This design comes from an exercise in tuning for a short achievable clock period and few clock cycles on the open sky130 flow, not from production work. Function was checked by simulation only, so behaviour that the tests miss may differ from the original. The series may have gaps, and a smaller design here may also do less where the tests do not look.

## design/flow/design.v

```verilog
module Processor (
    input wire clk,
    input wire reset,
    output reg [31:0] mem_addr,
    output reg [31:0] mem_wdata,
    input wire [31:0] mem_rdata,
    output reg mem_wen
);
    localparam FETCH=0, DECODE=1, EXEC=2, MEM=3, WRITEBACK=4;
    reg [2:0] state, next_state;
    reg [31:0] PC, IR, MDR, A, B, ALUOut;
    reg [31:0] RegFile [0:15];
    wire [5:0] opcode = IR[31:26];
    wire [3:0] rs = IR[24:21];  
    wire [3:0] rt = IR[19:16];
    wire [3:0] rd = IR[14:11];
    wire [15:0] imm = IR[15:0];
    wire [31:0] sign_ext_imm = {{16{imm[15]}}, imm};
    wire [25:0] jump_addr = IR[25:0];
    integer i;
    always @(posedge clk or posedge reset) begin
        if (reset) begin
            for (i=0; i<16; i=i+1) RegFile[i] <= 0;
            PC <= 0;
            state <= FETCH;
            MDR <= 0;
        end else begin
            RegFile[0] <= 0;  
            state <= next_state;
            if (state == FETCH)  IR <= mem_rdata; 
            if (state == DECODE) begin A <= RegFile[rs]; B <= RegFile[rt]; end
            if (state == MEM)    MDR <= mem_rdata; 
            if (state == DECODE && opcode == 6'h03) RegFile[15] <= PC; 
            if (state == WRITEBACK) begin
                if (opcode == 6'h00) RegFile[rd] <= ALUOut;
                else if (opcode == 6'h23) RegFile[rt] <= MDR;
                else if (opcode[5:3] == 3'b001) RegFile[rt] <= ALUOut;
            end
            if (state == FETCH) PC <= PC + 1;
            else if (state == EXEC) begin
               if (opcode == 6'h04 && A == B) PC <= PC + sign_ext_imm;
               if (opcode == 6'h05 && A != B) PC <= PC + sign_ext_imm;
               if (opcode == 6'h02) PC <= jump_addr;
               if (opcode == 6'h03) PC <= jump_addr;
               if (opcode == 6'h00 && IR[5:0] == 6'h08) PC <= A;
            end
        end
    end
    reg [31:0] ALUResult;
    reg [31:0] Operand2;
    always @(*) begin
        if (state == EXEC && (opcode[5:3] == 3'b001 || opcode == 6'h23 || opcode == 6'h2B)) 
            Operand2 = sign_ext_imm;
        else 
            Operand2 = B;
        case (opcode)
            6'h00: begin  
                case (IR[5:0]) 
                    6'h20: ALUResult = A + Operand2; 
                    6'h22: ALUResult = A - Operand2; 
                    6'h24: ALUResult = A & Operand2; 
                    6'h25: ALUResult = A | Operand2; 
                    6'h2A: ALUResult = (A < Operand2) ? 1 : 0; 
                    default: ALUResult = 0;
                endcase
            end
            6'h08: ALUResult = A + Operand2; 
            6'h0C: ALUResult = A & Operand2; 
            6'h23: ALUResult = A + Operand2;  
            6'h2B: ALUResult = A + Operand2;  
            default: ALUResult = 0;
        endcase
    end
    always @(posedge clk) if (state == EXEC || state == DECODE) ALUOut <= ALUResult;
    always @(*) begin
        mem_wen = 0;
        mem_addr = PC;
        mem_wdata = B; 
        case (state)
            FETCH: begin mem_addr = PC; next_state = DECODE; end
            DECODE: next_state = EXEC; 
            EXEC: begin
                if (opcode == 6'h23 || opcode == 6'h2B) next_state = MEM;
                else if (opcode == 6'h00 || opcode[5:3] == 3'b001) next_state = WRITEBACK;
                else next_state = FETCH;
            end
            MEM: begin
                mem_addr = ALUOut; 
                if (opcode == 6'h2B) begin mem_wen = 1; next_state = FETCH; end 
                else next_state = WRITEBACK; 
            end
            WRITEBACK: next_state = FETCH;
            default: next_state = FETCH;
        endcase
    end
endmodule
```

## design/flow/config.mk

```make
export PLATFORM = sky130hd
export DESIGN_NAME = Processor
export DESIGN_NICKNAME = Processor
export VERILOG_FILES = /design/flow/design.v
export SDC_FILE = /design/flow/constraint.sdc
export NUM_CORES = 4
export LEC_CHECK = 0
export CAP_MARGIN = 20
export CORE_MARGIN = 2
export CORE_UTILIZATION = 40
export PLACE_DENSITY = 0.6
export SLEW_MARGIN = 20
```

## design/flow/constraint.sdc

```tcl
create_clock -name core_clock -period 5.5 [get_ports {clk}]
set_input_delay 1.1000 -clock core_clock [delete_from_list [all_inputs] [get_ports {clk}]]
set_output_delay 1.1000 -clock core_clock [all_outputs]
set_load 0.01 [all_outputs]
```

## design/flow/run.sh

```bash
#!/bin/bash
# synth_recipe.tcl (not shown) runs the flow's synth.tcl, then flattens the netlist and writes it again
# the make line also repeats each setting of config.mk as NAME=value (left out here)
make -C /OpenROAD-flow-scripts/flow DESIGN_CONFIG=/design/flow/config.mk WORK_HOME=/design/flow/orfs CLKGATE_MAP_FILE= SYNTH_SCRIPT=/design/flow/synth_recipe.tcl finish
```

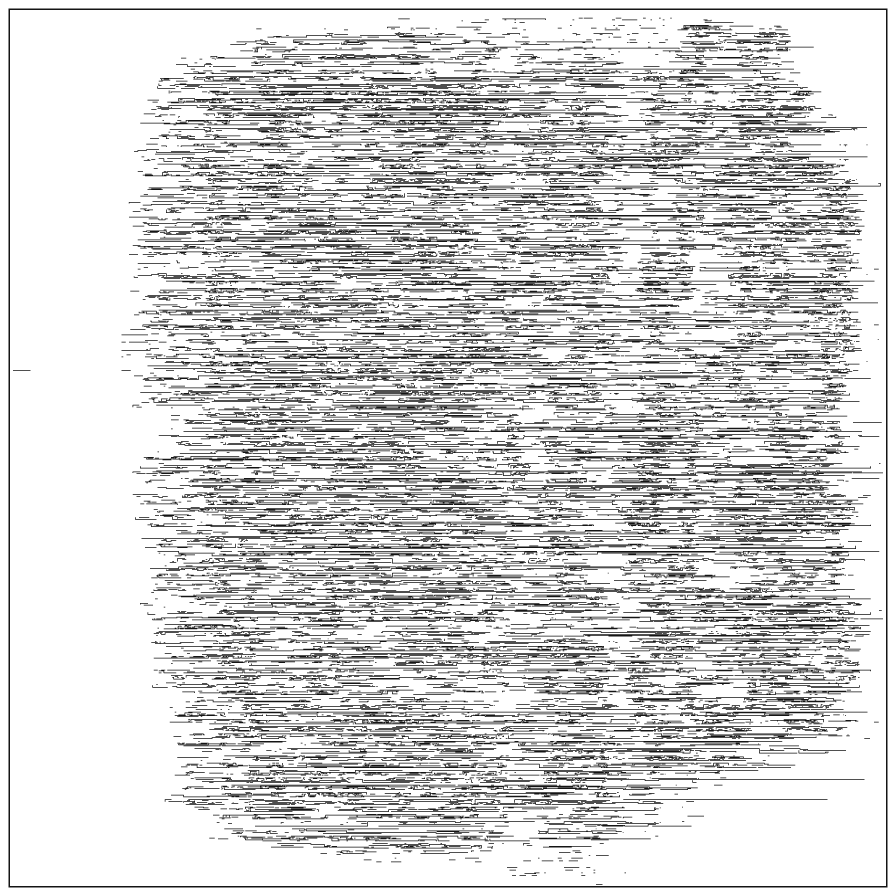
Fig. 1. Signal wires on met1 (run 1).
longest straight run = 113 µm
wire length on this layer = 70.5 mm
main direction = horizontal
post-detailed-routing wire length: 180000 µm
count of vias placed by the detailed router: 38900

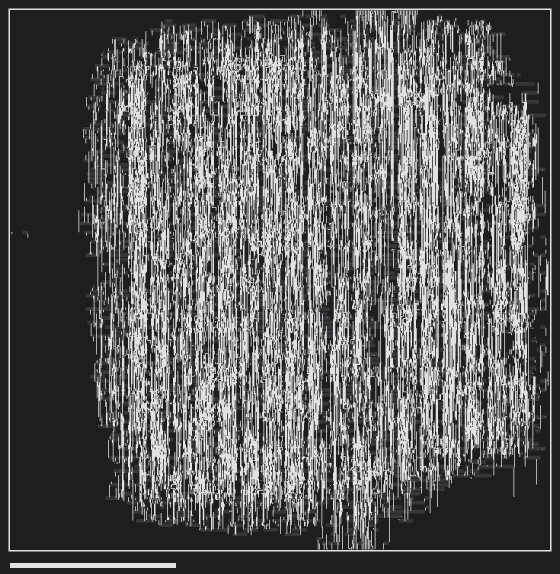
Fig. 2. Met2 routing (run 1).
Scale bar: 100 µm.
share of all routed wire = 43%
main direction = vertical
wire length on this layer = 77.3 mm
longest straight run = 108 µm
nets with wire on the layer = 3624
met2 usage in global routing: 49.0%

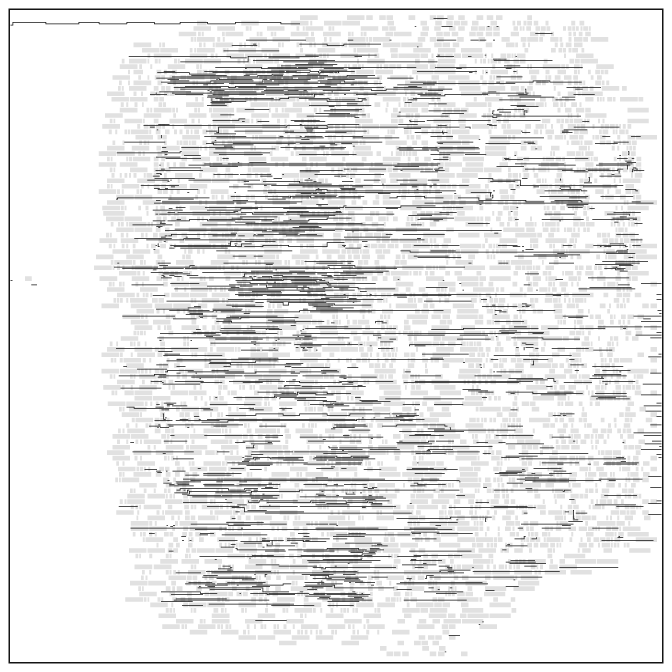
Fig. 3. The metal 3 layer (run 1).
main direction = horizontal
wire length on this layer = 21.0 mm
longest straight run = 134 µm
share of all routed wire = 12%
GR Util met3: 9.39%

-- run 1: layout make-up --
class	instances	area, µm²	area share, %
multi-input cells	3332	21500	45.9
flip-flops and latches	707	18300	39.1
clock buffers	109	2320	4.94
repair buffers	243	2130	4.55
well taps	1380	1730	3.68
inverters	114	432	0.921
clock inverters	34	418	0.891
diodes	4	10.0	0.0214
-- run 1: kinds of logic (layout without fill, tap and decap cells) --
group                    after synthesis  count (layout)  share of synthesized area [%]
other                                  0               4                              0
XOR/XNOR                              97              97                           2.05
multiplexers                         153             153                           3.93
flip-flops                           707             707                           44.2
AND/OR/NAND/NOR                     1188            1188                           13.1
AO/OA/AOI/OAI                       1762            1762                           28.0
buffers and inverters                490             500                           4.79
adder cells (fa/ha/maj)              132             132                           4.03
-- run 1: how the worst max path moves through the flow --
stage                       endpoint  startpoint  cells after the start
after CTS                 ALUOut[30]      IR[26]                     16
after global placement    ALUOut[30]      IR[26]                     16
after global routing      ALUOut[27]      IR[26]                     16
after detailed placement  ALUOut[30]      IR[26]                     16
final                     ALUOut[27]      IR[26]                     16
after floorplan                 A[0]       reset                      2
-- run 1: worst max-delay path, delay by kind of cell, from the launching register on --
kind                     cells  cell delay (ns)
AND/OR/NAND/NOR              4             0.96
buffers and inverters        2             0.41
multiplexers                 1             0.37
XOR/XNOR                     1             0.15
AO/OA/AOI/OAI                7             2.07
adder cells (fa/ha/maj)      1             0.30
flip-flops                   1             0.48
-- run 1: metrics by stage --
step	util [%]	TNS, ns
global route	45.4	0
detailed placement	42.8	0
floorplan	-	-2422.84
finish	45.4	0
CTS	45.4	0
global placement	42.8	0
-- run 1: state kept, by name (all words and copies together), names as in the netlist --
signal / count
ALUOut: 32
MDR: 32
A: 32
PC: 32
state: 3
IR: 32
RegFile: 512
B: 32
-- run 1: per-layer routing --
layer / wire (µm) / global-route usage (%) / vias to the layer above
met5: 228 / 1.20 / -
met4: 10700 / 17.0 / 8
li1: - / - / 16800
met3: 21000 / 9.39 / 623
met1: 70500 / 43.6 / 18900
met2: 77300 / 49.0 / 2585
==> reports/qor.txt, run 1 <==
run status - finished clean
Mean Syn Cell Area - 9.17 µm²
max-slew headroom at the worst pin - 19.3%
die span in y - 326 µm
leading cell type in the layout, fill and taps excluded - sky130_fd_sc_hd__dfrtp_1
final worst path period need - 4.98 ns
HP Start - RegFile[7][12]
maximum fanout encountered on the critical timing path - 10
Post-synth EDFFs - 128
number of violations reported at the end of detailed-routing iteration 0 - 5007
number of buffers created by CTS - 78
Die Footprint - 106000 µm²
minimum setup slack among reg-to-reg paths - 0.52 ns
clock root buffer master - sky130_fd_sc_hd__clkbuf_16
slew at the pin with the worst max-slew slack - 1.21 ns
type of element capturing the critical path - flip-flop
total setup buffers inserted after CTS - 0
global-route wire length before repair - 260000 µm
width of the die - 326 µm
Synth area leader - sky130_fd_sc_hd__dfrtp_1
maximum achievable frequency - 201 MHz
Final nets - 4642
count of hold-fix buffers inserted at cts - 0
post-detailed-route via-to-cell ratio - 6.57
deepest level of the CTS H-tree - 3
antenna violations before repair - 10
non-filler instance count after layout - 5923
total grt overflow - 0
ratio of final minimum period to clock period - 90.5%
biggest area contributors in the synthesized netlist - sky130_fd_sc_hd__dfrtp_1 35%, sky130_fd_sc_hd__edfxtp_1 9.3%, sky130_fd_sc_hd__a22oi_1 8.0%
post-DR wirelength/cell - 30.4 µm
Worst Setup Path Type - reg2reg
total standard cell area after synthesis - 41500 µm²
latest clock arrival within the worst-skew pair - 0.67 ns
startpoint of the lowest-slack register-to-register path - IR[26]
worst setup skew after layout - 0.0379 ns
Post-DP HPWL - 117000 µm
count of yosys warnings during synthesis - 2
Antenna Violating Nets Remaining - 0
I/O Pins - 99
ys async rst share - 81.9%
total DRC errors in the routed layout - 0
number of placed instances, taps included - 5776
RSZ-0062 raised after global routing - no
most used standard cell by instance count after synthesis - sky130_fd_sc_hd__dfrtp_1
placeable core region - 103000 µm²
total iterations of the first detailed-routing run - 9
Setup crit start kind - flip-flop
clock transition at the register clock pins on the worst setup and hold paths after CTS - 0.07 ns
most frequent cells in the layout - 579 x sky130_fd_sc_hd__dfrtp_1, 561 x sky130_fd_sc_hd__a21oi_1, 509 x sky130_fd_sc_hd__nor2_1
Hold Vio Cnt, Final - 0
Placement Rows - 118
worst-path cell chain - nand3_1 > nor3_1 > o211ai_1 > buf_4 > mux2_2 > inv_1 > ha_1 > o211ai_1 > or2_1 > nor3_1 > o22ai_1 > o22ai_1 > o21ai_0 > a21oi_1 > xnor2_1 > o21ai_1
post-synthesis register bit count - 707
largest net degree at the start of global routing - 131
end point of the worst hold path - RegFile[7][12]
port buffer count - 98
vias in the first global route - 37000
Design Area, Final - 46900 µm²
Setup-failing EPs final - 0
worst hold path cell count - 2
pre-CTS setup slack - 0.716 ns
post-cts sizing count - 0
library cell contributing the largest single delay on the critical path - sky130_fd_sc_hd__o211ai_1
dpl cell area - 44100 µm²
number of inserted filler cells in the final layout - 9904
clock tree from TritonCTS - built
end of the worst register-to-register path - ALUOut[27]
top flip-flop cell by instance count after synthesis - sky130_fd_sc_hd__dfrtp_1
max capacitance violation total - 0
worst setup slack after layout - 0.524 ns
routability cong. - 0.977
maximum clock path buffer count - 3
critical path data arrival time - 5.39 ns
number of cells on the worst reg-to-reg path - 16
Largest stage delay, worst path - 0.56 ns
number of different library cells in the post-synthesis netlist - 102
most common library cells after synthesis - 579 x sky130_fd_sc_hd__dfrtp_1, 563 x sky130_fd_sc_hd__a21oi_1, 530 x sky130_fd_sc_hd__nor2_1
part of the Yosys area used for sequential elements - 44.2%
required time reported for the critical path endpoint - 5.92 ns
Final Hold Slack - 0.511 ns
worst hold path class - reg2reg
fraction of final layout cells with drive strength greater than 1 - 10.4%
Area growth syn-to-layout - 12.9%
starting density of the core - 40.2%
number of nets produced by synthesis - 4695
CTS Sinks - 707
final count of pins violating max slew - 0
proportion of netlist area held by the largest area contributor - 34.9%
GRT Total Usage - 33.0%
synthesized instance count - 4529
Testbench counts for the RTL of run 1, summed over its fixed seeds: cycles 340,854.
Fig. 4: run 1, routing congestion map
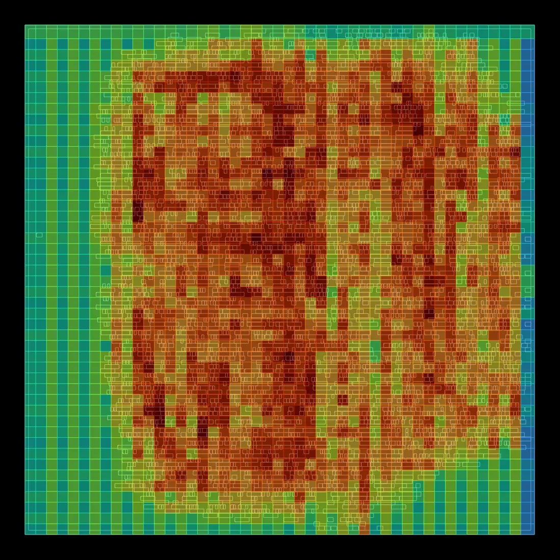

## Run 2: files that changed since run 1, shown whole
==> design/flow/design.v <==
module Processor (
    input wire clk,
    input wire reset,
    output wire [31:0] mem_addr,
    output wire [31:0] mem_wdata,
    input wire [31:0] mem_rdata,
    output wire mem_wen
);
    reg [31:0] fpc;        
    reg [31:0] maddr;      
    reg        wen_q;
    reg [31:0] wdata_q;
    reg        Mv;         
    reg        M_lw;
    reg [3:0]  M_rt;
    reg [31:0] ras;        
    assign mem_addr  = maddr;
    assign mem_wdata = wdata_q;
    assign mem_wen   = wen_q;
    reg [31:0] rf [1:15];
    reg        Dv;
    reg [31:0] IR_D;
    reg [31:0] pc_D;
    reg        Ev;
    reg [31:0] A_E, B_E, O2_E;
    reg [1:0]  fn_E;       
    reg        cin_E;
    reg        we_E;
    reg [3:0]  wd_E;
    reg        isbr_E, bne_E, pred_E, isjr_E, isld_E, isst_E;
    reg        a_rs_E, o2_b_E, inv_E;
    reg [3:0]  rs_E, rt_E;
    reg [31:0] alt_E;      
    reg [31:0] pc_E;
    wire [5:0]  op    = IR_D[31:26];
    wire [3:0]  rs    = IR_D[24:21];
    wire [3:0]  rt    = IR_D[19:16];
    wire [3:0]  rd    = IR_D[14:11];
    wire [5:0]  fnct  = IR_D[5:0];
    wire [31:0] simm  = {{16{IR_D[15]}}, IR_D[15:0]};
    wire d_r    = (op == 6'h00);
    wire d_imm  = (op[5:3] == 3'b001);
    wire d_lw   = (op == 6'h23);
    wire d_sw   = (op == 6'h2B);
    wire d_beq  = (op == 6'h04);
    wire d_bne  = (op == 6'h05);
    wire d_br   = d_beq | d_bne;
    wire d_j    = (op == 6'h02);
    wire d_jal  = (op == 6'h03);
    wire d_jr   = d_r & (fnct == 6'h08);
    wire same_rsrt = (rs == rt);
    wire d_pred = d_beq ? same_rsrt : ~same_rsrt;    
    reg [1:0] d_fn;
    reg       d_inv;       
    reg       d_o2imm;     
    reg       d_o2zero;    
    always @(*) begin
        d_fn = 2'd0; d_inv = 1'b0; d_o2imm = 1'b0; d_o2zero = 1'b0;
        if (d_r) begin
            case (fnct)
                6'h20: d_fn = 2'd0;
                6'h22: begin d_fn = 2'd0; d_inv = 1'b1; end
                6'h24: d_fn = 2'd1;
                6'h25: d_fn = 2'd2;
                6'h2A: begin d_fn = 2'd3; d_inv = 1'b1; end
                default: begin d_fn = 2'd1; d_o2zero = 1'b1; end
            endcase
        end else if (d_imm) begin
            if (op[2:0] == 3'b000) d_o2imm = 1'b1;
            else if (op[2:0] == 3'b100) begin d_fn = 2'd1; d_o2imm = 1'b1; end
            else begin d_fn = 2'd1; d_o2zero = 1'b1; end
        end else if (d_lw | d_sw) begin
            d_o2imm = 1'b1;
        end else if (d_jal) begin
            d_o2zero = 1'b1;
        end
    end
    wire [3:0] d_dest = d_r ? rd : d_jal ? 4'd15 : rt;
    wire d_we = (d_r | d_imm | d_jal) & (d_dest != 4'd0);
    wire [31:0] pcp_D  = pc_D + 32'd1;
    wire [31:0] btgt_D = pcp_D + simm;
    wire d_redir = d_j | d_jal | d_jr | (d_br & d_pred);
    wire [31:0] d_tgt = d_jr ? ras : d_br ? btgt_D : {6'b0, IR_D[25:0]};
    wire [32:0] sum = {1'b0, A_E} + {1'b0, O2_E} + {32'd0, cin_E};
    reg  [31:0] res_E;
    always @(*) begin
        case (fn_E)
            2'd0: res_E = sum[31:0];
            2'd1: res_E = A_E & O2_E;
            2'd2: res_E = A_E | O2_E;
            default: res_E = {31'd0, ~sum[32]};
        endcase
    end
    wire eq_E = (A_E == B_E);
    wire jrmis_E = (A_E != alt_E);
    wire mis_E = isbr_E ? ((bne_E ^ eq_E) != pred_E) : (isjr_E & jrmis_E);
    wire [31:0] etgt = isjr_E ? A_E : alt_E;
    wire e_go   = Ev & ~Mv;
    wire redirE = e_go & mis_E;
    wire toM    = e_go & (isld_E | isst_E);
    wire d_go   = Dv & ~Mv & ~redirE;
    wire redirD = d_go & d_redir;
    wire fetch_ok = ~Mv & ~redirE & ~redirD;
    wire [31:0] nfpc = redirE ? etgt : redirD ? d_tgt : fpc + 32'd1;
    wire byp_a = e_go & we_E & (wd_E == rs);
    wire byp_b = e_go & we_E & (wd_E == rt);
    wire [31:0] rf_a = (rs == 4'd0) ? 32'd0 : rf[rs];
    wire [31:0] rf_b = (rt == 4'd0) ? 32'd0 : rf[rt];
    wire [31:0] va = byp_a ? res_E : rf_a;
    wire [31:0] vb = byp_b ? res_E : rf_b;
    wire sm_E = wen_q & Ev & (maddr == pc_E);
    wire sm_D = wen_q & Dv & (maddr == pc_D);
    always @(posedge clk or posedge reset) begin
        if (reset) begin
            fpc <= 32'd0;
            maddr <= 32'd0;
            wen_q <= 1'b0;
            Mv <= 1'b0;
            Dv <= 1'b0;
            Ev <= 1'b0;
        end else if (Mv) begin
            Mv <= 1'b0;
            wen_q <= 1'b0;
            if (sm_E) begin
                Ev <= 1'b0; Dv <= 1'b0; fpc <= pc_E; maddr <= pc_E;
            end else if (sm_D) begin
                Dv <= 1'b0; fpc <= pc_D; maddr <= pc_D;
            end else begin
                maddr <= fpc;
            end
        end else begin
            fpc <= nfpc;
            maddr <= toM ? sum[31:0] : nfpc;
            Mv <= toM;
            wen_q <= toM & isst_E;
            Dv <= fetch_ok;
            Ev <= d_go;
        end
    end
    always @(posedge clk) begin
        if (Mv) begin
            if (M_lw & Ev) begin
                if (a_rs_E & (rs_E == M_rt)) A_E <= mem_rdata;
                if (rt_E == M_rt) begin
                    B_E <= mem_rdata;
                    if (o2_b_E) O2_E <= inv_E ? ~mem_rdata : mem_rdata;
                end
            end
        end else begin
            if (toM) begin
                wdata_q <= B_E;
                M_lw <= isld_E & (wd_E != 4'd0);
                M_rt <= wd_E;
            end
            if (fetch_ok) begin
                IR_D <= mem_rdata;
                pc_D <= fpc;
            end
            if (d_go & d_jal) ras <= pcp_D;
            if (d_go) begin
                A_E <= d_jal ? pcp_D : va;
                B_E <= vb;
                O2_E <= d_o2zero ? 32'd0 : d_o2imm ? simm : d_inv ? ~vb : vb;
                fn_E <= d_fn;
                cin_E <= d_inv;
                inv_E <= d_inv;
                a_rs_E <= ~d_jal;
                o2_b_E <= ~d_o2zero & ~d_o2imm;
                we_E <= d_we;
                wd_E <= d_dest;
                isbr_E <= d_br;
                bne_E <= d_bne;
                pred_E <= d_pred;
                isjr_E <= d_jr;
                isld_E <= d_lw;
                isst_E <= d_sw;
                rs_E <= rs;
                rt_E <= rt;
                alt_E <= d_jr ? ras : d_pred ? pcp_D : btgt_D;
                pc_E <= pc_D;
            end
        end
    end
    integer i;
    always @(posedge clk or posedge reset) begin
        if (reset) begin
            for (i = 1; i < 16; i = i + 1) rf[i] <= 32'd0;
        end else if (Mv) begin
            if (M_lw) rf[M_rt] <= mem_rdata;
        end else if (Ev & we_E) begin
            rf[wd_E] <= res_E;
        end
    end
endmodule
==> design/flow/config.mk <==
export PLATFORM = sky130hd
export DESIGN_NAME = Processor
export DESIGN_NICKNAME = Processor
export VERILOG_FILES = /design/flow/design.v
export SDC_FILE = /design/flow/constraint.sdc
export NUM_CORES = 4
export LEC_CHECK = 0
export ABC_CLOCK_PERIOD_IN_PS = 2200
export CAP_MARGIN = 20
export CORE_MARGIN = 2
export CORE_UTILIZATION = 40
export PLACE_DENSITY = 0.6
export SETUP_SLACK_MARGIN = 3.3
export SLEW_MARGIN = 20
export TNS_END_PERCENT = 100
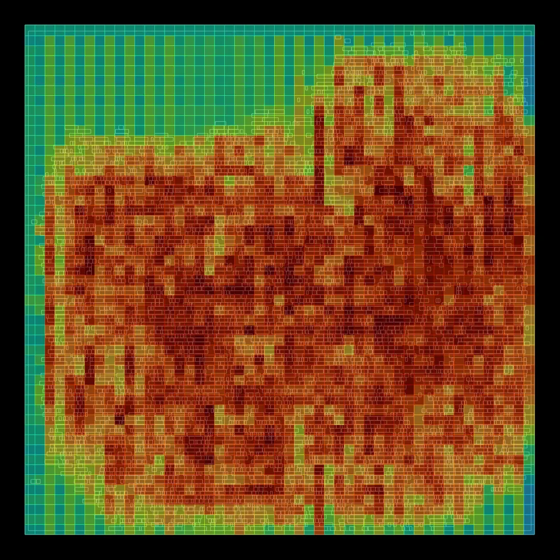
Fig. 5. Routing congestion map (run 2).
post-DR wirelength/cell: 35.1 µm
end-of-flow core utilization: 57.8%
met2 usage in global routing: 58.2%

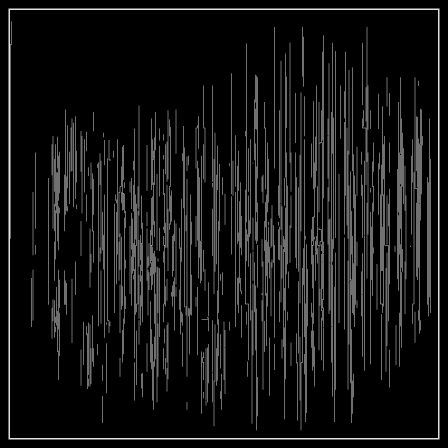
Fig. 6. Met4 routing (run 2).
main direction = vertical
share of all routed wire = 9.7%
nets with wire on the layer = 379

==> reports/qor.txt, run 2 <==
fraction of final layout cells with drive strength greater than 1 - 37.0%
Post-DP HPWL - 158000 µm
most used standard cell by instance count after synthesis - sky130_fd_sc_hd__nand2_1
tap cells - 1612
run status - finished clean
port buffer count - 98
number of violations reported at the end of detailed-routing iteration 0 - 9101
Mean Syn Cell Area - 9.43 µm²
number of sequential cells in the layout - 865
placeable core region - 120000 µm²
worst hold path class - reg2reg
area of the multi-input gates - 29700 µm²
Hold Vio Cnt, Final - 0
RSZ-0062 raised after global routing - yes
I/O Pins - 99
non-filler instance count after layout - 7522
deepest level of the CTS H-tree - 3
starting density of the core - 40.4%
number of buffers created by CTS - 97
Die Footprint - 124000 µm²
Synth area leader - sky130_fd_sc_hd__dfrtp_1
leading cell type in the layout, fill and taps excluded - sky130_fd_sc_hd__nand2_1
global-route wire length before repair - 356000 µm
vias in the first global route - 47000
flip-flop and latch area - 23300 µm²
worst setup skew after layout - 0.0332 ns
Max-area cell class - multi-input gates
proportion of netlist area held by the largest area contributor - 28.2%
Post-synth EDFFs - 317
maximum achievable frequency - 239 MHz
clock tree from TritonCTS - built
part of the Yosys area used for sequential elements - 47.8%
total grt overflow - 0
CTS Sinks - 865
latest clock arrival within the worst-skew pair - 0.72 ns
ys async rst share - 63.4%
max-slew headroom at the worst pin - 17.9%
Worst Setup Path Type - reg2reg
most common library cells after synthesis - 739 x sky130_fd_sc_hd__nand2_1, 609 x sky130_fd_sc_hd__o21ai_0, 548 x sky130_fd_sc_hd__dfrtp_1
number of inserted filler cells in the final layout - 10000
ant diodes - 4
GRT Total Usage - 39.7%
clock root buffer master - sky130_fd_sc_hd__clkbuf_16
ratio of final minimum period to clock period - 75.9%
Repair and plain buffers - 945
synthesized instance count - 5149
invs w/o clock - 118
total DRC errors in the routed layout - 0
Placement Rows - 127
number of cells on the worst reg-to-reg path - 17
maximum clock path buffer count - 3
Final Hold Slack - 0.496 ns
post-detailed-route via-to-cell ratio - 6.79
clock transition at the register clock pins on the worst setup and hold paths after CTS - 0.06 ns
type of element capturing the critical path - flip-flop
Area growth syn-to-layout - 43.0%
width of the die - 352 µm
most frequent cells in the layout - 690 x sky130_fd_sc_hd__nand2_1, 522 x sky130_fd_sc_hd__dfrtp_1, 461 x sky130_fd_sc_hd__buf_4
slew at the pin with the worst max-slew slack - 1.23 ns
total standard cell area after synthesis - 48600 µm²
number of placed instances, taps included - 6690
critical path data arrival time - 4.78 ns
Testbench counts for the RTL of run 2, summed over its fixed seeds: cycles 127,179.
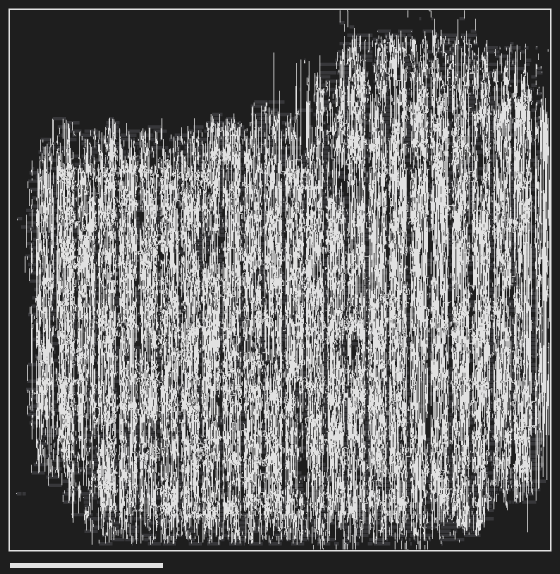
Fig. 7. Met2 routing (run 2).
Scale bar: 100 µm.
nets with wire on the layer = 5188
longest straight run = 150 µm
share of all routed wire = 42%
main direction = vertical
count of vias placed by the detailed router: 51100
post-detailed-routing wire length: 264000 µm

[run 2: critical path, stage by stage (launching register included)]
cell	delay (ns)
sky130_fd_sc_hd__edfxtp_1	0.45
sky130_fd_sc_hd__buf_4	0.16
sky130_fd_sc_hd__nand2_4	0.08
sky130_fd_sc_hd__nor4_4	0.24
sky130_fd_sc_hd__buf_6	0.19
sky130_fd_sc_hd__nand4_1	0.15
sky130_fd_sc_hd__xnor2_2	0.37
sky130_fd_sc_hd__ha_1	0.37
sky130_fd_sc_hd__and3_4	0.21
sky130_fd_sc_hd__buf_4	0.13
sky130_fd_sc_hd__a221oi_2	0.20
sky130_fd_sc_hd__nor2b_1	0.07
sky130_fd_sc_hd__a311o_1	0.35
sky130_fd_sc_hd__a221oi_4	0.40
sky130_fd_sc_hd__o21ai_2	0.13
sky130_fd_sc_hd__mux2i_2	0.24
sky130_fd_sc_hd__o21ai_2	0.10
sky130_fd_sc_hd__a211oi_2	0.24
[run 2: worst max-delay path by stage]
stage	start	to	slack, ns	depth (start not counted)
2_1_floorplan	reset	Dv	-3.06	1
3_3_place_gp	pc_D[0]	maddr[15]	0.78	15
3_5_place_dp	pc_D[0]	maddr[15]	0.71	15
4_1_cts	pc_D[0]	fpc[29]	1.47	19
5_1_grt	pc_D[1]	maddr[22]	1.19	22
6_report	pc_D[0]	maddr[30]	1.32	17
[run 2: logic make-up after synthesis]
| family | share of synthesized area (%) |
|---|---|
| flops | 47.8 |
| mux | 2.99 |
| xor+xnor | 5.77 |
| simple gates | 14.2 |
| fa+ha+maj | 2.80 |
| buf+inv | 4.06 |
| compound gates | 22.4 |
[run 2: what timing repair did]
item	CTS	global route
setup buffers	430	142
cloned	59	19
hold endpoints to repair	0	0
pin swaps	443	397
hold buffers	0	0
resized for setup	1552	802
setup endpoints to repair	1082	1134
[run 2: through the flow]
step / TNS, ns / setup WS, ns / instance area (µm²)
after floorplan: -1674.62 / -3.06 / 49000
after global placement: 0 / 0.780 / 52700
after detailed placement: 0 / 0.705 / 52700
after CTS: 0 / 1.47 / 65300
after global routing: 0 / 1.19 / 69400
final: 0 / 1.32 / 69400
[run 2: metal layers]
layer,part of all wire [%],vias up,global-route usage [%]
met5,0.13,-,0
met4,9.7,20,29.2
met3,14,1310,13.1
met2,42,4413,58.2
met1,35,24900,48.9
li1,-,20400,-
Fig. 8: run 2, signal wires on met1
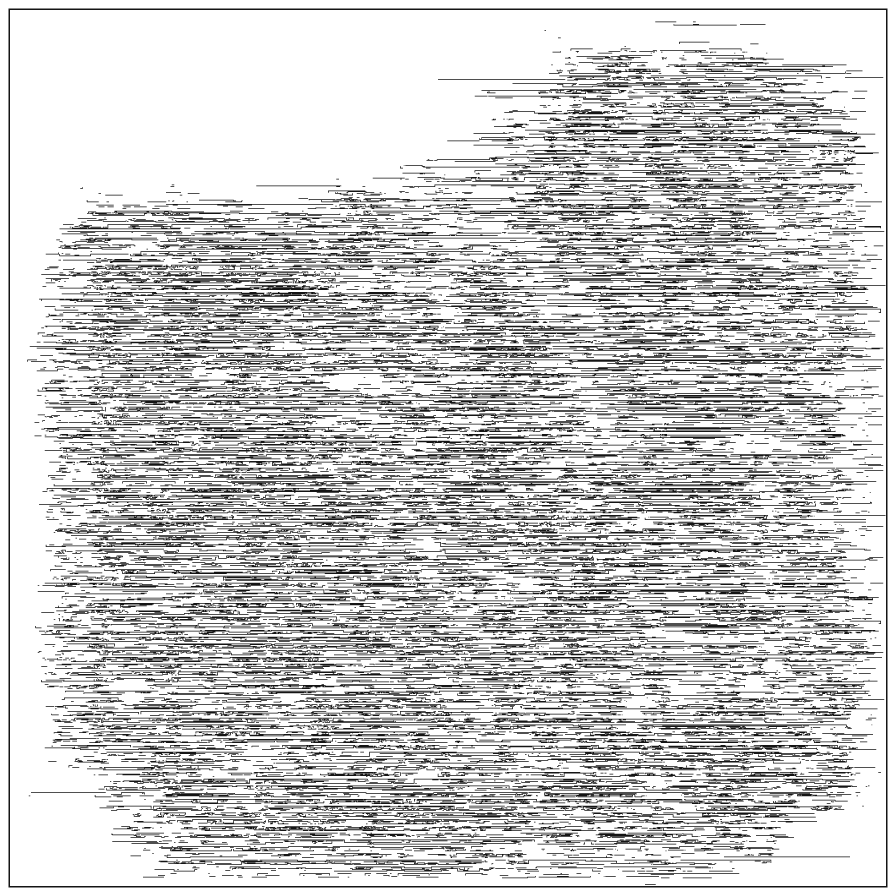

==> run 3: a larger rewrite; changed files in full <==
==> design/flow/design.v <==
module Processor (
    input wire clk,
    input wire reset,
    output wire [31:0] mem_addr,
    output wire [31:0] mem_wdata,
    input wire [31:0] mem_rdata,
    output wire mem_wen
);
    reg [31:0] fpc;        
    reg [31:0] maddr;      
    reg        wen_q;
    reg [31:0] wdata_q;
    reg        Mv;         
    reg        M_lw;
    reg [3:0]  M_rt;
    reg [31:0] ras;        
    assign mem_addr  = maddr;
    assign mem_wdata = wdata_q;
    assign mem_wen   = wen_q;
    localparam BB = 4;             
    localparam BT = 6;             
    localparam BN = 1 << BB;
    reg          btb_v   [0:BN-1];
    reg [BT-1:0] btb_tag [0:BN-1];
    reg [31:0]   btb_tgt [0:BN-1];
    reg          btb_ret [0:BN-1];
    wire [BB-1:0] fidx  = fpc[BB-1:0];
    wire          bhit  = btb_v[fidx] & (btb_tag[fidx] == fpc[BB+BT-1:BB]);
    wire [31:0]   bpred = btb_ret[fidx] ? ras : btb_tgt[fidx];
    reg          upd_v;
    reg          upd_set;      
    reg [31:0]   upd_pc;
    reg [31:0]   upd_tgt;
    reg          upd_ret;
    reg [31:0] rf [1:15];
    reg        Dv;
    reg [31:0] IR_D;
    reg [31:0] pc_D;
    reg [31:0] pcp_D;      
    reg        hit_D;      
    reg [31:0] ptgt_D;     
    reg        Ev;
    reg [31:0] A_E, B_E, O2_E;
    reg [1:0]  fn_E;       
    reg        cin_E;
    reg        we_E;
    reg [3:0]  wd_E;
    reg        isbr_E, bne_E, isjr_E, isld_E, isst_E;
    reg        a_rs_E, o2_b_E, inv_E;
    reg [3:0]  rs_E, rt_E;
    reg [31:0] pc_E, pcp_E, btgt_E;
    reg        hit_E;      
    reg [31:0] ptgt_E;     
    reg        z_E;        
    wire [5:0]  op    = IR_D[31:26];
    wire [3:0]  rs    = IR_D[24:21];
    wire [3:0]  rt    = IR_D[19:16];
    wire [3:0]  rd    = IR_D[14:11];
    wire [5:0]  fnct  = IR_D[5:0];
    wire [31:0] simm  = {{16{IR_D[15]}}, IR_D[15:0]};
    wire d_r    = (op == 6'h00);
    wire d_imm  = (op[5:3] == 3'b001);
    wire d_lw   = (op == 6'h23);
    wire d_sw   = (op == 6'h2B);
    wire d_beq  = (op == 6'h04);
    wire d_bne  = (op == 6'h05);
    wire d_br   = d_beq | d_bne;
    wire d_j    = (op == 6'h02);
    wire d_jal  = (op == 6'h03);
    wire d_jj   = d_j | d_jal;
    wire d_jr   = d_r & (fnct == 6'h08);
    reg [1:0] d_fn;
    reg       d_inv;       
    reg       d_o2imm;     
    reg       d_o2zero;    
    always @(*) begin
        d_fn = 2'd0; d_inv = 1'b0; d_o2imm = 1'b0; d_o2zero = 1'b0;
        if (d_r) begin
            case (fnct)
                6'h20: d_fn = 2'd0;
                6'h22: begin d_fn = 2'd0; d_inv = 1'b1; end
                6'h24: d_fn = 2'd1;
                6'h25: d_fn = 2'd2;
                6'h2A: begin d_fn = 2'd3; d_inv = 1'b1; end
                default: begin d_fn = 2'd1; d_o2zero = 1'b1; end
            endcase
        end else if (d_imm) begin
            if (op[2:0] == 3'b000) d_o2imm = 1'b1;
            else if (op[2:0] == 3'b100) begin d_fn = 2'd1; d_o2imm = 1'b1; end
            else begin d_fn = 2'd1; d_o2zero = 1'b1; end
        end else if (d_lw | d_sw) begin
            d_o2imm = 1'b1;
        end else if (d_jal) begin
            d_o2zero = 1'b1;
        end
    end
    wire [3:0] d_dest = d_r ? rd : d_jal ? 4'd15 : rt;
    wire d_we = (d_r | d_imm | d_jal) & (d_dest != 4'd0);
    wire [31:0] jtgt = {6'b0, IR_D[25:0]};
    wire d_jok  = hit_D & (ptgt_D == jtgt);
    wire d_bad  = d_jj ? ~d_jok : d_jr ? ~hit_D : (~d_br & hit_D);
    wire [31:0] d_tgt = d_jj ? jtgt : d_jr ? ras : pcp_D;
    wire [31:0] btgt_D = pcp_D + simm;
    wire [32:0] sum = {1'b0, A_E} + {1'b0, O2_E} + {32'd0, cin_E};
    reg  [31:0] res_E;
    always @(*) begin
        case (fn_E)
            2'd0: res_E = sum[31:0];
            2'd1: res_E = A_E & O2_E;
            2'd2: res_E = A_E | O2_E;
            default: res_E = {31'd0, ~sum[32]};
        endcase
    end
    wire eq_E   = (A_E == B_E);
    wire tk_E   = bne_E ^ eq_E;
    wire tok_E  = (ptgt_E == btgt_E);
    wire jrok_E = (A_E == ptgt_E);
    wire bmis_E = tk_E ? ~(hit_E ? tok_E : z_E) : hit_E;
    wire mis_E  = isbr_E ? bmis_E : (isjr_E & ~jrok_E);
    wire [31:0] etgt = isjr_E ? A_E : tk_E ? btgt_E : pcp_E;
    wire e_go   = Ev & ~Mv;
    wire redirE = e_go & mis_E;
    wire toM    = e_go & (isld_E | isst_E);
    wire d_run  = Dv & ~Mv;
    wire redirD = d_run & d_bad;
    wire [31:0] fpc1 = fpc + 32'd1;
    wire [31:0] nfpc_noE = redirD ? d_tgt : bhit ? bpred : fpc1;
    wire [31:0] nfpc = redirE ? etgt : nfpc_noE;
    wire byp_a = Ev & we_E & (wd_E == rs);
    wire byp_b = Ev & we_E & (wd_E == rt);
    wire [31:0] rf_a = (rs == 4'd0) ? 32'd0 : rf[rs];
    wire [31:0] rf_b = (rt == 4'd0) ? 32'd0 : rf[rt];
    wire [31:0] va = byp_a ? res_E : rf_a;
    wire [31:0] vb = byp_b ? res_E : rf_b;
    wire sm_E = wen_q & Ev & (maddr == pc_E);
    wire sm_D = wen_q & Dv & (maddr == pc_D);
    always @(posedge clk or posedge reset) begin
        if (reset) begin
            fpc <= 32'd0;
            maddr <= 32'd0;
            wen_q <= 1'b0;
            Mv <= 1'b0;
            Dv <= 1'b0;
            Ev <= 1'b0;
        end else if (Mv) begin
            Mv <= 1'b0;
            wen_q <= 1'b0;
            if (sm_E) begin
                Ev <= 1'b0; Dv <= 1'b0;
                fpc <= pc_E; maddr <= pc_E;
            end else if (sm_D) begin
                Dv <= 1'b0;
                fpc <= pc_D; maddr <= pc_D;
            end else begin
                maddr <= fpc;
            end
        end else begin
            fpc <= nfpc;
            maddr <= toM ? sum[31:0] : nfpc;
            Mv <= toM;
            wen_q <= toM & isst_E;
            Dv <= ~redirE & ~redirD;
            Ev <= Dv & ~redirE;
        end
    end
    always @(posedge clk) begin
        if (Mv) begin
            if (M_lw & Ev) begin
                if (a_rs_E & (rs_E == M_rt)) A_E <= mem_rdata;
                if (rt_E == M_rt) begin
                    B_E <= mem_rdata;
                    if (o2_b_E) O2_E <= inv_E ? ~mem_rdata : mem_rdata;
                end
            end
        end else begin
            wdata_q <= B_E;
            M_lw <= isld_E & (wd_E != 4'd0);
            M_rt <= wd_E;
            IR_D <= mem_rdata;
            pc_D <= fpc;
            pcp_D <= fpc1;
            hit_D <= bhit;
            ptgt_D <= bpred;
            if (Dv & d_jal) ras <= pcp_D;
            A_E <= d_jal ? pcp_D : va;
            B_E <= vb;
            O2_E <= d_o2zero ? 32'd0 : d_o2imm ? simm : d_inv ? ~vb : vb;
            fn_E <= d_fn;
            cin_E <= d_inv;
            inv_E <= d_inv;
            a_rs_E <= ~d_jal;
            o2_b_E <= ~d_o2zero & ~d_o2imm;
            we_E <= d_we;
            wd_E <= d_dest;
            isbr_E <= d_br;
            bne_E <= d_bne;
            isjr_E <= d_jr;
            isld_E <= d_lw;
            isst_E <= d_sw;
            rs_E <= rs;
            rt_E <= rt;
            pc_E <= pc_D;
            pcp_E <= pcp_D;
            btgt_E <= btgt_D;
            hit_E <= hit_D;
            ptgt_E <= (d_jr & ~hit_D) ? ras : ptgt_D;
            z_E <= (IR_D[15:0] == 16'd0);
        end
    end
    always @(posedge clk or posedge reset) begin
        if (reset) begin
            upd_v <= 1'b0;
        end else begin
            upd_v <= 1'b0;
            if (e_go & isbr_E) begin
                if (tk_E & ~z_E & ~(hit_E & tok_E)) begin
                    upd_v <= 1'b1; upd_set <= 1'b1;
                end else if (~tk_E & hit_E) begin
                    upd_v <= 1'b1; upd_set <= 1'b0;
                end
                upd_pc <= pc_E; upd_tgt <= btgt_E; upd_ret <= 1'b0;
            end else begin
                upd_v <= redirD;
                upd_set <= d_jj | d_jr;
                upd_pc <= pc_D; upd_tgt <= jtgt; upd_ret <= d_jr;
            end
        end
    end
    integer k;
    always @(posedge clk or posedge reset) begin
        if (reset) begin
            for (k = 0; k < BN; k = k + 1) btb_v[k] <= 1'b0;
        end else if (upd_v) begin
            btb_v[upd_pc[BB-1:0]] <= upd_set;
        end
    end
    always @(posedge clk) begin
        if (upd_v) begin
            btb_tag[upd_pc[BB-1:0]] <= upd_pc[BB+BT-1:BB];
            btb_tgt[upd_pc[BB-1:0]] <= upd_tgt;
            btb_ret[upd_pc[BB-1:0]] <= upd_ret;
        end
    end
    integer i;
    always @(posedge clk or posedge reset) begin
        if (reset) begin
            for (i = 1; i < 16; i = i + 1) rf[i] <= 32'd0;
        end else if (Mv) begin
            if (M_lw) rf[M_rt] <= mem_rdata;
        end else if (Ev & we_E) begin
            rf[wd_E] <= res_E;
        end
    end
endmodule
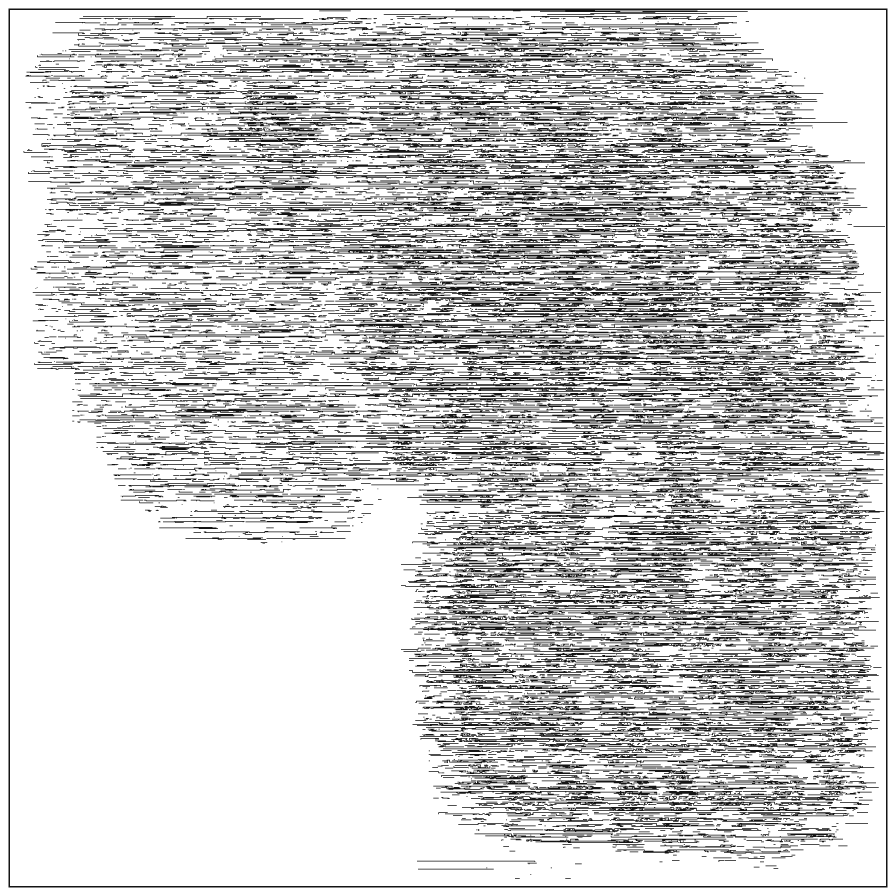
Fig. 9. Signal wires on met1 (run 3).
longest straight run = 167 µm
share of all routed wire = 35%
wire length on this layer = 121 mm
main direction = horizontal

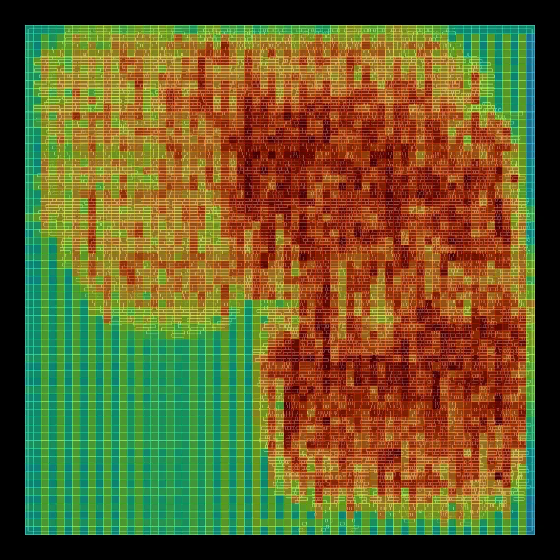
Fig. 10. Routing congestion map (run 3).
routing layer with the top usage in global route: met2
GR Util met3: 10.3%
end-of-flow core utilization: 52.6%
met2 usage in global routing: 47.5%

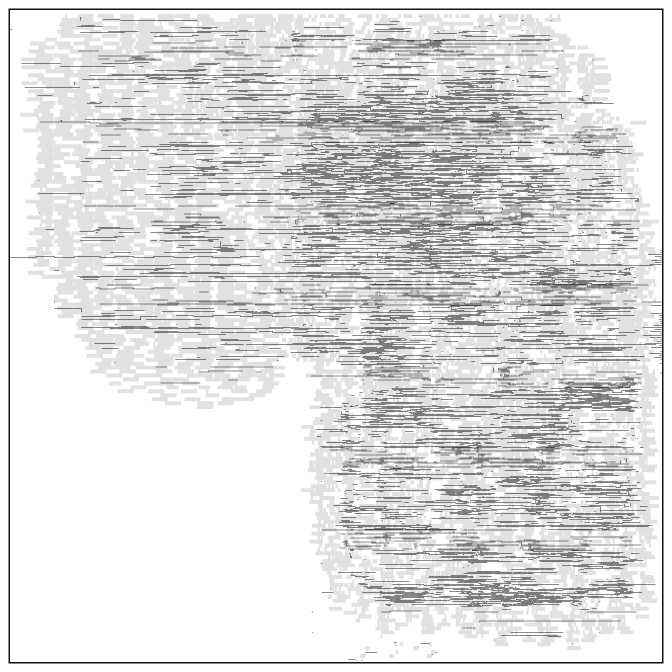
Fig. 11. The metal 3 layer (run 3).
wire length on this layer = 47.0 mm
main direction = horizontal
nets with wire on the layer = 1424
count of vias placed by the detailed router: 65100
post-detailed-routing wire length: 346000 µm

==> reports/qor.txt, run 3 <==
worst setup path startpoint - inv_E
I/O Pins - 99
post-synthesis register bit count - 1680
total iterations of the first detailed-routing run - 10
vias in the first global route - 60800
end of the worst register-to-register path - O2_E[22]
ratio of final minimum period to clock period - 73.2%
number of nets produced by synthesis - 6432
most used standard cell by instance count after synthesis - sky130_fd_sc_hd__edfxtp_1
antenna violations before repair - 30
maximum clock path buffer count - 3
worst hold path class - reg2reg
critical path data arrival time - 4.72 ns
Die Footprint - 201000 µm²
max FFs per register - 512
Antenna Violating Nets Remaining - 0
routability cong. - 1.02
placeable core region - 197000 µm²
count of yosys warnings during synthesis - 3
Placement Rows - 163
non-filler instance count after layout - 9850
HP Start - B_E[29]
slew at the pin with the worst max-slew slack - 1.30 ns
proportion of netlist area held by the largest area contributor - 42.3%
CTS Sinks - 1680
Setup crit start kind - flip-flop
global-route wire length before repair - 472000 µm
total grt overflow - 0
Setup-failing EPs final - 0
latest clock arrival within the worst-skew pair - 0.87 ns
type of element capturing the critical path - flip-flop
max-slew headroom at the worst pin - 13.2%
clock transition at the register clock pins on the worst setup and hold paths after CTS - 0.07 ns
Final Hold Slack - 0.481 ns
Hold Vio Cnt, Final - 0
Mean Syn Cell Area - 12.6 µm²
Final nets - 7176
part of the Yosys area used for sequential elements - 60.2%
Post-DP HPWL - 195000 µm
number of buffers created by CTS - 180
port buffer count - 98
final worst path period need - 4.03 ns
top flip-flop cell by instance count after synthesis - sky130_fd_sc_hd__edfxtp_1
number of violations reported at the end of detailed-routing iteration 0 - 11400
Worst Setup Path Type - reg2reg
ys async rst share - 33.6%
total standard cell area after synthesis - 79100 µm²
synthesized instance count - 6296
number of cells on the worst reg-to-reg path - 13
worst hold path cell count - 0
minimum setup slack among reg-to-reg paths - 1.47 ns
die span in y - 449 µm
clock tree from TritonCTS - built
worst setup skew after layout - 0.0598 ns
clock root buffer master - sky130_fd_sc_hd__clkbuf_16
leading cell type in the layout, fill and taps excluded - sky130_fd_sc_hd__edfxtp_1
required time reported for the critical path endpoint - 6.19 ns
run status - finished clean
Testbench counts for the RTL of run 3, summed over its fixed seeds: cycles 117,502.
-- run 3: cells by family (layout without fill, tap and decap cells) --
| logic type | count (synthesis) | count (layout) | share of synthesized area [%] |
|---|---|---|---|
| AO/OA/AOI/OAI | 1748 | 1754 | 14.0 |
| flip-flops | 1680 | 1680 | 60.2 |
| AND/OR/NAND/NOR | 1374 | 1379 | 7.90 |
| buffers and inverters | 556 | 1443 | 2.91 |
| multiplexers | 498 | 499 | 9.60 |
| XOR/XNOR | 338 | 338 | 3.74 |
| adder cells (fa/ha/maj) | 102 | 102 | 1.64 |
| other | 0 | 15 | 0 |
-- run 3: per-layer routing --
metal	GRT usage (%)	share of wire, %	up-vias
met1	41.9	35	32400
met4	22.4	9.3	16
li1	-	-	25600
met3	10.3	14	1575
met5	0	0.038	-
met2	47.5	42	5435
-- run 3: through the flow --
step | setup slack, ns | cell area, µm²
finish | 1.47 | 104000
global route | 1.47 | 104000
CTS | 1.58 | 99800
floorplan | -6.05 | 79600
global placement | 1.06 | 84300
detailed placement | 1.02 | 84300
-- run 3: final cells by class --
cell class	count	area, µm²	area share (%)
multi-input combinational	4072	34500	33.4
timing repair inverter	2	23.8	0.0230
inverter	116	492	0.475
antenna	15	37.5	0.0362
clock buffer	242	4990	4.82
sequential	1680	47700	46.0
timing repair buffer	988	11300	10.9
clock inverter	95	1210	1.16
tap	2640	3300	3.19
-- run 3: critical path, stage by stage (launching register included) --
cell	delay, ns
sky130_fd_sc_hd__edfxtp_1	0.44
sky130_fd_sc_hd__fa_2	0.44
sky130_fd_sc_hd__fa_2	0.39
sky130_fd_sc_hd__a211oi_4	0.25
sky130_fd_sc_hd__o211ai_1	0.18
sky130_fd_sc_hd__a221o_2	0.45
sky130_fd_sc_hd__o2111ai_4	0.28
sky130_fd_sc_hd__buf_6	0.15
sky130_fd_sc_hd__o21ai_4	0.07
sky130_fd_sc_hd__or4b_4	0.51
sky130_fd_sc_hd__o2111ai_4	0.14
sky130_fd_sc_hd__o21ai_2	0.12
sky130_fd_sc_hd__mux2_2	0.30
sky130_fd_sc_hd__o22ai_1	0.16
-- run 3: what timing repair did --
item                        CTS  global route
gates cloned                 69            12
resized for setup          1550           673
pin swaps                   363           255
setup buffers               434           155
hold buffers                  0             0
setup endpoints to repair  1921          1028
Fig. 12: run 3, supply voltage drop heat map
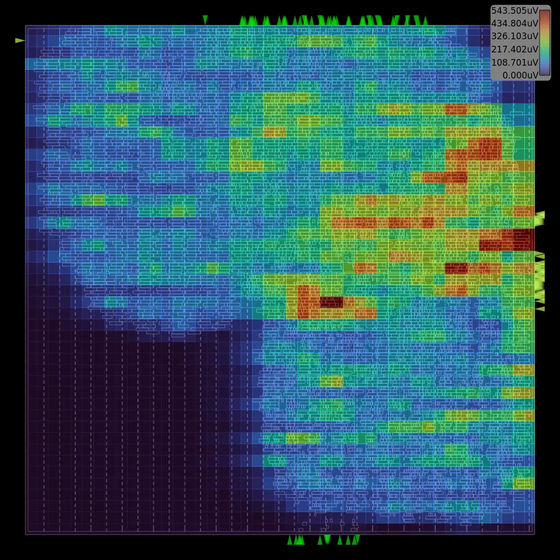

==> run 4: a larger rewrite; changed files in full <==
==> design/flow/design.v <==
module Processor (
    input wire clk,
    input wire reset,
    output wire [31:0] mem_addr,
    output wire [31:0] mem_wdata,
    input wire [31:0] mem_rdata,
    output wire mem_wen
);
    reg [31:0] fpc;        
    reg [31:0] maddr;      
    reg [31:0] saddr;      
    reg        wen_q;
    reg [31:0] wdata_q;
    reg        Mv;         
    reg        M_lw;
    reg [3:0]  M_rt;
    reg [31:0] ras;        
    assign mem_addr  = maddr;
    assign mem_wdata = wdata_q;
    assign mem_wen   = wen_q;
    localparam BB = 4;             
    localparam BT = 6;             
    localparam BN = 1 << BB;
    reg          btb_v   [0:BN-1];
    reg [BT-1:0] btb_tag [0:BN-1];
    reg [31:0]   btb_tgt [0:BN-1];
    reg          btb_ret [0:BN-1];
    wire [BB-1:0] fidx  = fpc[BB-1:0];
    reg           bhit;
    integer       be;
    always @(*) begin
        bhit = 1'b0;
        for (be = 0; be < BN; be = be + 1)
            if (fidx == be[BB-1:0] && btb_v[be] && btb_tag[be] == fpc[BB+BT-1:BB])
                bhit = 1'b1;
    end
    wire [31:0]   bpred = btb_ret[fidx] ? ras : btb_tgt[fidx];
    reg          upd_v;
    reg          upd_set;      
    reg [31:0]   upd_pc;
    reg [31:0]   upd_tgt;
    reg          upd_ret;
    localparam CB = 5;
    localparam CN = 1 << CB;
    reg           ic_v   [0:CN-1];
    reg [9:CB]    ic_tag [0:CN-1];
    reg [31:0]    ic_dat [0:CN-1];
    reg           frz;             
    reg           smE_q, smD_q;    
    reg [31:0]    ic_w;
    reg [31:0] rf [1:15];
    reg        Dv;
    reg [31:0] IR_D;
    reg [31:0] pc_D;
    reg [31:0] pcp_D;      
    reg [15:0] sa_D, sb_D;   
    reg        hit_D;      
    reg [31:0] ptgt_D;     
    reg        Ev;
    reg [31:0] A_E, B_E, O2_E;
    reg        fa_E, fb_E;           
    reg        fbp_E, fbn_E;         
    reg [5:0]  ssel_E;               
    reg        byw_a, byw_b;         
    reg        bym_a, bym_b;         
    reg [31:0] res_W, resn_W;        
    reg        wW;                   
    reg [3:0]  wdW;
    reg [1:0]  fn_E;       
    reg        cin_E;
    reg        we_E;
    reg [3:0]  wd_E;
    reg        isbr_E, bne_E, isjr_E, isld_E, isst_E;
    reg        a_rs_E, o2_b_E, inv_E;
    reg [3:0]  rs_E, rt_E;
    reg [31:0] pc_E, pcp_E, btgt_E;
    reg        hit_E;      
    reg [31:0] ptgt_E;     
    reg        z_E;        
    wire [5:0]  op    = IR_D[31:26];
    wire [3:0]  rs    = IR_D[24:21];
    wire [3:0]  rt    = IR_D[19:16];
    wire [3:0]  rd    = IR_D[14:11];
    wire [5:0]  fnct  = IR_D[5:0];
    wire [31:0] simm  = {{16{IR_D[15]}}, IR_D[15:0]};
    wire d_r    = (op == 6'h00);
    wire d_imm  = (op[5:3] == 3'b001);
    wire d_lw   = (op == 6'h23);
    wire d_sw   = (op == 6'h2B);
    wire d_beq  = (op == 6'h04);
    wire d_bne  = (op == 6'h05);
    wire d_br   = d_beq | d_bne;
    wire d_j    = (op == 6'h02);
    wire d_jal  = (op == 6'h03);
    wire d_jj   = d_j | d_jal;
    wire d_jr   = d_r & (fnct == 6'h08);
    reg [1:0] d_fn;
    reg       d_inv;       
    reg       d_o2imm;     
    reg       d_o2zero;    
    always @(*) begin
        d_fn = 2'd0; d_inv = 1'b0; d_o2imm = 1'b0; d_o2zero = 1'b0;
        if (d_r) begin
            case (fnct)
                6'h20: d_fn = 2'd0;
                6'h22: begin d_fn = 2'd0; d_inv = 1'b1; end
                6'h24: d_fn = 2'd1;
                6'h25: d_fn = 2'd2;
                6'h2A: begin d_fn = 2'd3; d_inv = 1'b1; end
                default: begin d_fn = 2'd1; d_o2zero = 1'b1; end
            endcase
        end else if (d_imm) begin
            if (op[2:0] == 3'b000) d_o2imm = 1'b1;
            else if (op[2:0] == 3'b100) begin d_fn = 2'd1; d_o2imm = 1'b1; end
            else begin d_fn = 2'd1; d_o2zero = 1'b1; end
        end else if (d_lw | d_sw) begin
            d_o2imm = 1'b1;
        end else if (d_jal) begin
            d_o2zero = 1'b1;
        end
    end
    wire [3:0] d_dest = d_r ? rd : d_jal ? 4'd15 : rt;
    wire d_we = (d_r | d_imm | d_jal) & (d_dest != 4'd0);
    wire [31:0] jtgt = {6'b0, IR_D[25:0]};
    wire d_jok  = hit_D & (ptgt_D == jtgt);
    wire d_bad  = d_jj ? ~d_jok : d_jr ? ~hit_D : (~d_br & hit_D);
    wire [31:0] d_tgt = d_jj ? jtgt : d_jr ? ras : pcp_D;
    wire [16:0] bt_lo = {1'b0, pcp_D[15:0]} + {1'b0, IR_D[15:0]};
    wire [15:0] bt_hp = pcp_D[31:16] + 16'd1;
    wire [15:0] bt_hm = pcp_D[31:16] - 16'd1;
    wire [15:0] bt_hi = IR_D[15] ? (bt_lo[16] ? pcp_D[31:16] : bt_hm)
                                 : (bt_lo[16] ? bt_hp : pcp_D[31:16]);
    wire [31:0] btgt_D = {bt_hi, bt_lo[15:0]};
    wire [31:0] A_op  = fa_E ? res_W : A_E;
    wire [31:0] B_op  = fb_E ? res_W : B_E;
    wire [31:0] O2_op = fbp_E ? res_W : fbn_E ? resn_W : O2_E;
    wire [33:0] x1 = {1'b0, A_E, 1'b1}   + {1'b0, O2_E, cin_E};
    wire [33:0] x2 = {1'b0, res_W, 1'b1} + {1'b0, O2_E, cin_E};
    wire [32:0] x3 = {1'b0, A_E} + {1'b0, res_W};
    wire [33:0] x4 = {1'b0, A_E, 1'b1}   + {1'b0, resn_W, 1'b1};
    wire [32:0] x5 = {res_W, 1'b0};
    wire [32:0] x6 = {1'b1, 32'd0};
    wire [32:0] sum = ({33{ssel_E[0]}} & x1[33:1]) | ({33{ssel_E[1]}} & x2[33:1])
                    | ({33{ssel_E[2]}} & x3)       | ({33{ssel_E[3]}} & x4[33:1])
                    | ({33{ssel_E[4]}} & x5)       | ({33{ssel_E[5]}} & x6);
    reg  [31:0] res_E;
    always @(*) begin
        case (fn_E)
            2'd0: res_E = sum[31:0];
            2'd1: res_E = A_op & O2_op;
            2'd2: res_E = A_op | O2_op;
            default: res_E = {31'd0, ~sum[32]};
        endcase
    end
    wire eqAB = (A_E == B_E);
    wire eqWB = (res_W == B_E);
    wire eqAW = (A_E == res_W);
    wire eq_E   = fa_E ? (fb_E | eqWB) : (fb_E ? eqAW : eqAB);
    wire tk_E   = bne_E ^ eq_E;
    wire tok_E  = (ptgt_E == btgt_E);
    wire jrok_E = fa_E ? (res_W == ptgt_E) : (A_E == ptgt_E);
    wire bmis_E = tk_E ? ~(hit_E ? tok_E : z_E) : hit_E;
    wire mis_E  = isbr_E ? bmis_E : (isjr_E & ~jrok_E);
    wire [31:0] etgt = isjr_E ? A_op : hit_E ? (tok_E ? pcp_E : pc_E) : btgt_E;
    wire e_go   = Ev & ~frz;
    wire redirE = e_go & mis_E;
    wire toM    = e_go & (isld_E | isst_E);
    wire d_run  = Dv & ~frz;
    wire redirD = d_run & d_bad;
    wire [31:0] fpc1;
    genvar gi;
    generate for (gi = 0; gi < 32; gi = gi + 1) begin : inc
        if (gi == 0) begin : b0
            assign fpc1[gi] = ~fpc[gi];
        end else begin : bn
            assign fpc1[gi] = fpc[gi] ^ (&fpc[gi-1:0]);
        end
    end endgenerate
    wire [31:0] nfpc_noE = redirD ? d_tgt : bhit ? bpred : fpc1;
    wire [31:0] nfpc = redirE ? etgt : nfpc_noE;
    reg [31:0] rf_a, rf_b;
    integer ri;
    always @(*) begin
        rf_a = 32'd0; rf_b = 32'd0;
        for (ri = 1; ri < 16; ri = ri + 1) begin
            rf_a = rf_a | ({32{sa_D[ri]}} & rf[ri]);
            rf_b = rf_b | ({32{sb_D[ri]}} & rf[ri]);
        end
    end
    wire [31:0] va = byw_a ? res_W : bym_a ? mem_rdata : rf_a;
    wire [31:0] vb = byw_b ? res_W : bym_b ? mem_rdata : rf_b;
    wire fwd_a = Ev & we_E & (wd_E == rs);
    wire fwd_b = Ev & we_E & (wd_E == rt);
    wire sa_f = fwd_a & ~d_jal;
    wire sp_f = fwd_b & ~d_o2zero & ~d_o2imm & ~d_inv;
    wire sn_f = fwd_b & ~d_o2zero & ~d_o2imm & d_inv;
    wire [5:0] ssel_D = {sa_f & sn_f, sa_f & sp_f, ~sa_f & sn_f, ~sa_f & sp_f,
                         sa_f & ~sp_f & ~sn_f, ~sa_f & ~sp_f & ~sn_f};
    wire [31:0] in_w = Mv ? ic_w : mem_rdata;
    always @(posedge clk or posedge reset) begin
        if (reset) begin
            fpc <= 32'd0;
            maddr <= 32'd0;
            wen_q <= 1'b0;
            Mv <= 1'b0;
            Dv <= 1'b0;
            Ev <= 1'b0;
        end else if (frz) begin
            Mv <= 1'b0;
            wen_q <= 1'b0;
            if (smE_q & Ev) begin
                Ev <= 1'b0; Dv <= 1'b0;
                fpc <= pc_E; maddr <= pc_E;
            end else if (smD_q & Dv) begin
                Dv <= 1'b0;
                fpc <= pc_D; maddr <= pc_D;
            end else begin
                maddr <= fpc;
            end
        end else begin
            fpc <= nfpc;
            maddr <= toM ? sum[31:0] : nfpc;
            Mv <= toM;
            wen_q <= toM & isst_E;
            Dv <= ~redirE & ~redirD;
            Ev <= Dv & ~redirE;
        end
    end
    always @(posedge clk) begin
        if (frz) begin
            if (M_lw & Ev) begin
                if (a_rs_E & (rs_E == M_rt)) begin
                    A_E <= mem_rdata; fa_E <= 1'b0;
                end
                if (rt_E == M_rt) begin
                    B_E <= mem_rdata; fb_E <= 1'b0;
                    if (o2_b_E) begin
                        O2_E <= inv_E ? ~mem_rdata : mem_rdata;
                        fbp_E <= 1'b0; fbn_E <= 1'b0;
                    end
                end
            end
        end else begin
            res_W <= res_E;
            resn_W <= ~res_E;
            wdW <= wd_E;
            if (toM) begin
                wdata_q <= B_op;
                saddr <= sum[31:0];
            end
            M_lw <= isld_E & (wd_E != 4'd0);
            M_rt <= wd_E;
            IR_D <= in_w;
            pc_D <= fpc;
            pcp_D <= fpc1;
            sa_D <= 16'd1 << in_w[24:21];
            sb_D <= 16'd1 << in_w[19:16];
            hit_D <= bhit;
            ptgt_D <= bpred;
            if (Dv & d_jal) ras <= pcp_D;
            A_E <= d_jal ? pcp_D : va;
            B_E <= vb;
            O2_E <= d_o2zero ? 32'd0 : d_o2imm ? simm : d_inv ? ~vb : vb;
            fa_E <= fwd_a & ~d_jal;
            fb_E <= fwd_b;
            fbp_E <= fwd_b & ~d_o2zero & ~d_o2imm & ~d_inv;
            fbn_E <= fwd_b & ~d_o2zero & ~d_o2imm & d_inv;
            ssel_E <= ssel_D;
            fn_E <= d_fn;
            cin_E <= d_inv;
            inv_E <= d_inv;
            a_rs_E <= ~d_jal;
            o2_b_E <= ~d_o2zero & ~d_o2imm;
            we_E <= d_we;
            wd_E <= d_dest;
            isbr_E <= d_br;
            bne_E <= d_bne;
            isjr_E <= d_jr;
            isld_E <= d_lw;
            isst_E <= d_sw;
            rs_E <= rs;
            rt_E <= rt;
            pc_E <= pc_D;
            pcp_E <= pcp_D;
            btgt_E <= btgt_D;
            hit_E <= hit_D;
            ptgt_E <= (d_jr & ~hit_D) ? ras : ptgt_D;
            z_E <= (IR_D[15:0] == 16'd0);
        end
    end
    always @(posedge clk or posedge reset) begin
        if (reset) begin
            upd_v <= 1'b0;
        end else begin
            upd_v <= 1'b0;
            if (e_go & isbr_E) begin
                if (tk_E & ~z_E & ~(hit_E & tok_E)) begin
                    upd_v <= 1'b1; upd_set <= 1'b1;
                end else if (~tk_E & hit_E) begin
                    upd_v <= 1'b1; upd_set <= 1'b0;
                end
                upd_pc <= pc_E; upd_tgt <= btgt_E; upd_ret <= 1'b0;
            end else begin
                upd_v <= redirD;
                upd_set <= d_jj | d_jr;
                upd_pc <= pc_D; upd_tgt <= jtgt; upd_ret <= d_jr;
            end
        end
    end
    integer k;
    always @(posedge clk or posedge reset) begin
        if (reset) begin
            for (k = 0; k < BN; k = k + 1) btb_v[k] <= 1'b0;
        end else if (upd_v) begin
            btb_v[upd_pc[BB-1:0]] <= upd_set;
        end
    end
    always @(posedge clk) begin
        if (upd_v) begin
            btb_tag[upd_pc[BB-1:0]] <= upd_pc[BB+BT-1:BB];
            btb_tgt[upd_pc[BB-1:0]] <= upd_tgt;
            btb_ret[upd_pc[BB-1:0]] <= upd_ret;
        end
    end
    wire          f_low  = (fpc[31:10] == 22'd0);
    wire          f1_low = f_low & (fpc[9:0] != 10'h3FF);    
    wire          s_low  = (saddr[31:10] == 22'd0);
    wire [CB-1:0] la_idx = fpc1[CB-1:0];
    reg la_any;
    integer le;
    always @(*) begin
        la_any = 1'b0;
        for (le = 0; le < CN; le = le + 1)
            if (la_idx == le[CB-1:0] && ic_v[le] && ic_tag[le] == fpc1[9:CB])
                la_any = 1'b1;
    end
    wire la_hit = la_any & f1_low;
    wire seq = ~redirE & ~redirD & ~bhit;
    wire seq_m = ~redirD & ~bhit;       
    wire [9:0] s_lo  = sum[9:0];
    wire d_use_rt = d_r | d_br | d_sw;
    wire dep_n  = isld_E & (wd_E != 4'd0) & Dv & ((wd_E == rs) | (d_use_rt & (wd_E == rt)));
    wire smE_n  = isst_E & Dv & (s_lo == pc_D[9:0]);
    wire smD_n  = isst_E & (s_lo == fpc[9:0]);
    wire smF_n  = isst_E & (s_lo == fpc1[9:0]);
    wire smL_n  = Mv & wen_q & (saddr[9:0] == fpc1[9:0]);
    wire frz_n  = toM & ~(seq_m & la_hit & ~dep_n & ~smE_n & ~smD_n & ~smF_n & ~smL_n);
    integer c;
    always @(posedge clk or posedge reset) begin
        if (reset) begin
            for (c = 0; c < CN; c = c + 1) ic_v[c] <= 1'b0;
            frz <= 1'b0;
            wW <= 1'b0;
            smE_q <= 1'b0; smD_q <= 1'b0;
            byw_a <= 1'b0; byw_b <= 1'b0; bym_a <= 1'b0; bym_b <= 1'b0;
        end else begin
            frz <= ~frz & frz_n;
            wW <= ~frz & e_go & we_E;
            if (~frz) begin
                smE_q <= smE_n;
                smD_q <= smD_n;
            end
            for (c = 0; c < CN; c = c + 1) begin
                if (~Mv) begin
                    if (f_low & (fpc[CB-1:0] == c[CB-1:0])) ic_v[c] <= 1'b1;
                end else if (wen_q & s_low & (saddr[CB-1:0] == c[CB-1:0])
                             & (ic_tag[c] == saddr[9:CB])) begin
                    ic_v[c] <= 1'b0;
                end
            end
            byw_a <= ~frz & e_go & we_E & (wd_E == in_w[24:21]);
            byw_b <= ~frz & e_go & we_E & (wd_E == in_w[19:16]);
            bym_a <= ~frz & toM & isld_E & (wd_E != 4'd0) & (wd_E == in_w[24:21]);
            bym_b <= ~frz & toM & isld_E & (wd_E != 4'd0) & (wd_E == in_w[19:16]);
        end
    end
    always @(posedge clk) begin
        ic_w <= ic_dat[la_idx];
        if (~Mv & f_low) begin
            ic_tag[fpc[CB-1:0]] <= fpc[9:CB];
            ic_dat[fpc[CB-1:0]] <= mem_rdata;
        end
    end
    integer i;
    always @(posedge clk or posedge reset) begin
        if (reset) begin
            for (i = 1; i < 16; i = i + 1) rf[i] <= 32'd0;
        end else begin
            if (Mv & M_lw) rf[M_rt] <= mem_rdata;
            if (wW) rf[wdW] <= res_W;
        end
    end
endmodule
==> design/flow/config.mk <==
export PLATFORM = sky130hd
export DESIGN_NAME = Processor
export DESIGN_NICKNAME = Processor
export VERILOG_FILES = /design/flow/design.v
export SDC_FILE = /design/flow/constraint.sdc
export NUM_CORES = 4
export LEC_CHECK = 0
export CAP_MARGIN = 20
export CORE_MARGIN = 2
export CORE_UTILIZATION = 55
export PLACE_DENSITY = 0.75
export SETUP_SLACK_MARGIN = 2.8
export SLEW_MARGIN = 20
export TNS_END_PERCENT = 10
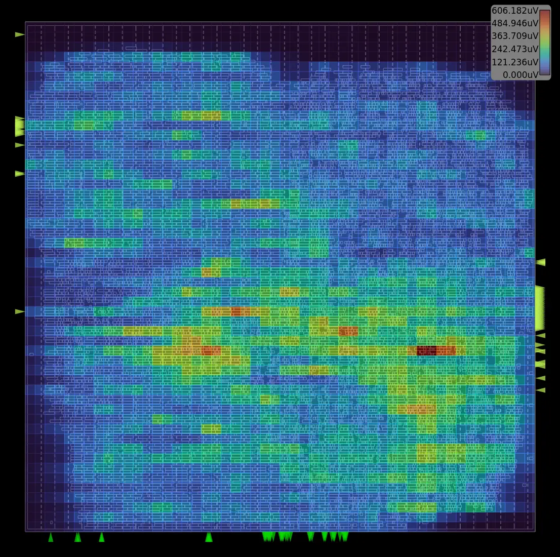
Fig. 13. Supply voltage drop heat map (run 4).

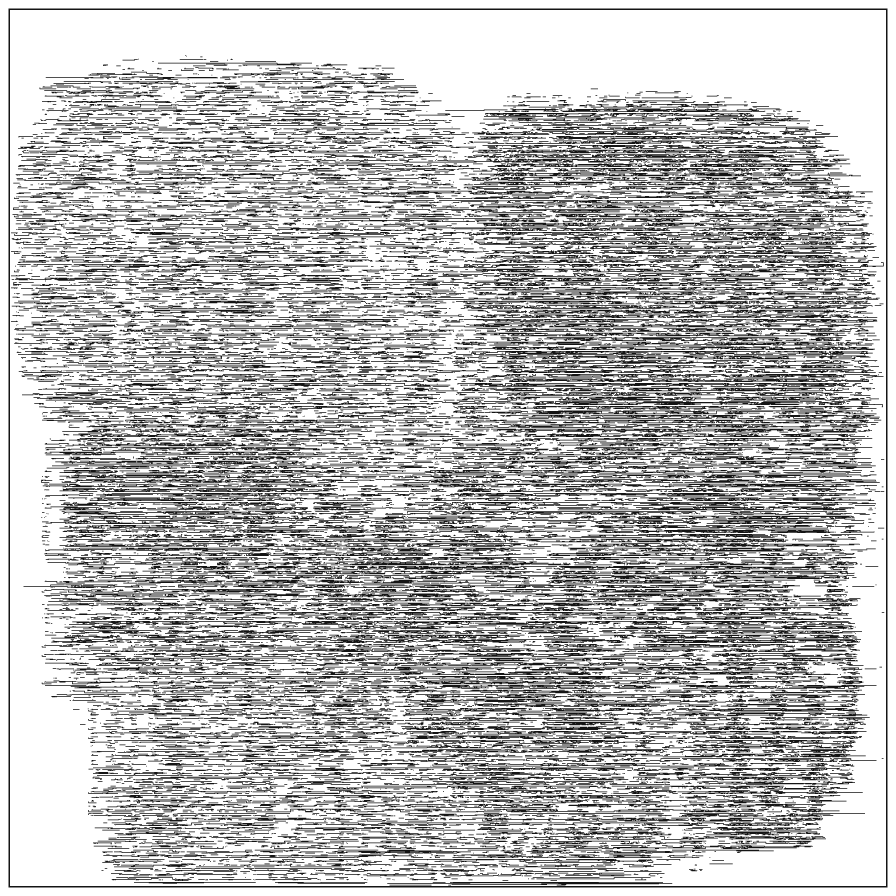
Fig. 14. Signal wires on met1 (run 4).
wire length on this layer = 193 mm
longest straight run = 127 µm
nets with wire on the layer = 11375

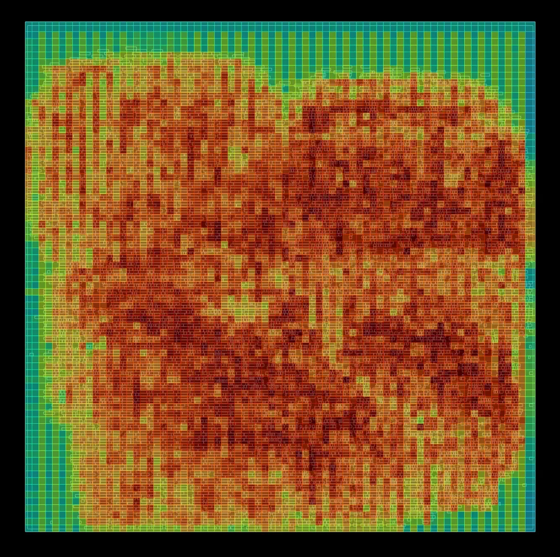
Fig. 15. Routing congestion map (run 4).
GRT Total Usage: 42.6%
met2 usage in global routing: 60.4%
GR Util met3: 15.8%
end-of-flow core utilization: 66.4%
post-DR wirelength/cell: 39.0 µm

==> reports/qor.txt, run 4 <==
run status - finished clean
minimum setup slack among reg-to-reg paths - 1.58 ns
global-route wire length before repair - 817000 µm
final count of pins violating max slew - 0
critical path data arrival time - 4.75 ns
worst hold path class - reg2reg
placeable core region - 265000 µm²
I/O Pins - 99
Final Hold Slack - 0.451 ns
flip-flop and latch area - 88900 µm²
clock tree from TritonCTS - built
biggest area contributors in the synthesized netlist - sky130_fd_sc_hd__edfxtp_1 50%, sky130_fd_sc_hd__dfrtp_1 10%, sky130_fd_sc_hd__mux4_2 7.4%
end of the worst register-to-register path - frz
worst hold path cell count - 0
worst setup skew after layout - 0.161 ns
count of vias placed by the detailed router - 114000
clock transition at the register clock pins on the worst setup and hold paths after CTS - 0.07 ns
ratio of final minimum period to clock period - 71.2%
max capacitance violation total - 0
maximum achievable frequency - 255 MHz
post-detailed-routing wire length - 605000 µm
HP Start - pc_D[25]
RSZ-0062 raised after global routing - yes
most used standard cell by instance count after synthesis - sky130_fd_sc_hd__edfxtp_1
Final nets - 11800
synthesized instance count - 11000
max-slew headroom at the worst pin - 16.6%
post-detailed-route via-to-cell ratio - 7.35
most common library cells after synthesis - 2435 x sky130_fd_sc_hd__edfxtp_1, 872 x sky130_fd_sc_hd__nand2_1, 742 x sky130_fd_sc_hd__nor2_1
most frequent cells in the layout - 2435 x sky130_fd_sc_hd__edfxtp_1, 822 x sky130_fd_sc_hd__nand2_1, 723 x sky130_fd_sc_hd__buf_4
required time reported for the critical path endpoint - 6.34 ns
Setup-failing EPs final - 0
top flip-flop cell by instance count after synthesis - sky130_fd_sc_hd__edfxtp_1
end point of the worst hold path - pc_E[25]
CTS Sinks - 3072
deepest level of the CTS H-tree - 5
Post-DP HPWL - 339000 µm
total standard cell area after synthesis - 147000 µm²
maximum clock path buffer count - 4
type of element capturing the critical path - flip-flop
number of cells on the worst reg-to-reg path - 16
width of the die - 521 µm
Synth area leader - sky130_fd_sc_hd__edfxtp_1
Die Footprint - 271000 µm²
dpl cell area - 153000 µm²
latest clock arrival within the worst-skew pair - 0.99 ns
slew at the pin with the worst max-slew slack - 1.25 ns
number of nets produced by synthesis - 11100
part of the Yosys area used for sequential elements - 60.6%
maximum fanout encountered on the critical timing path - 11
non-filler instance count after layout - 15500
number of violations reported at the end of detailed-routing iteration 0 - 23300
Post-synth EDFFs - 2435
total iterations of the first detailed-routing run - 13
Testbench counts for the RTL of run 4, summed over its fixed seeds: cycles 111,125.
-- run 4: final cells by class --
cell class / count / area share [%]
Tap cell: 3533 / 2.51
Clock buffer: 430 / 4.98
Antenna cell: 45 / 0.0639
Timing Repair inverter: 1 / 0.00639
Clock inverter: 151 / 0.878
Timing Repair Buffer: 1176 / 7.34
Multi-Input combinational cell: 6953 / 33.4
Sequential cell: 3072 / 50.5
Inverter: 133 / 0.335
-- run 4: per-layer routing --
layer	GRT usage [%]	vias to the layer above	share of wire (%)
li1	-	43500	-
met1	53.5	55100	32
met2	60.4	12000	42
met3	15.8	3215	17
met4	31.4	56	9.8
met5	0.667	-	0.13
-- run 4: critical path, cell delays in order (launching register included) --
cell and delay, ns:
sky130_fd_sc_hd__dfrtp_4 0.51, sky130_fd_sc_hd__ha_4 0.17, sky130_fd_sc_hd__and4_4 0.15, sky130_fd_sc_hd__nand4_1 0.14, sky130_fd_sc_hd__inv_2 0.08, sky130_fd_sc_hd__ha_4 0.36, sky130_fd_sc_hd__buf_4 0.30, sky130_fd_sc_hd__xnor2_1 0.16
sky130_fd_sc_hd__nand4_1 0.19, sky130_fd_sc_hd__nor4b_2 0.42, sky130_fd_sc_hd__nand4_1 0.26, sky130_fd_sc_hd__o2111ai_2 0.18, sky130_fd_sc_hd__nor4_2 0.08, sky130_fd_sc_hd__a31oi_2 0.25, sky130_fd_sc_hd__or4_4 0.21, sky130_fd_sc_hd__o211ai_1 0.09
sky130_fd_sc_hd__o31a_1 0.25
-- run 4: logic make-up (layout without fill, tap and decap cells) --
family,count (synthesis),count (layout),synth area share (%)
buffers and inverters,933,1891,2.51
AND/OR/NAND/NOR,2490,2494,7.79
XOR/XNOR,794,794,4.91
other,0,45,0
flip-flops,3072,3072,60.6
AO/OA/AOI/OAI,2210,2210,9.70
adder cells (fa/ha/maj),159,159,1.38
multiplexers,1294,1296,13.2
-- run 4: repair_timing --
| action | in CTS | in global routing |
|---|---|---|
| setup endpoints to repair | 2169 | 2243 |
| pin swaps | 187 | 180 |
| gates resized for setup | 758 | 415 |
| cloned | 72 | 10 |
| hold endpoints to repair | 0 | 0 |
| buffers inserted | 361 | 214 |
Fig. 16: run 4, met4 routing
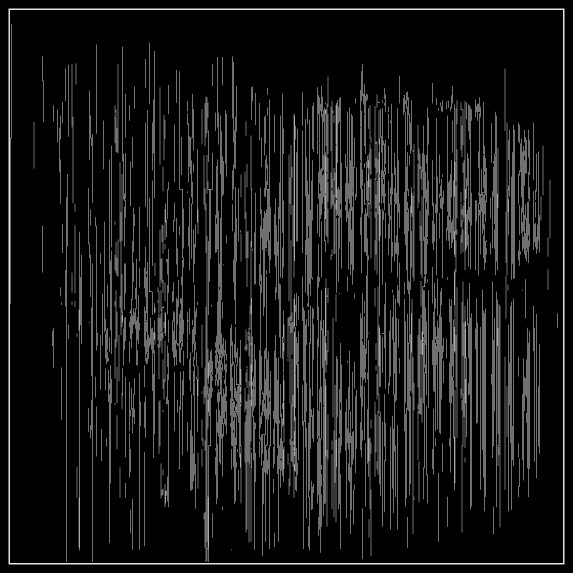

## Run 5: what changed since run 4
--- a/design/flow/design.v
+++ b/design/flow/design.v
@@ -40,7 +40,7 @@
     reg [31:0]   upd_pc;
     reg [31:0]   upd_tgt;
     reg          upd_ret;
-    localparam CB = 5;
+    localparam CB = 4;
     localparam CN = 1 << CB;
     reg           ic_v   [0:CN-1];
     reg [9:CB]    ic_tag [0:CN-1];
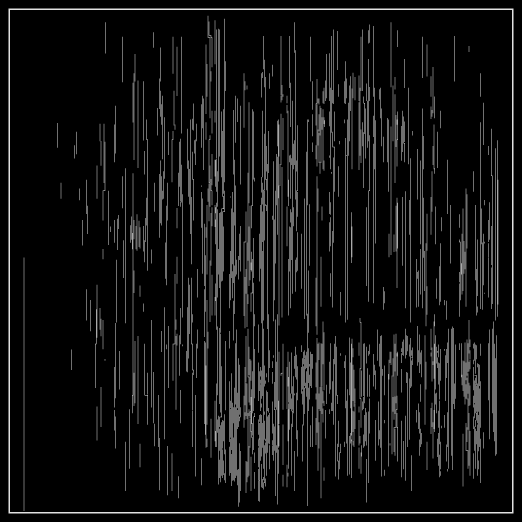
Fig. 17. Met4 routing (run 5).
main direction = vertical
wire length on this layer = 37.1 mm
nets with wire on the layer = 586

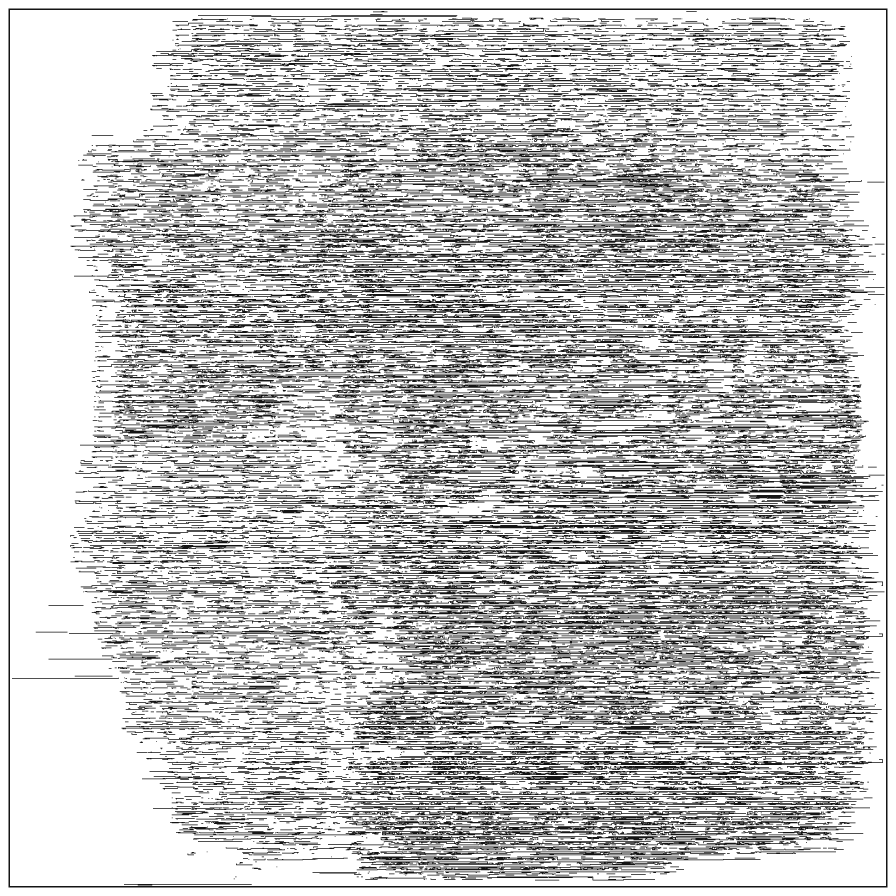
Fig. 18. Signal wires on met1 (run 5).
longest straight run = 111 µm
share of all routed wire = 34%
nets with wire on the layer = 9659
main direction = horizontal
wire length on this layer = 157 mm

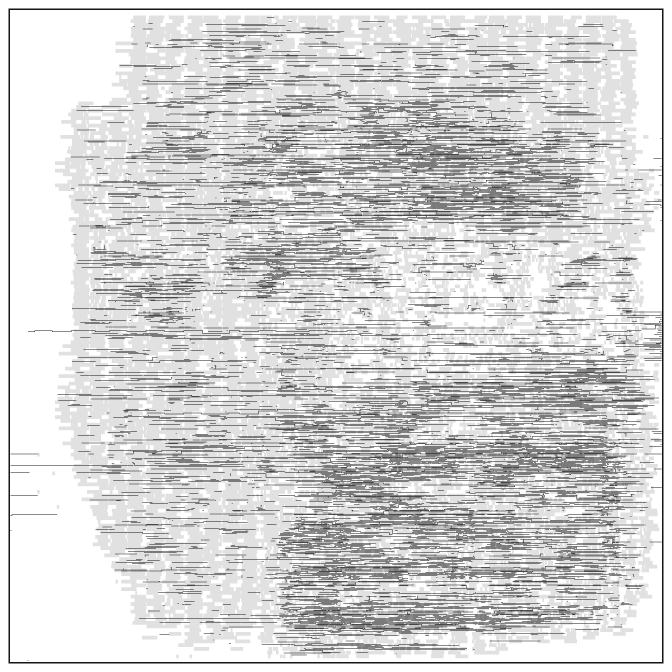
Fig. 19. The metal 3 layer (run 5).
longest straight run = 208 µm
wire length on this layer = 72.1 mm
GR Util met3: 14.7%
count of vias placed by the detailed router: 93700
post-detailed-routing wire length: 462000 µm

==> reports/qor.txt, run 5 <==
post-synthesis register bit count - 2480
total grt overflow - 0
latest clock arrival within the worst-skew pair - 0.97 ns
maximum clock path buffer count - 4
library cell contributing the largest single delay on the critical path - sky130_fd_sc_hd__edfxtp_1
number of different library cells in the post-synthesis netlist - 94
Post-synth EDFFs - 1859
end point of the worst hold path - pc_E[25]
post-detailed-route via-to-cell ratio - 7.15
placeable core region - 220000 µm²
worst setup skew after layout - 0.0643 ns
Worst Path Buf+Inv - 0
Hold Vio Cnt, Final - 0
end-of-flow core utilization - 64.0%
total iterations of the first detailed-routing run - 11
die span in y - 475 µm
worst hold path class - reg2reg
total DRC errors in the routed layout - 0
Critical Path Most Common Cell - sky130_fd_sc_hd__a221o_1
Area growth syn-to-layout - 15.7%
required time reported for the critical path endpoint - 6.19 ns
Antenna Violating Nets Remaining - 0
fraction of final layout cells with drive strength greater than 1 - 19.3%
most frequent cells in the layout - 1859 x sky130_fd_sc_hd__edfxtp_1, 691 x sky130_fd_sc_hd__a21oi_1, 683 x sky130_fd_sc_hd__nand2_1
number of inserted filler cells in the final layout - 15700
clock root buffer master - sky130_fd_sc_hd__clkbuf_16
cell family with most CP delay - compound AO/OA/AOI/OAI gates
width of the die - 475 µm
final count of pins violating max slew - 0
proportion of netlist area held by the largest area contributor - 45.8%
part of the Yosys area used for sequential elements - 58.5%
Final nets - 10100
HP Start - pc_D[25]
GRT Total Usage - 39.8%
RSZ-0062 raised after global routing - yes
max-slew headroom at the worst pin - 17.3%
final worst path period need - 4.07 ns
minimum setup slack among reg-to-reg paths - 1.43 ns
end of the worst register-to-register path - res_W[28]
vias in the first global route - 89700
deepest level of the CTS H-tree - 5
post-DR wirelength/cell - 35.3 µm
Worst Setup Path Type - reg2reg
largest net degree at the start of global routing - 142
count of hold-fix buffers inserted at cts - 0
max capacitance violation total - 0
slew at the pin with the worst max-slew slack - 1.24 ns
Final Hold Slack - 0.441 ns
ratio of final minimum period to clock period - 74.1%
Mean Syn Cell Area - 12.6 µm²
most common library cells after synthesis - 1859 x sky130_fd_sc_hd__edfxtp_1, 713 x sky130_fd_sc_hd__a21oi_1, 709 x sky130_fd_sc_hd__nand2_1
critical path data arrival time - 4.77 ns
global-route wire length before repair - 642000 µm
Post-DP HPWL - 271000 µm
leading cell type in the layout, fill and taps excluded - sky130_fd_sc_hd__edfxtp_1
worst hold path cell count - 0
Synth area leader - sky130_fd_sc_hd__edfxtp_1
port buffer count - 98
count of yosys warnings during synthesis - 4
type of element capturing the critical path - flip-flop
Setup crit start kind - flip-flop
antenna violations before repair - 19
number of buffers created by CTS - 274
total standard cell area after synthesis - 122000 µm²
startpoint of the lowest-slack register-to-register path - res_W[0]
biggest area contributors in the synthesized netlist - sky130_fd_sc_hd__edfxtp_1 46%, sky130_fd_sc_hd__dfrtp_1 12%, sky130_fd_sc_hd__mux4_2 6.0%
I/O Pins - 99
Die Footprint - 225000 µm²
clock tree from TritonCTS - built
routability cong. - 1.04
most used standard cell by instance count after synthesis - sky130_fd_sc_hd__edfxtp_1
worst-path cell chain - ha_2 > fa_2 > a211oi_2 > o21bai_2 > a221o_1 > a32o_2 > a31o_4 > a221oi_4 > and2b_1 > xnor2_1 > a221o_1 > a221o_1
starting density of the core - 55.4%
Placement Rows - 172
number of cells on the worst reg-to-reg path - 12
maximum achievable frequency - 245 MHz
clock transition at the register clock pins on the worst setup and hold paths after CTS - 0.06 ns
synthesized instance count - 9635
run status - finished clean
top flip-flop cell by instance count after synthesis - sky130_fd_sc_hd__edfxtp_1
maximum fanout encountered on the critical timing path - 3
ys async rst share - 23.8%
Testbench counts for the RTL of run 5, summed over its fixed seeds: cycles 112,057.
[run 5: cell types whose count changed after synthesis, sizes merged, moves of 52 or more]
cell    before   now
clkbuf     652   600
edfxtp    2435  1859
nor2       743   664
xnor2      536   403
nand2      873   709
mux4       485   323
[run 5: worst max-delay path by stage]
stage               cells past startpoint         to  slack, ns     start
floorplan                               1  upd_pc[0]      -6.45     reset
global placement                       10  res_W[31]       0.77    A_E[2]
detailed placement                     10  res_W[31]       0.84    A_E[2]
CTS                                    12  res_W[28]       1.56    A_E[0]
global route                           12  res_W[28]       1.36    A_E[0]
finish                                 12  res_W[28]       1.43  res_W[0]
[run 5: metal layers]
| metal | global-route usage (%) | up-vias | share of wire, % | wire length [µm] |
|---|---|---|---|---|
| li1 | - | 37300 | - | - |
| met1 | 51.1 | 45800 | 34 | 157000 |
| met2 | 57.2 | 8473 | 42 | 195000 |
| met3 | 14.7 | 2115 | 16 | 72100 |
| met4 | 24.8 | 16 | 8.0 | 37100 |
| met5 | 0.498 | - | 0.040 | 187 |
[run 5: repair_timing]
action                                   CTS  global route
endpoints found under the hold margin      0             0
gates cloned                              14            11
gates resized for setup                  401           202
pin swaps                                141           117
buffers inserted                         170           119
endpoints found under the setup margin  1651          1819
[run 5: cell families (layout without fill, tap and decap cells)]
logic type	Yosys count	after routing	synth area share [%]
flops	2480	2480	58.5
simple gates	2204	2205	8.34
compound gates	2156	2156	11.2
mux	1118	1118	12.7
buf+inv	828	1319	2.63
xor+xnor	690	690	4.98
fa+ha+maj	159	159	1.66
other cells	0	8	0
[run 5: through the flow]
step,TNS (ns),setup slack [ns],std cells,instance area [µm²]
5_1_grt,0,1.36,13100,141000
3_5_place_dp,0,0.837,12300,127000
6_report,0,1.43,13100,141000
2_1_floorplan,-3207.82,-6.45,9635,122000
3_3_place_gp,0,0.767,12300,127000
4_1_cts,0,1.56,12900,139000
[run 5: layout make-up]
class / instances / area, µm² / share of cell area, %
antenna: 8 / 20.0 / 0.0142
clock buffer: 369 / 7640 / 5.42
clock inverter: 99 / 1010 / 0.719
inverter: 98 / 407 / 0.289
multi-input combinational: 6328 / 49600 / 35.2
sequential: 2480 / 71200 / 50.6
tap: 2958 / 3700 / 2.63
timing repair buffer: 753 / 7220 / 5.13
## Run 6: what changed since run 5
--- a/design/flow/design.v
+++ b/design/flow/design.v
@@ -40,7 +40,7 @@
     reg [31:0]   upd_pc;
     reg [31:0]   upd_tgt;
     reg          upd_ret;
-    localparam CB = 4;
+    localparam CB = 5;
     localparam CN = 1 << CB;
     reg           ic_v   [0:CN-1];
     reg [9:CB]    ic_tag [0:CN-1];
--- a/design/flow/config.mk
+++ b/design/flow/config.mk
@@ -7,8 +7,8 @@
 export LEC_CHECK = 0
 export CAP_MARGIN = 20
 export CORE_MARGIN = 2
-export CORE_UTILIZATION = 55
-export PLACE_DENSITY = 0.75
+export CORE_UTILIZATION = 65
+export PLACE_DENSITY = 0.85
 export SETUP_SLACK_MARGIN = 2.8
 export SLEW_MARGIN = 20
 export TNS_END_PERCENT = 10
==> reports/qor.txt, run 6 <==
total grt overflow - 105
count of hold-fix buffers inserted at cts - 0
dpl cell area - 152000 µm²
failing step - global routing (5_1_grt)
part of the Yosys area used for sequential elements - 60.6%
number of buffers created by CTS - 325
fraction of the mapped netlist area in compound gates - 9.70%
width of the die - 479 µm
Post-DP HPWL - 360000 µm
multiplexer share of the synthesized area - 13.2%
most used standard cell by instance count after synthesis - sky130_fd_sc_hd__edfxtp_1
combinational family with the most area after synthesis - multiplexers
count of yosys warnings during synthesis - 4
number of different library cells in the post-synthesis netlist - 99
ys async rst share - 19.7%
run status - aborted with a tool error
adder and majority gate portion of the synthesized area - 1.38%
post-synthesis share of cell area spent on xor and xnor gates - 4.91%
clock root buffer master - sky130_fd_sc_hd__clkbuf_16
Placement Rows - 174
Mean Syn Cell Area - 13.4 µm²
proportion of netlist area held by the largest area contributor - 49.8%
synthesized instance count - 11000
simple-gate area share of the yosys netlist - 7.79%
port buffer count - 98
number of nets produced by synthesis - 11100
I/O Pins - 99
biggest area contributors in the synthesized netlist - sky130_fd_sc_hd__edfxtp_1 50%, sky130_fd_sc_hd__dfrtp_1 10%, sky130_fd_sc_hd__mux4_2 7.4%
most common library cells after synthesis - 2435 x sky130_fd_sc_hd__edfxtp_1, 872 x sky130_fd_sc_hd__nand2_1, 742 x sky130_fd_sc_hd__nor2_1
die span in y - 479 µm
maximum clock path buffer count - 4
post-synthesis register bit count - 3072
top flip-flop cell by instance count after synthesis - sky130_fd_sc_hd__edfxtp_1
Post-synth EDFFs - 2435
number of placed instances, taps included - 13600
GRT Total Usage - 74.0%
CTS Sinks - 3072
starting density of the core - 65.3%
Synth area leader - sky130_fd_sc_hd__edfxtp_1
routability cong. - 1.06
deepest level of the CTS H-tree - 5
first error in the log - [ERROR GRT-0232] Routing congestion too high. Check the congestion heatmap in the GUI.
total standard cell area after synthesis - 147000 µm²
largest net degree at the start of global routing - 160
Testbench counts for the RTL of run 6, summed over its fixed seeds: cycles 111,125.
==> run 6: cell types whose count changed after synthesis, moves of 23 or more <==
| cell | before | now |
|---|---|---|
| sky130_fd_sc_hd__xor2_1 | 287 | 241 |
| sky130_fd_sc_hd__edfxtp_1 | 1859 | 2435 |
| sky130_fd_sc_hd__buf_2 | 54 | 79 |
| sky130_fd_sc_hd__nor2_1 | 664 | 742 |
| sky130_fd_sc_hd__a21oi_1 | 713 | 667 |
| sky130_fd_sc_hd__mux4_2 | 323 | 485 |
| sky130_fd_sc_hd__inv_1 | 91 | 127 |
| sky130_fd_sc_hd__nor4_1 | 79 | 108 |
| sky130_fd_sc_hd__a211oi_1 | 27 | 50 |
| sky130_fd_sc_hd__o41ai_1 | 7 | 30 |
| sky130_fd_sc_hd__nand2_1 | 709 | 872 |
| sky130_fd_sc_hd__nand4_1 | 211 | 243 |
| sky130_fd_sc_hd__xnor2_1 | 401 | 535 |
| sky130_fd_sc_hd__clkbuf_1 | 600 | 652 |
==> run 6: worst max-delay path by stage <==
stage	slack [ns]	to
after global placement	0.66	maddr[3]
after CTS	1.67	frz
after floorplan	-6.72	upd_pc[0]
after detailed placement	0.62	maddr[7]
==> run 6: what timing repair did <==
item,in CTS
setup buffers,323
gates cloned,47
pin swaps,152
setup endpoints to repair,2278
resized for setup,683
==> run 6: cell families after synthesis <==
kind of cell             Yosys count
multiplexers                    1294
AO/OA/AOI/OAI                   2210
XOR/XNOR                         794
adder cells (fa/ha/maj)          159
flip-flops                      3072
AND/OR/NAND/NOR                 2490
buffers and inverters            933
==> run 6: routing by layer <==
| metal | track usage, % | overflow |
|---|---|---|
| met1 | 77.7 | 10 |
| met2 | 87.2 | 40 |
| met3 | 61.7 | 9 |
| met4 | 65.5 | 45 |
| met5 | 36.9 | 1 |
==> run 6: metrics by stage <==
step                worst slack [ns]  hold WS, ns
detailed placement             0.617        0.432
global placement               0.663        0.429
CTS                             1.67        0.447
floorplan                      -6.72        0.423
## Run 7: what changed since run 6
--- a/design/flow/config.mk
+++ b/design/flow/config.mk
@@ -7,8 +7,8 @@
 export LEC_CHECK = 0
 export CAP_MARGIN = 20
 export CORE_MARGIN = 2
-export CORE_UTILIZATION = 65
-export PLACE_DENSITY = 0.85
+export CORE_UTILIZATION = 50
+export PLACE_DENSITY = 0.7
 export SETUP_SLACK_MARGIN = 2.8
 export SLEW_MARGIN = 20
 export TNS_END_PERCENT = 10
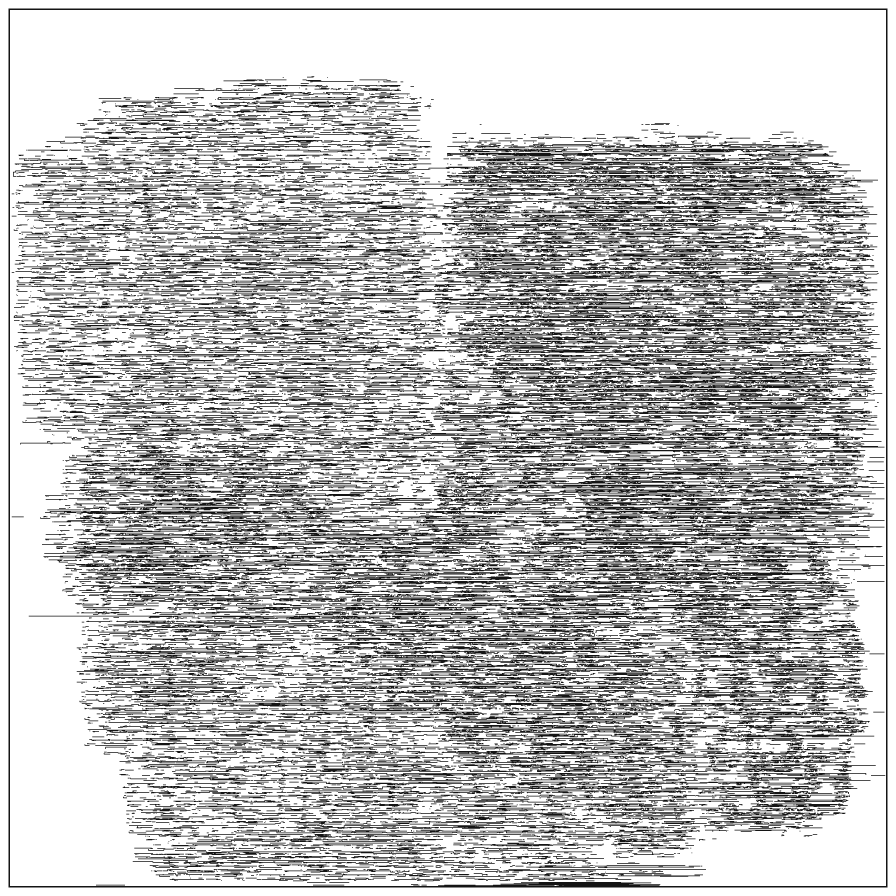
Fig. 20. Signal wires on met1 (run 7).
nets with wire on the layer = 11292
wire length on this layer = 197 mm
main direction = horizontal
longest straight run = 102 µm

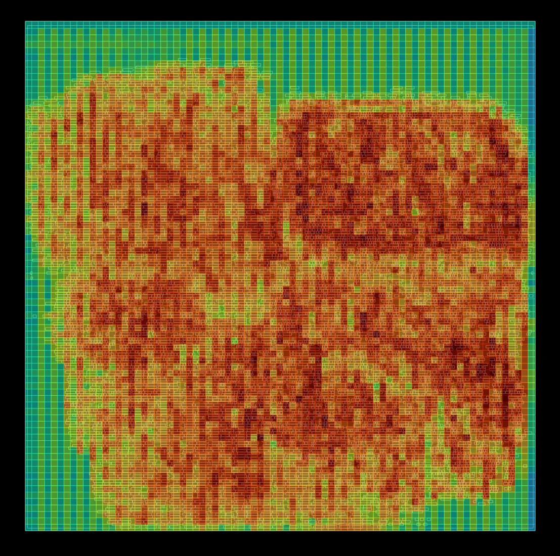
Fig. 21. Routing congestion map (run 7).
fraction of met1 tracks used by global routing: 49.4%
GRT Total Usage: 37.4%
GR Util met3: 11.6%
end-of-flow core utilization: 60.3%
met2 usage in global routing: 53.7%

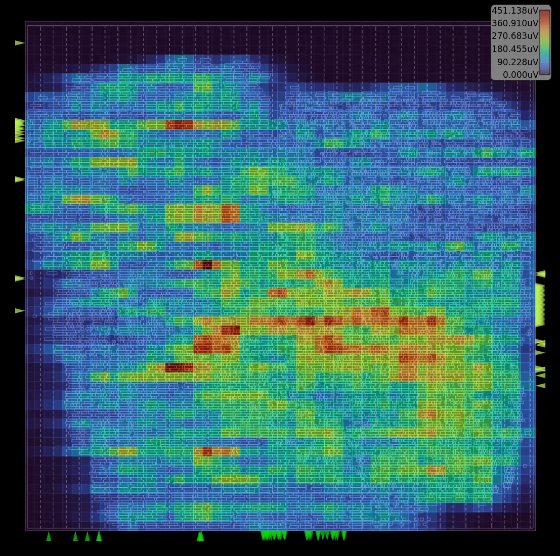
Fig. 22. Supply voltage drop heat map (run 7).

==> reports/qor.txt, run 7 <==
ratio of final minimum period to clock period - 70.9%
worst setup skew after layout - 0.0944 ns
largest net degree at the start of global routing - 153
width of the die - 546 µm
pre-CTS setup slack - 0.575 ns
placeable core region - 292000 µm²
final worst path period need - 3.90 ns
antenna violations before repair - 65
total standard cell area after synthesis - 147000 µm²
most used standard cell by instance count after synthesis - sky130_fd_sc_hd__edfxtp_1
proportion of netlist area held by the largest area contributor - 49.8%
RSZ-0062 raised after global routing - yes
Final Hold Slack - 0.445 ns
area of the multi-input gates - 58300 µm²
sum of negative setup slack - 0 ns
total grt overflow - 0
critical path data arrival time - 4.52 ns
Final nets - 11800
Setup-failing EPs final - 0
clock root buffer master - sky130_fd_sc_hd__clkbuf_16
Post-DP HPWL - 335000 µm
port buffer count - 98
count of yosys warnings during synthesis - 4
total iterations of the first detailed-routing run - 11
slew at the pin with the worst max-slew slack - 1.28 ns
Mean Syn Cell Area - 13.4 µm²
part of the Yosys area used for sequential elements - 60.6%
post-synthesis register bit count - 3072
number of nets produced by synthesis - 11100
top flip-flop cell by instance count after synthesis - sky130_fd_sc_hd__edfxtp_1
total DRC errors in the routed layout - 0
worst hold path class - reg2reg
Placement Rows - 198
Post-synth EDFFs - 2435
number of placed instances, taps included - 14600
Hold Vio Cnt, Final - 0
most common library cells after synthesis - 2435 x sky130_fd_sc_hd__edfxtp_1, 872 x sky130_fd_sc_hd__nand2_1, 742 x sky130_fd_sc_hd__nor2_1
max-slew headroom at the worst pin - 14.7%
final count of pins violating max slew - 0
worst setup slack after layout - 1.60 ns
starting density of the core - 50.3%
die span in y - 546 µm
Antenna Violating Nets Remaining - 0
most frequent cells in the layout - 2435 x sky130_fd_sc_hd__edfxtp_1, 824 x sky130_fd_sc_hd__nand2_1, 671 x sky130_fd_sc_hd__nor2_1
Die Footprint - 298000 µm²
max FFs per register - 1024
flip-flop and latch area - 88900 µm²
Worst Setup Path Type - reg2reg
post-detailed-route via-to-cell ratio - 7.01
count of hold-fix buffers inserted at cts - 0
number of inserted filler cells in the final layout - 21400
fraction of final layout cells with drive strength greater than 1 - 23.8%
post-DR wirelength/cell - 37.0 µm
deepest level of the CTS H-tree - 5
ys async rst share - 19.7%
biggest area contributors in the synthesized netlist - sky130_fd_sc_hd__edfxtp_1 50%, sky130_fd_sc_hd__dfrtp_1 10%, sky130_fd_sc_hd__mux4_2 7.4%
maximum clock path buffer count - 4
run status - finished clean
non-filler instance count after layout - 15800
Setup crit start kind - flip-flop
I/O Pins - 99
vias in the first global route - 105000
Area growth syn-to-layout - 19.7%
routability cong. - 1.07
number of different library cells in the post-synthesis netlist - 99
clock transition at the register clock pins on the worst setup and hold paths after CTS - 0.07 ns
run 7: cell families after synthesis:
kind of cell / count (synthesis) / synth area share, %
compound gates: 2210 / 9.70
fa+ha+maj: 159 / 1.38
xor+xnor: 794 / 4.91
buf+inv: 933 / 2.51
flops: 3072 / 60.6
mux: 1294 / 13.2
simple gates: 2490 / 7.79
run 7: critical path, stage by stage (launching register included):
cell and delay [ns]:
sky130_fd_sc_hd__edfxtp_1 0.43, sky130_fd_sc_hd__buf_6 0.16, sky130_fd_sc_hd__buf_6 0.11, sky130_fd_sc_hd__ha_4 0.22, sky130_fd_sc_hd__a211oi_4 0.27, sky130_fd_sc_hd__o32ai_2 0.11, sky130_fd_sc_hd__buf_4 0.17, sky130_fd_sc_hd__a21oi_4 0.38
sky130_fd_sc_hd__o2111a_2 0.35, sky130_fd_sc_hd__nor4_4 0.07, sky130_fd_sc_hd__buf_4 0.15, sky130_fd_sc_hd__or3_1 0.31, sky130_fd_sc_hd__and3_4 0.19, sky130_fd_sc_hd__or4_4 0.52, sky130_fd_sc_hd__a21o_1 0.18
run 7: final cells by class:
type                    count  area share [%]
diodes                     39          0.0555
clock buffers             399            4.89
clock inverters           183            1.12
inverters                 133           0.328
multi-input cells        6951            33.2
flip-flops and latches   3072            50.6
well taps                3900            2.78
repair buffers           1106            7.00
run 7: worst paths after layout:
check | start | cells past startpoint | slack, ns | to
setup / recovery | A_E[0] | 14 | 1.60 | res_W[26]
hold / removal | pc_D[26] | 0 | 0.44 | pc_E[26]
setup reg to reg | A_E[0] | 14 | 1.60 | res_W[26]
hold reg to reg | pc_D[26] | 0 | 0.44 | pc_E[26]
max in group asynchronous | reset | 4 | 2.92 | rf[4][1]
min in group asynchronous | reset | 3 | 1.05 | ic_v[6]
run 7: routing by layer:
metal / routed length, µm / vias to the layer above / part of all wire [%]
li1: - / 43400 / -
met1: 197000 / 54500 / 34
met2: 246000 / 10400 / 42
met3: 92200 / 2449 / 16
met4: 47900 / 40 / 8.2
met5: 294 / - / 0.050
run 7: timing repair:
action,CTS,global route
resized for setup,755,340
gates cloned,60,19
endpoints found under the setup margin,2312,2378
setup buffers,330,164
pin swaps,212,158

## port drivers added, routing unchanged
The results above use ideal ports. As a check the final layouts listed here were re-extracted and re-timed, cells and wires unchanged. Step 1 assumes that a clkbuf_16 drives the clock port and a buf_2 every other input. Step 2 times the ports against the registers' clock, not the clock port: input delays grow and output delays shrink by t, the midpoint of the rising clock arrivals with the driver on. Slacks: no drivers / after step 1 / after step 2; pairs: no drivers / after step 1.
run	shift t [ns]	setup WS [ns]	slew at the worst register clock pin (ns)
run 1	0.735	0.524 / 0.524 / 0.524	0.08 / 0.08
run 2	0.784	1.323 / 1.323 / 1.323	0.07 / 0.07
run 3	0.928	1.473 / 1.473 / 1.473	0.07 / 0.07
run 4	1.017	1.584 / 1.584 / 1.584	0.08 / 0.08
run 5	1.036	1.426 / 1.426 / 1.426	0.07 / 0.07
run 7	1.001	1.600 / 1.600 / 1.600	0.07 / 0.07
After both steps setup and hold are still met in every run listed.
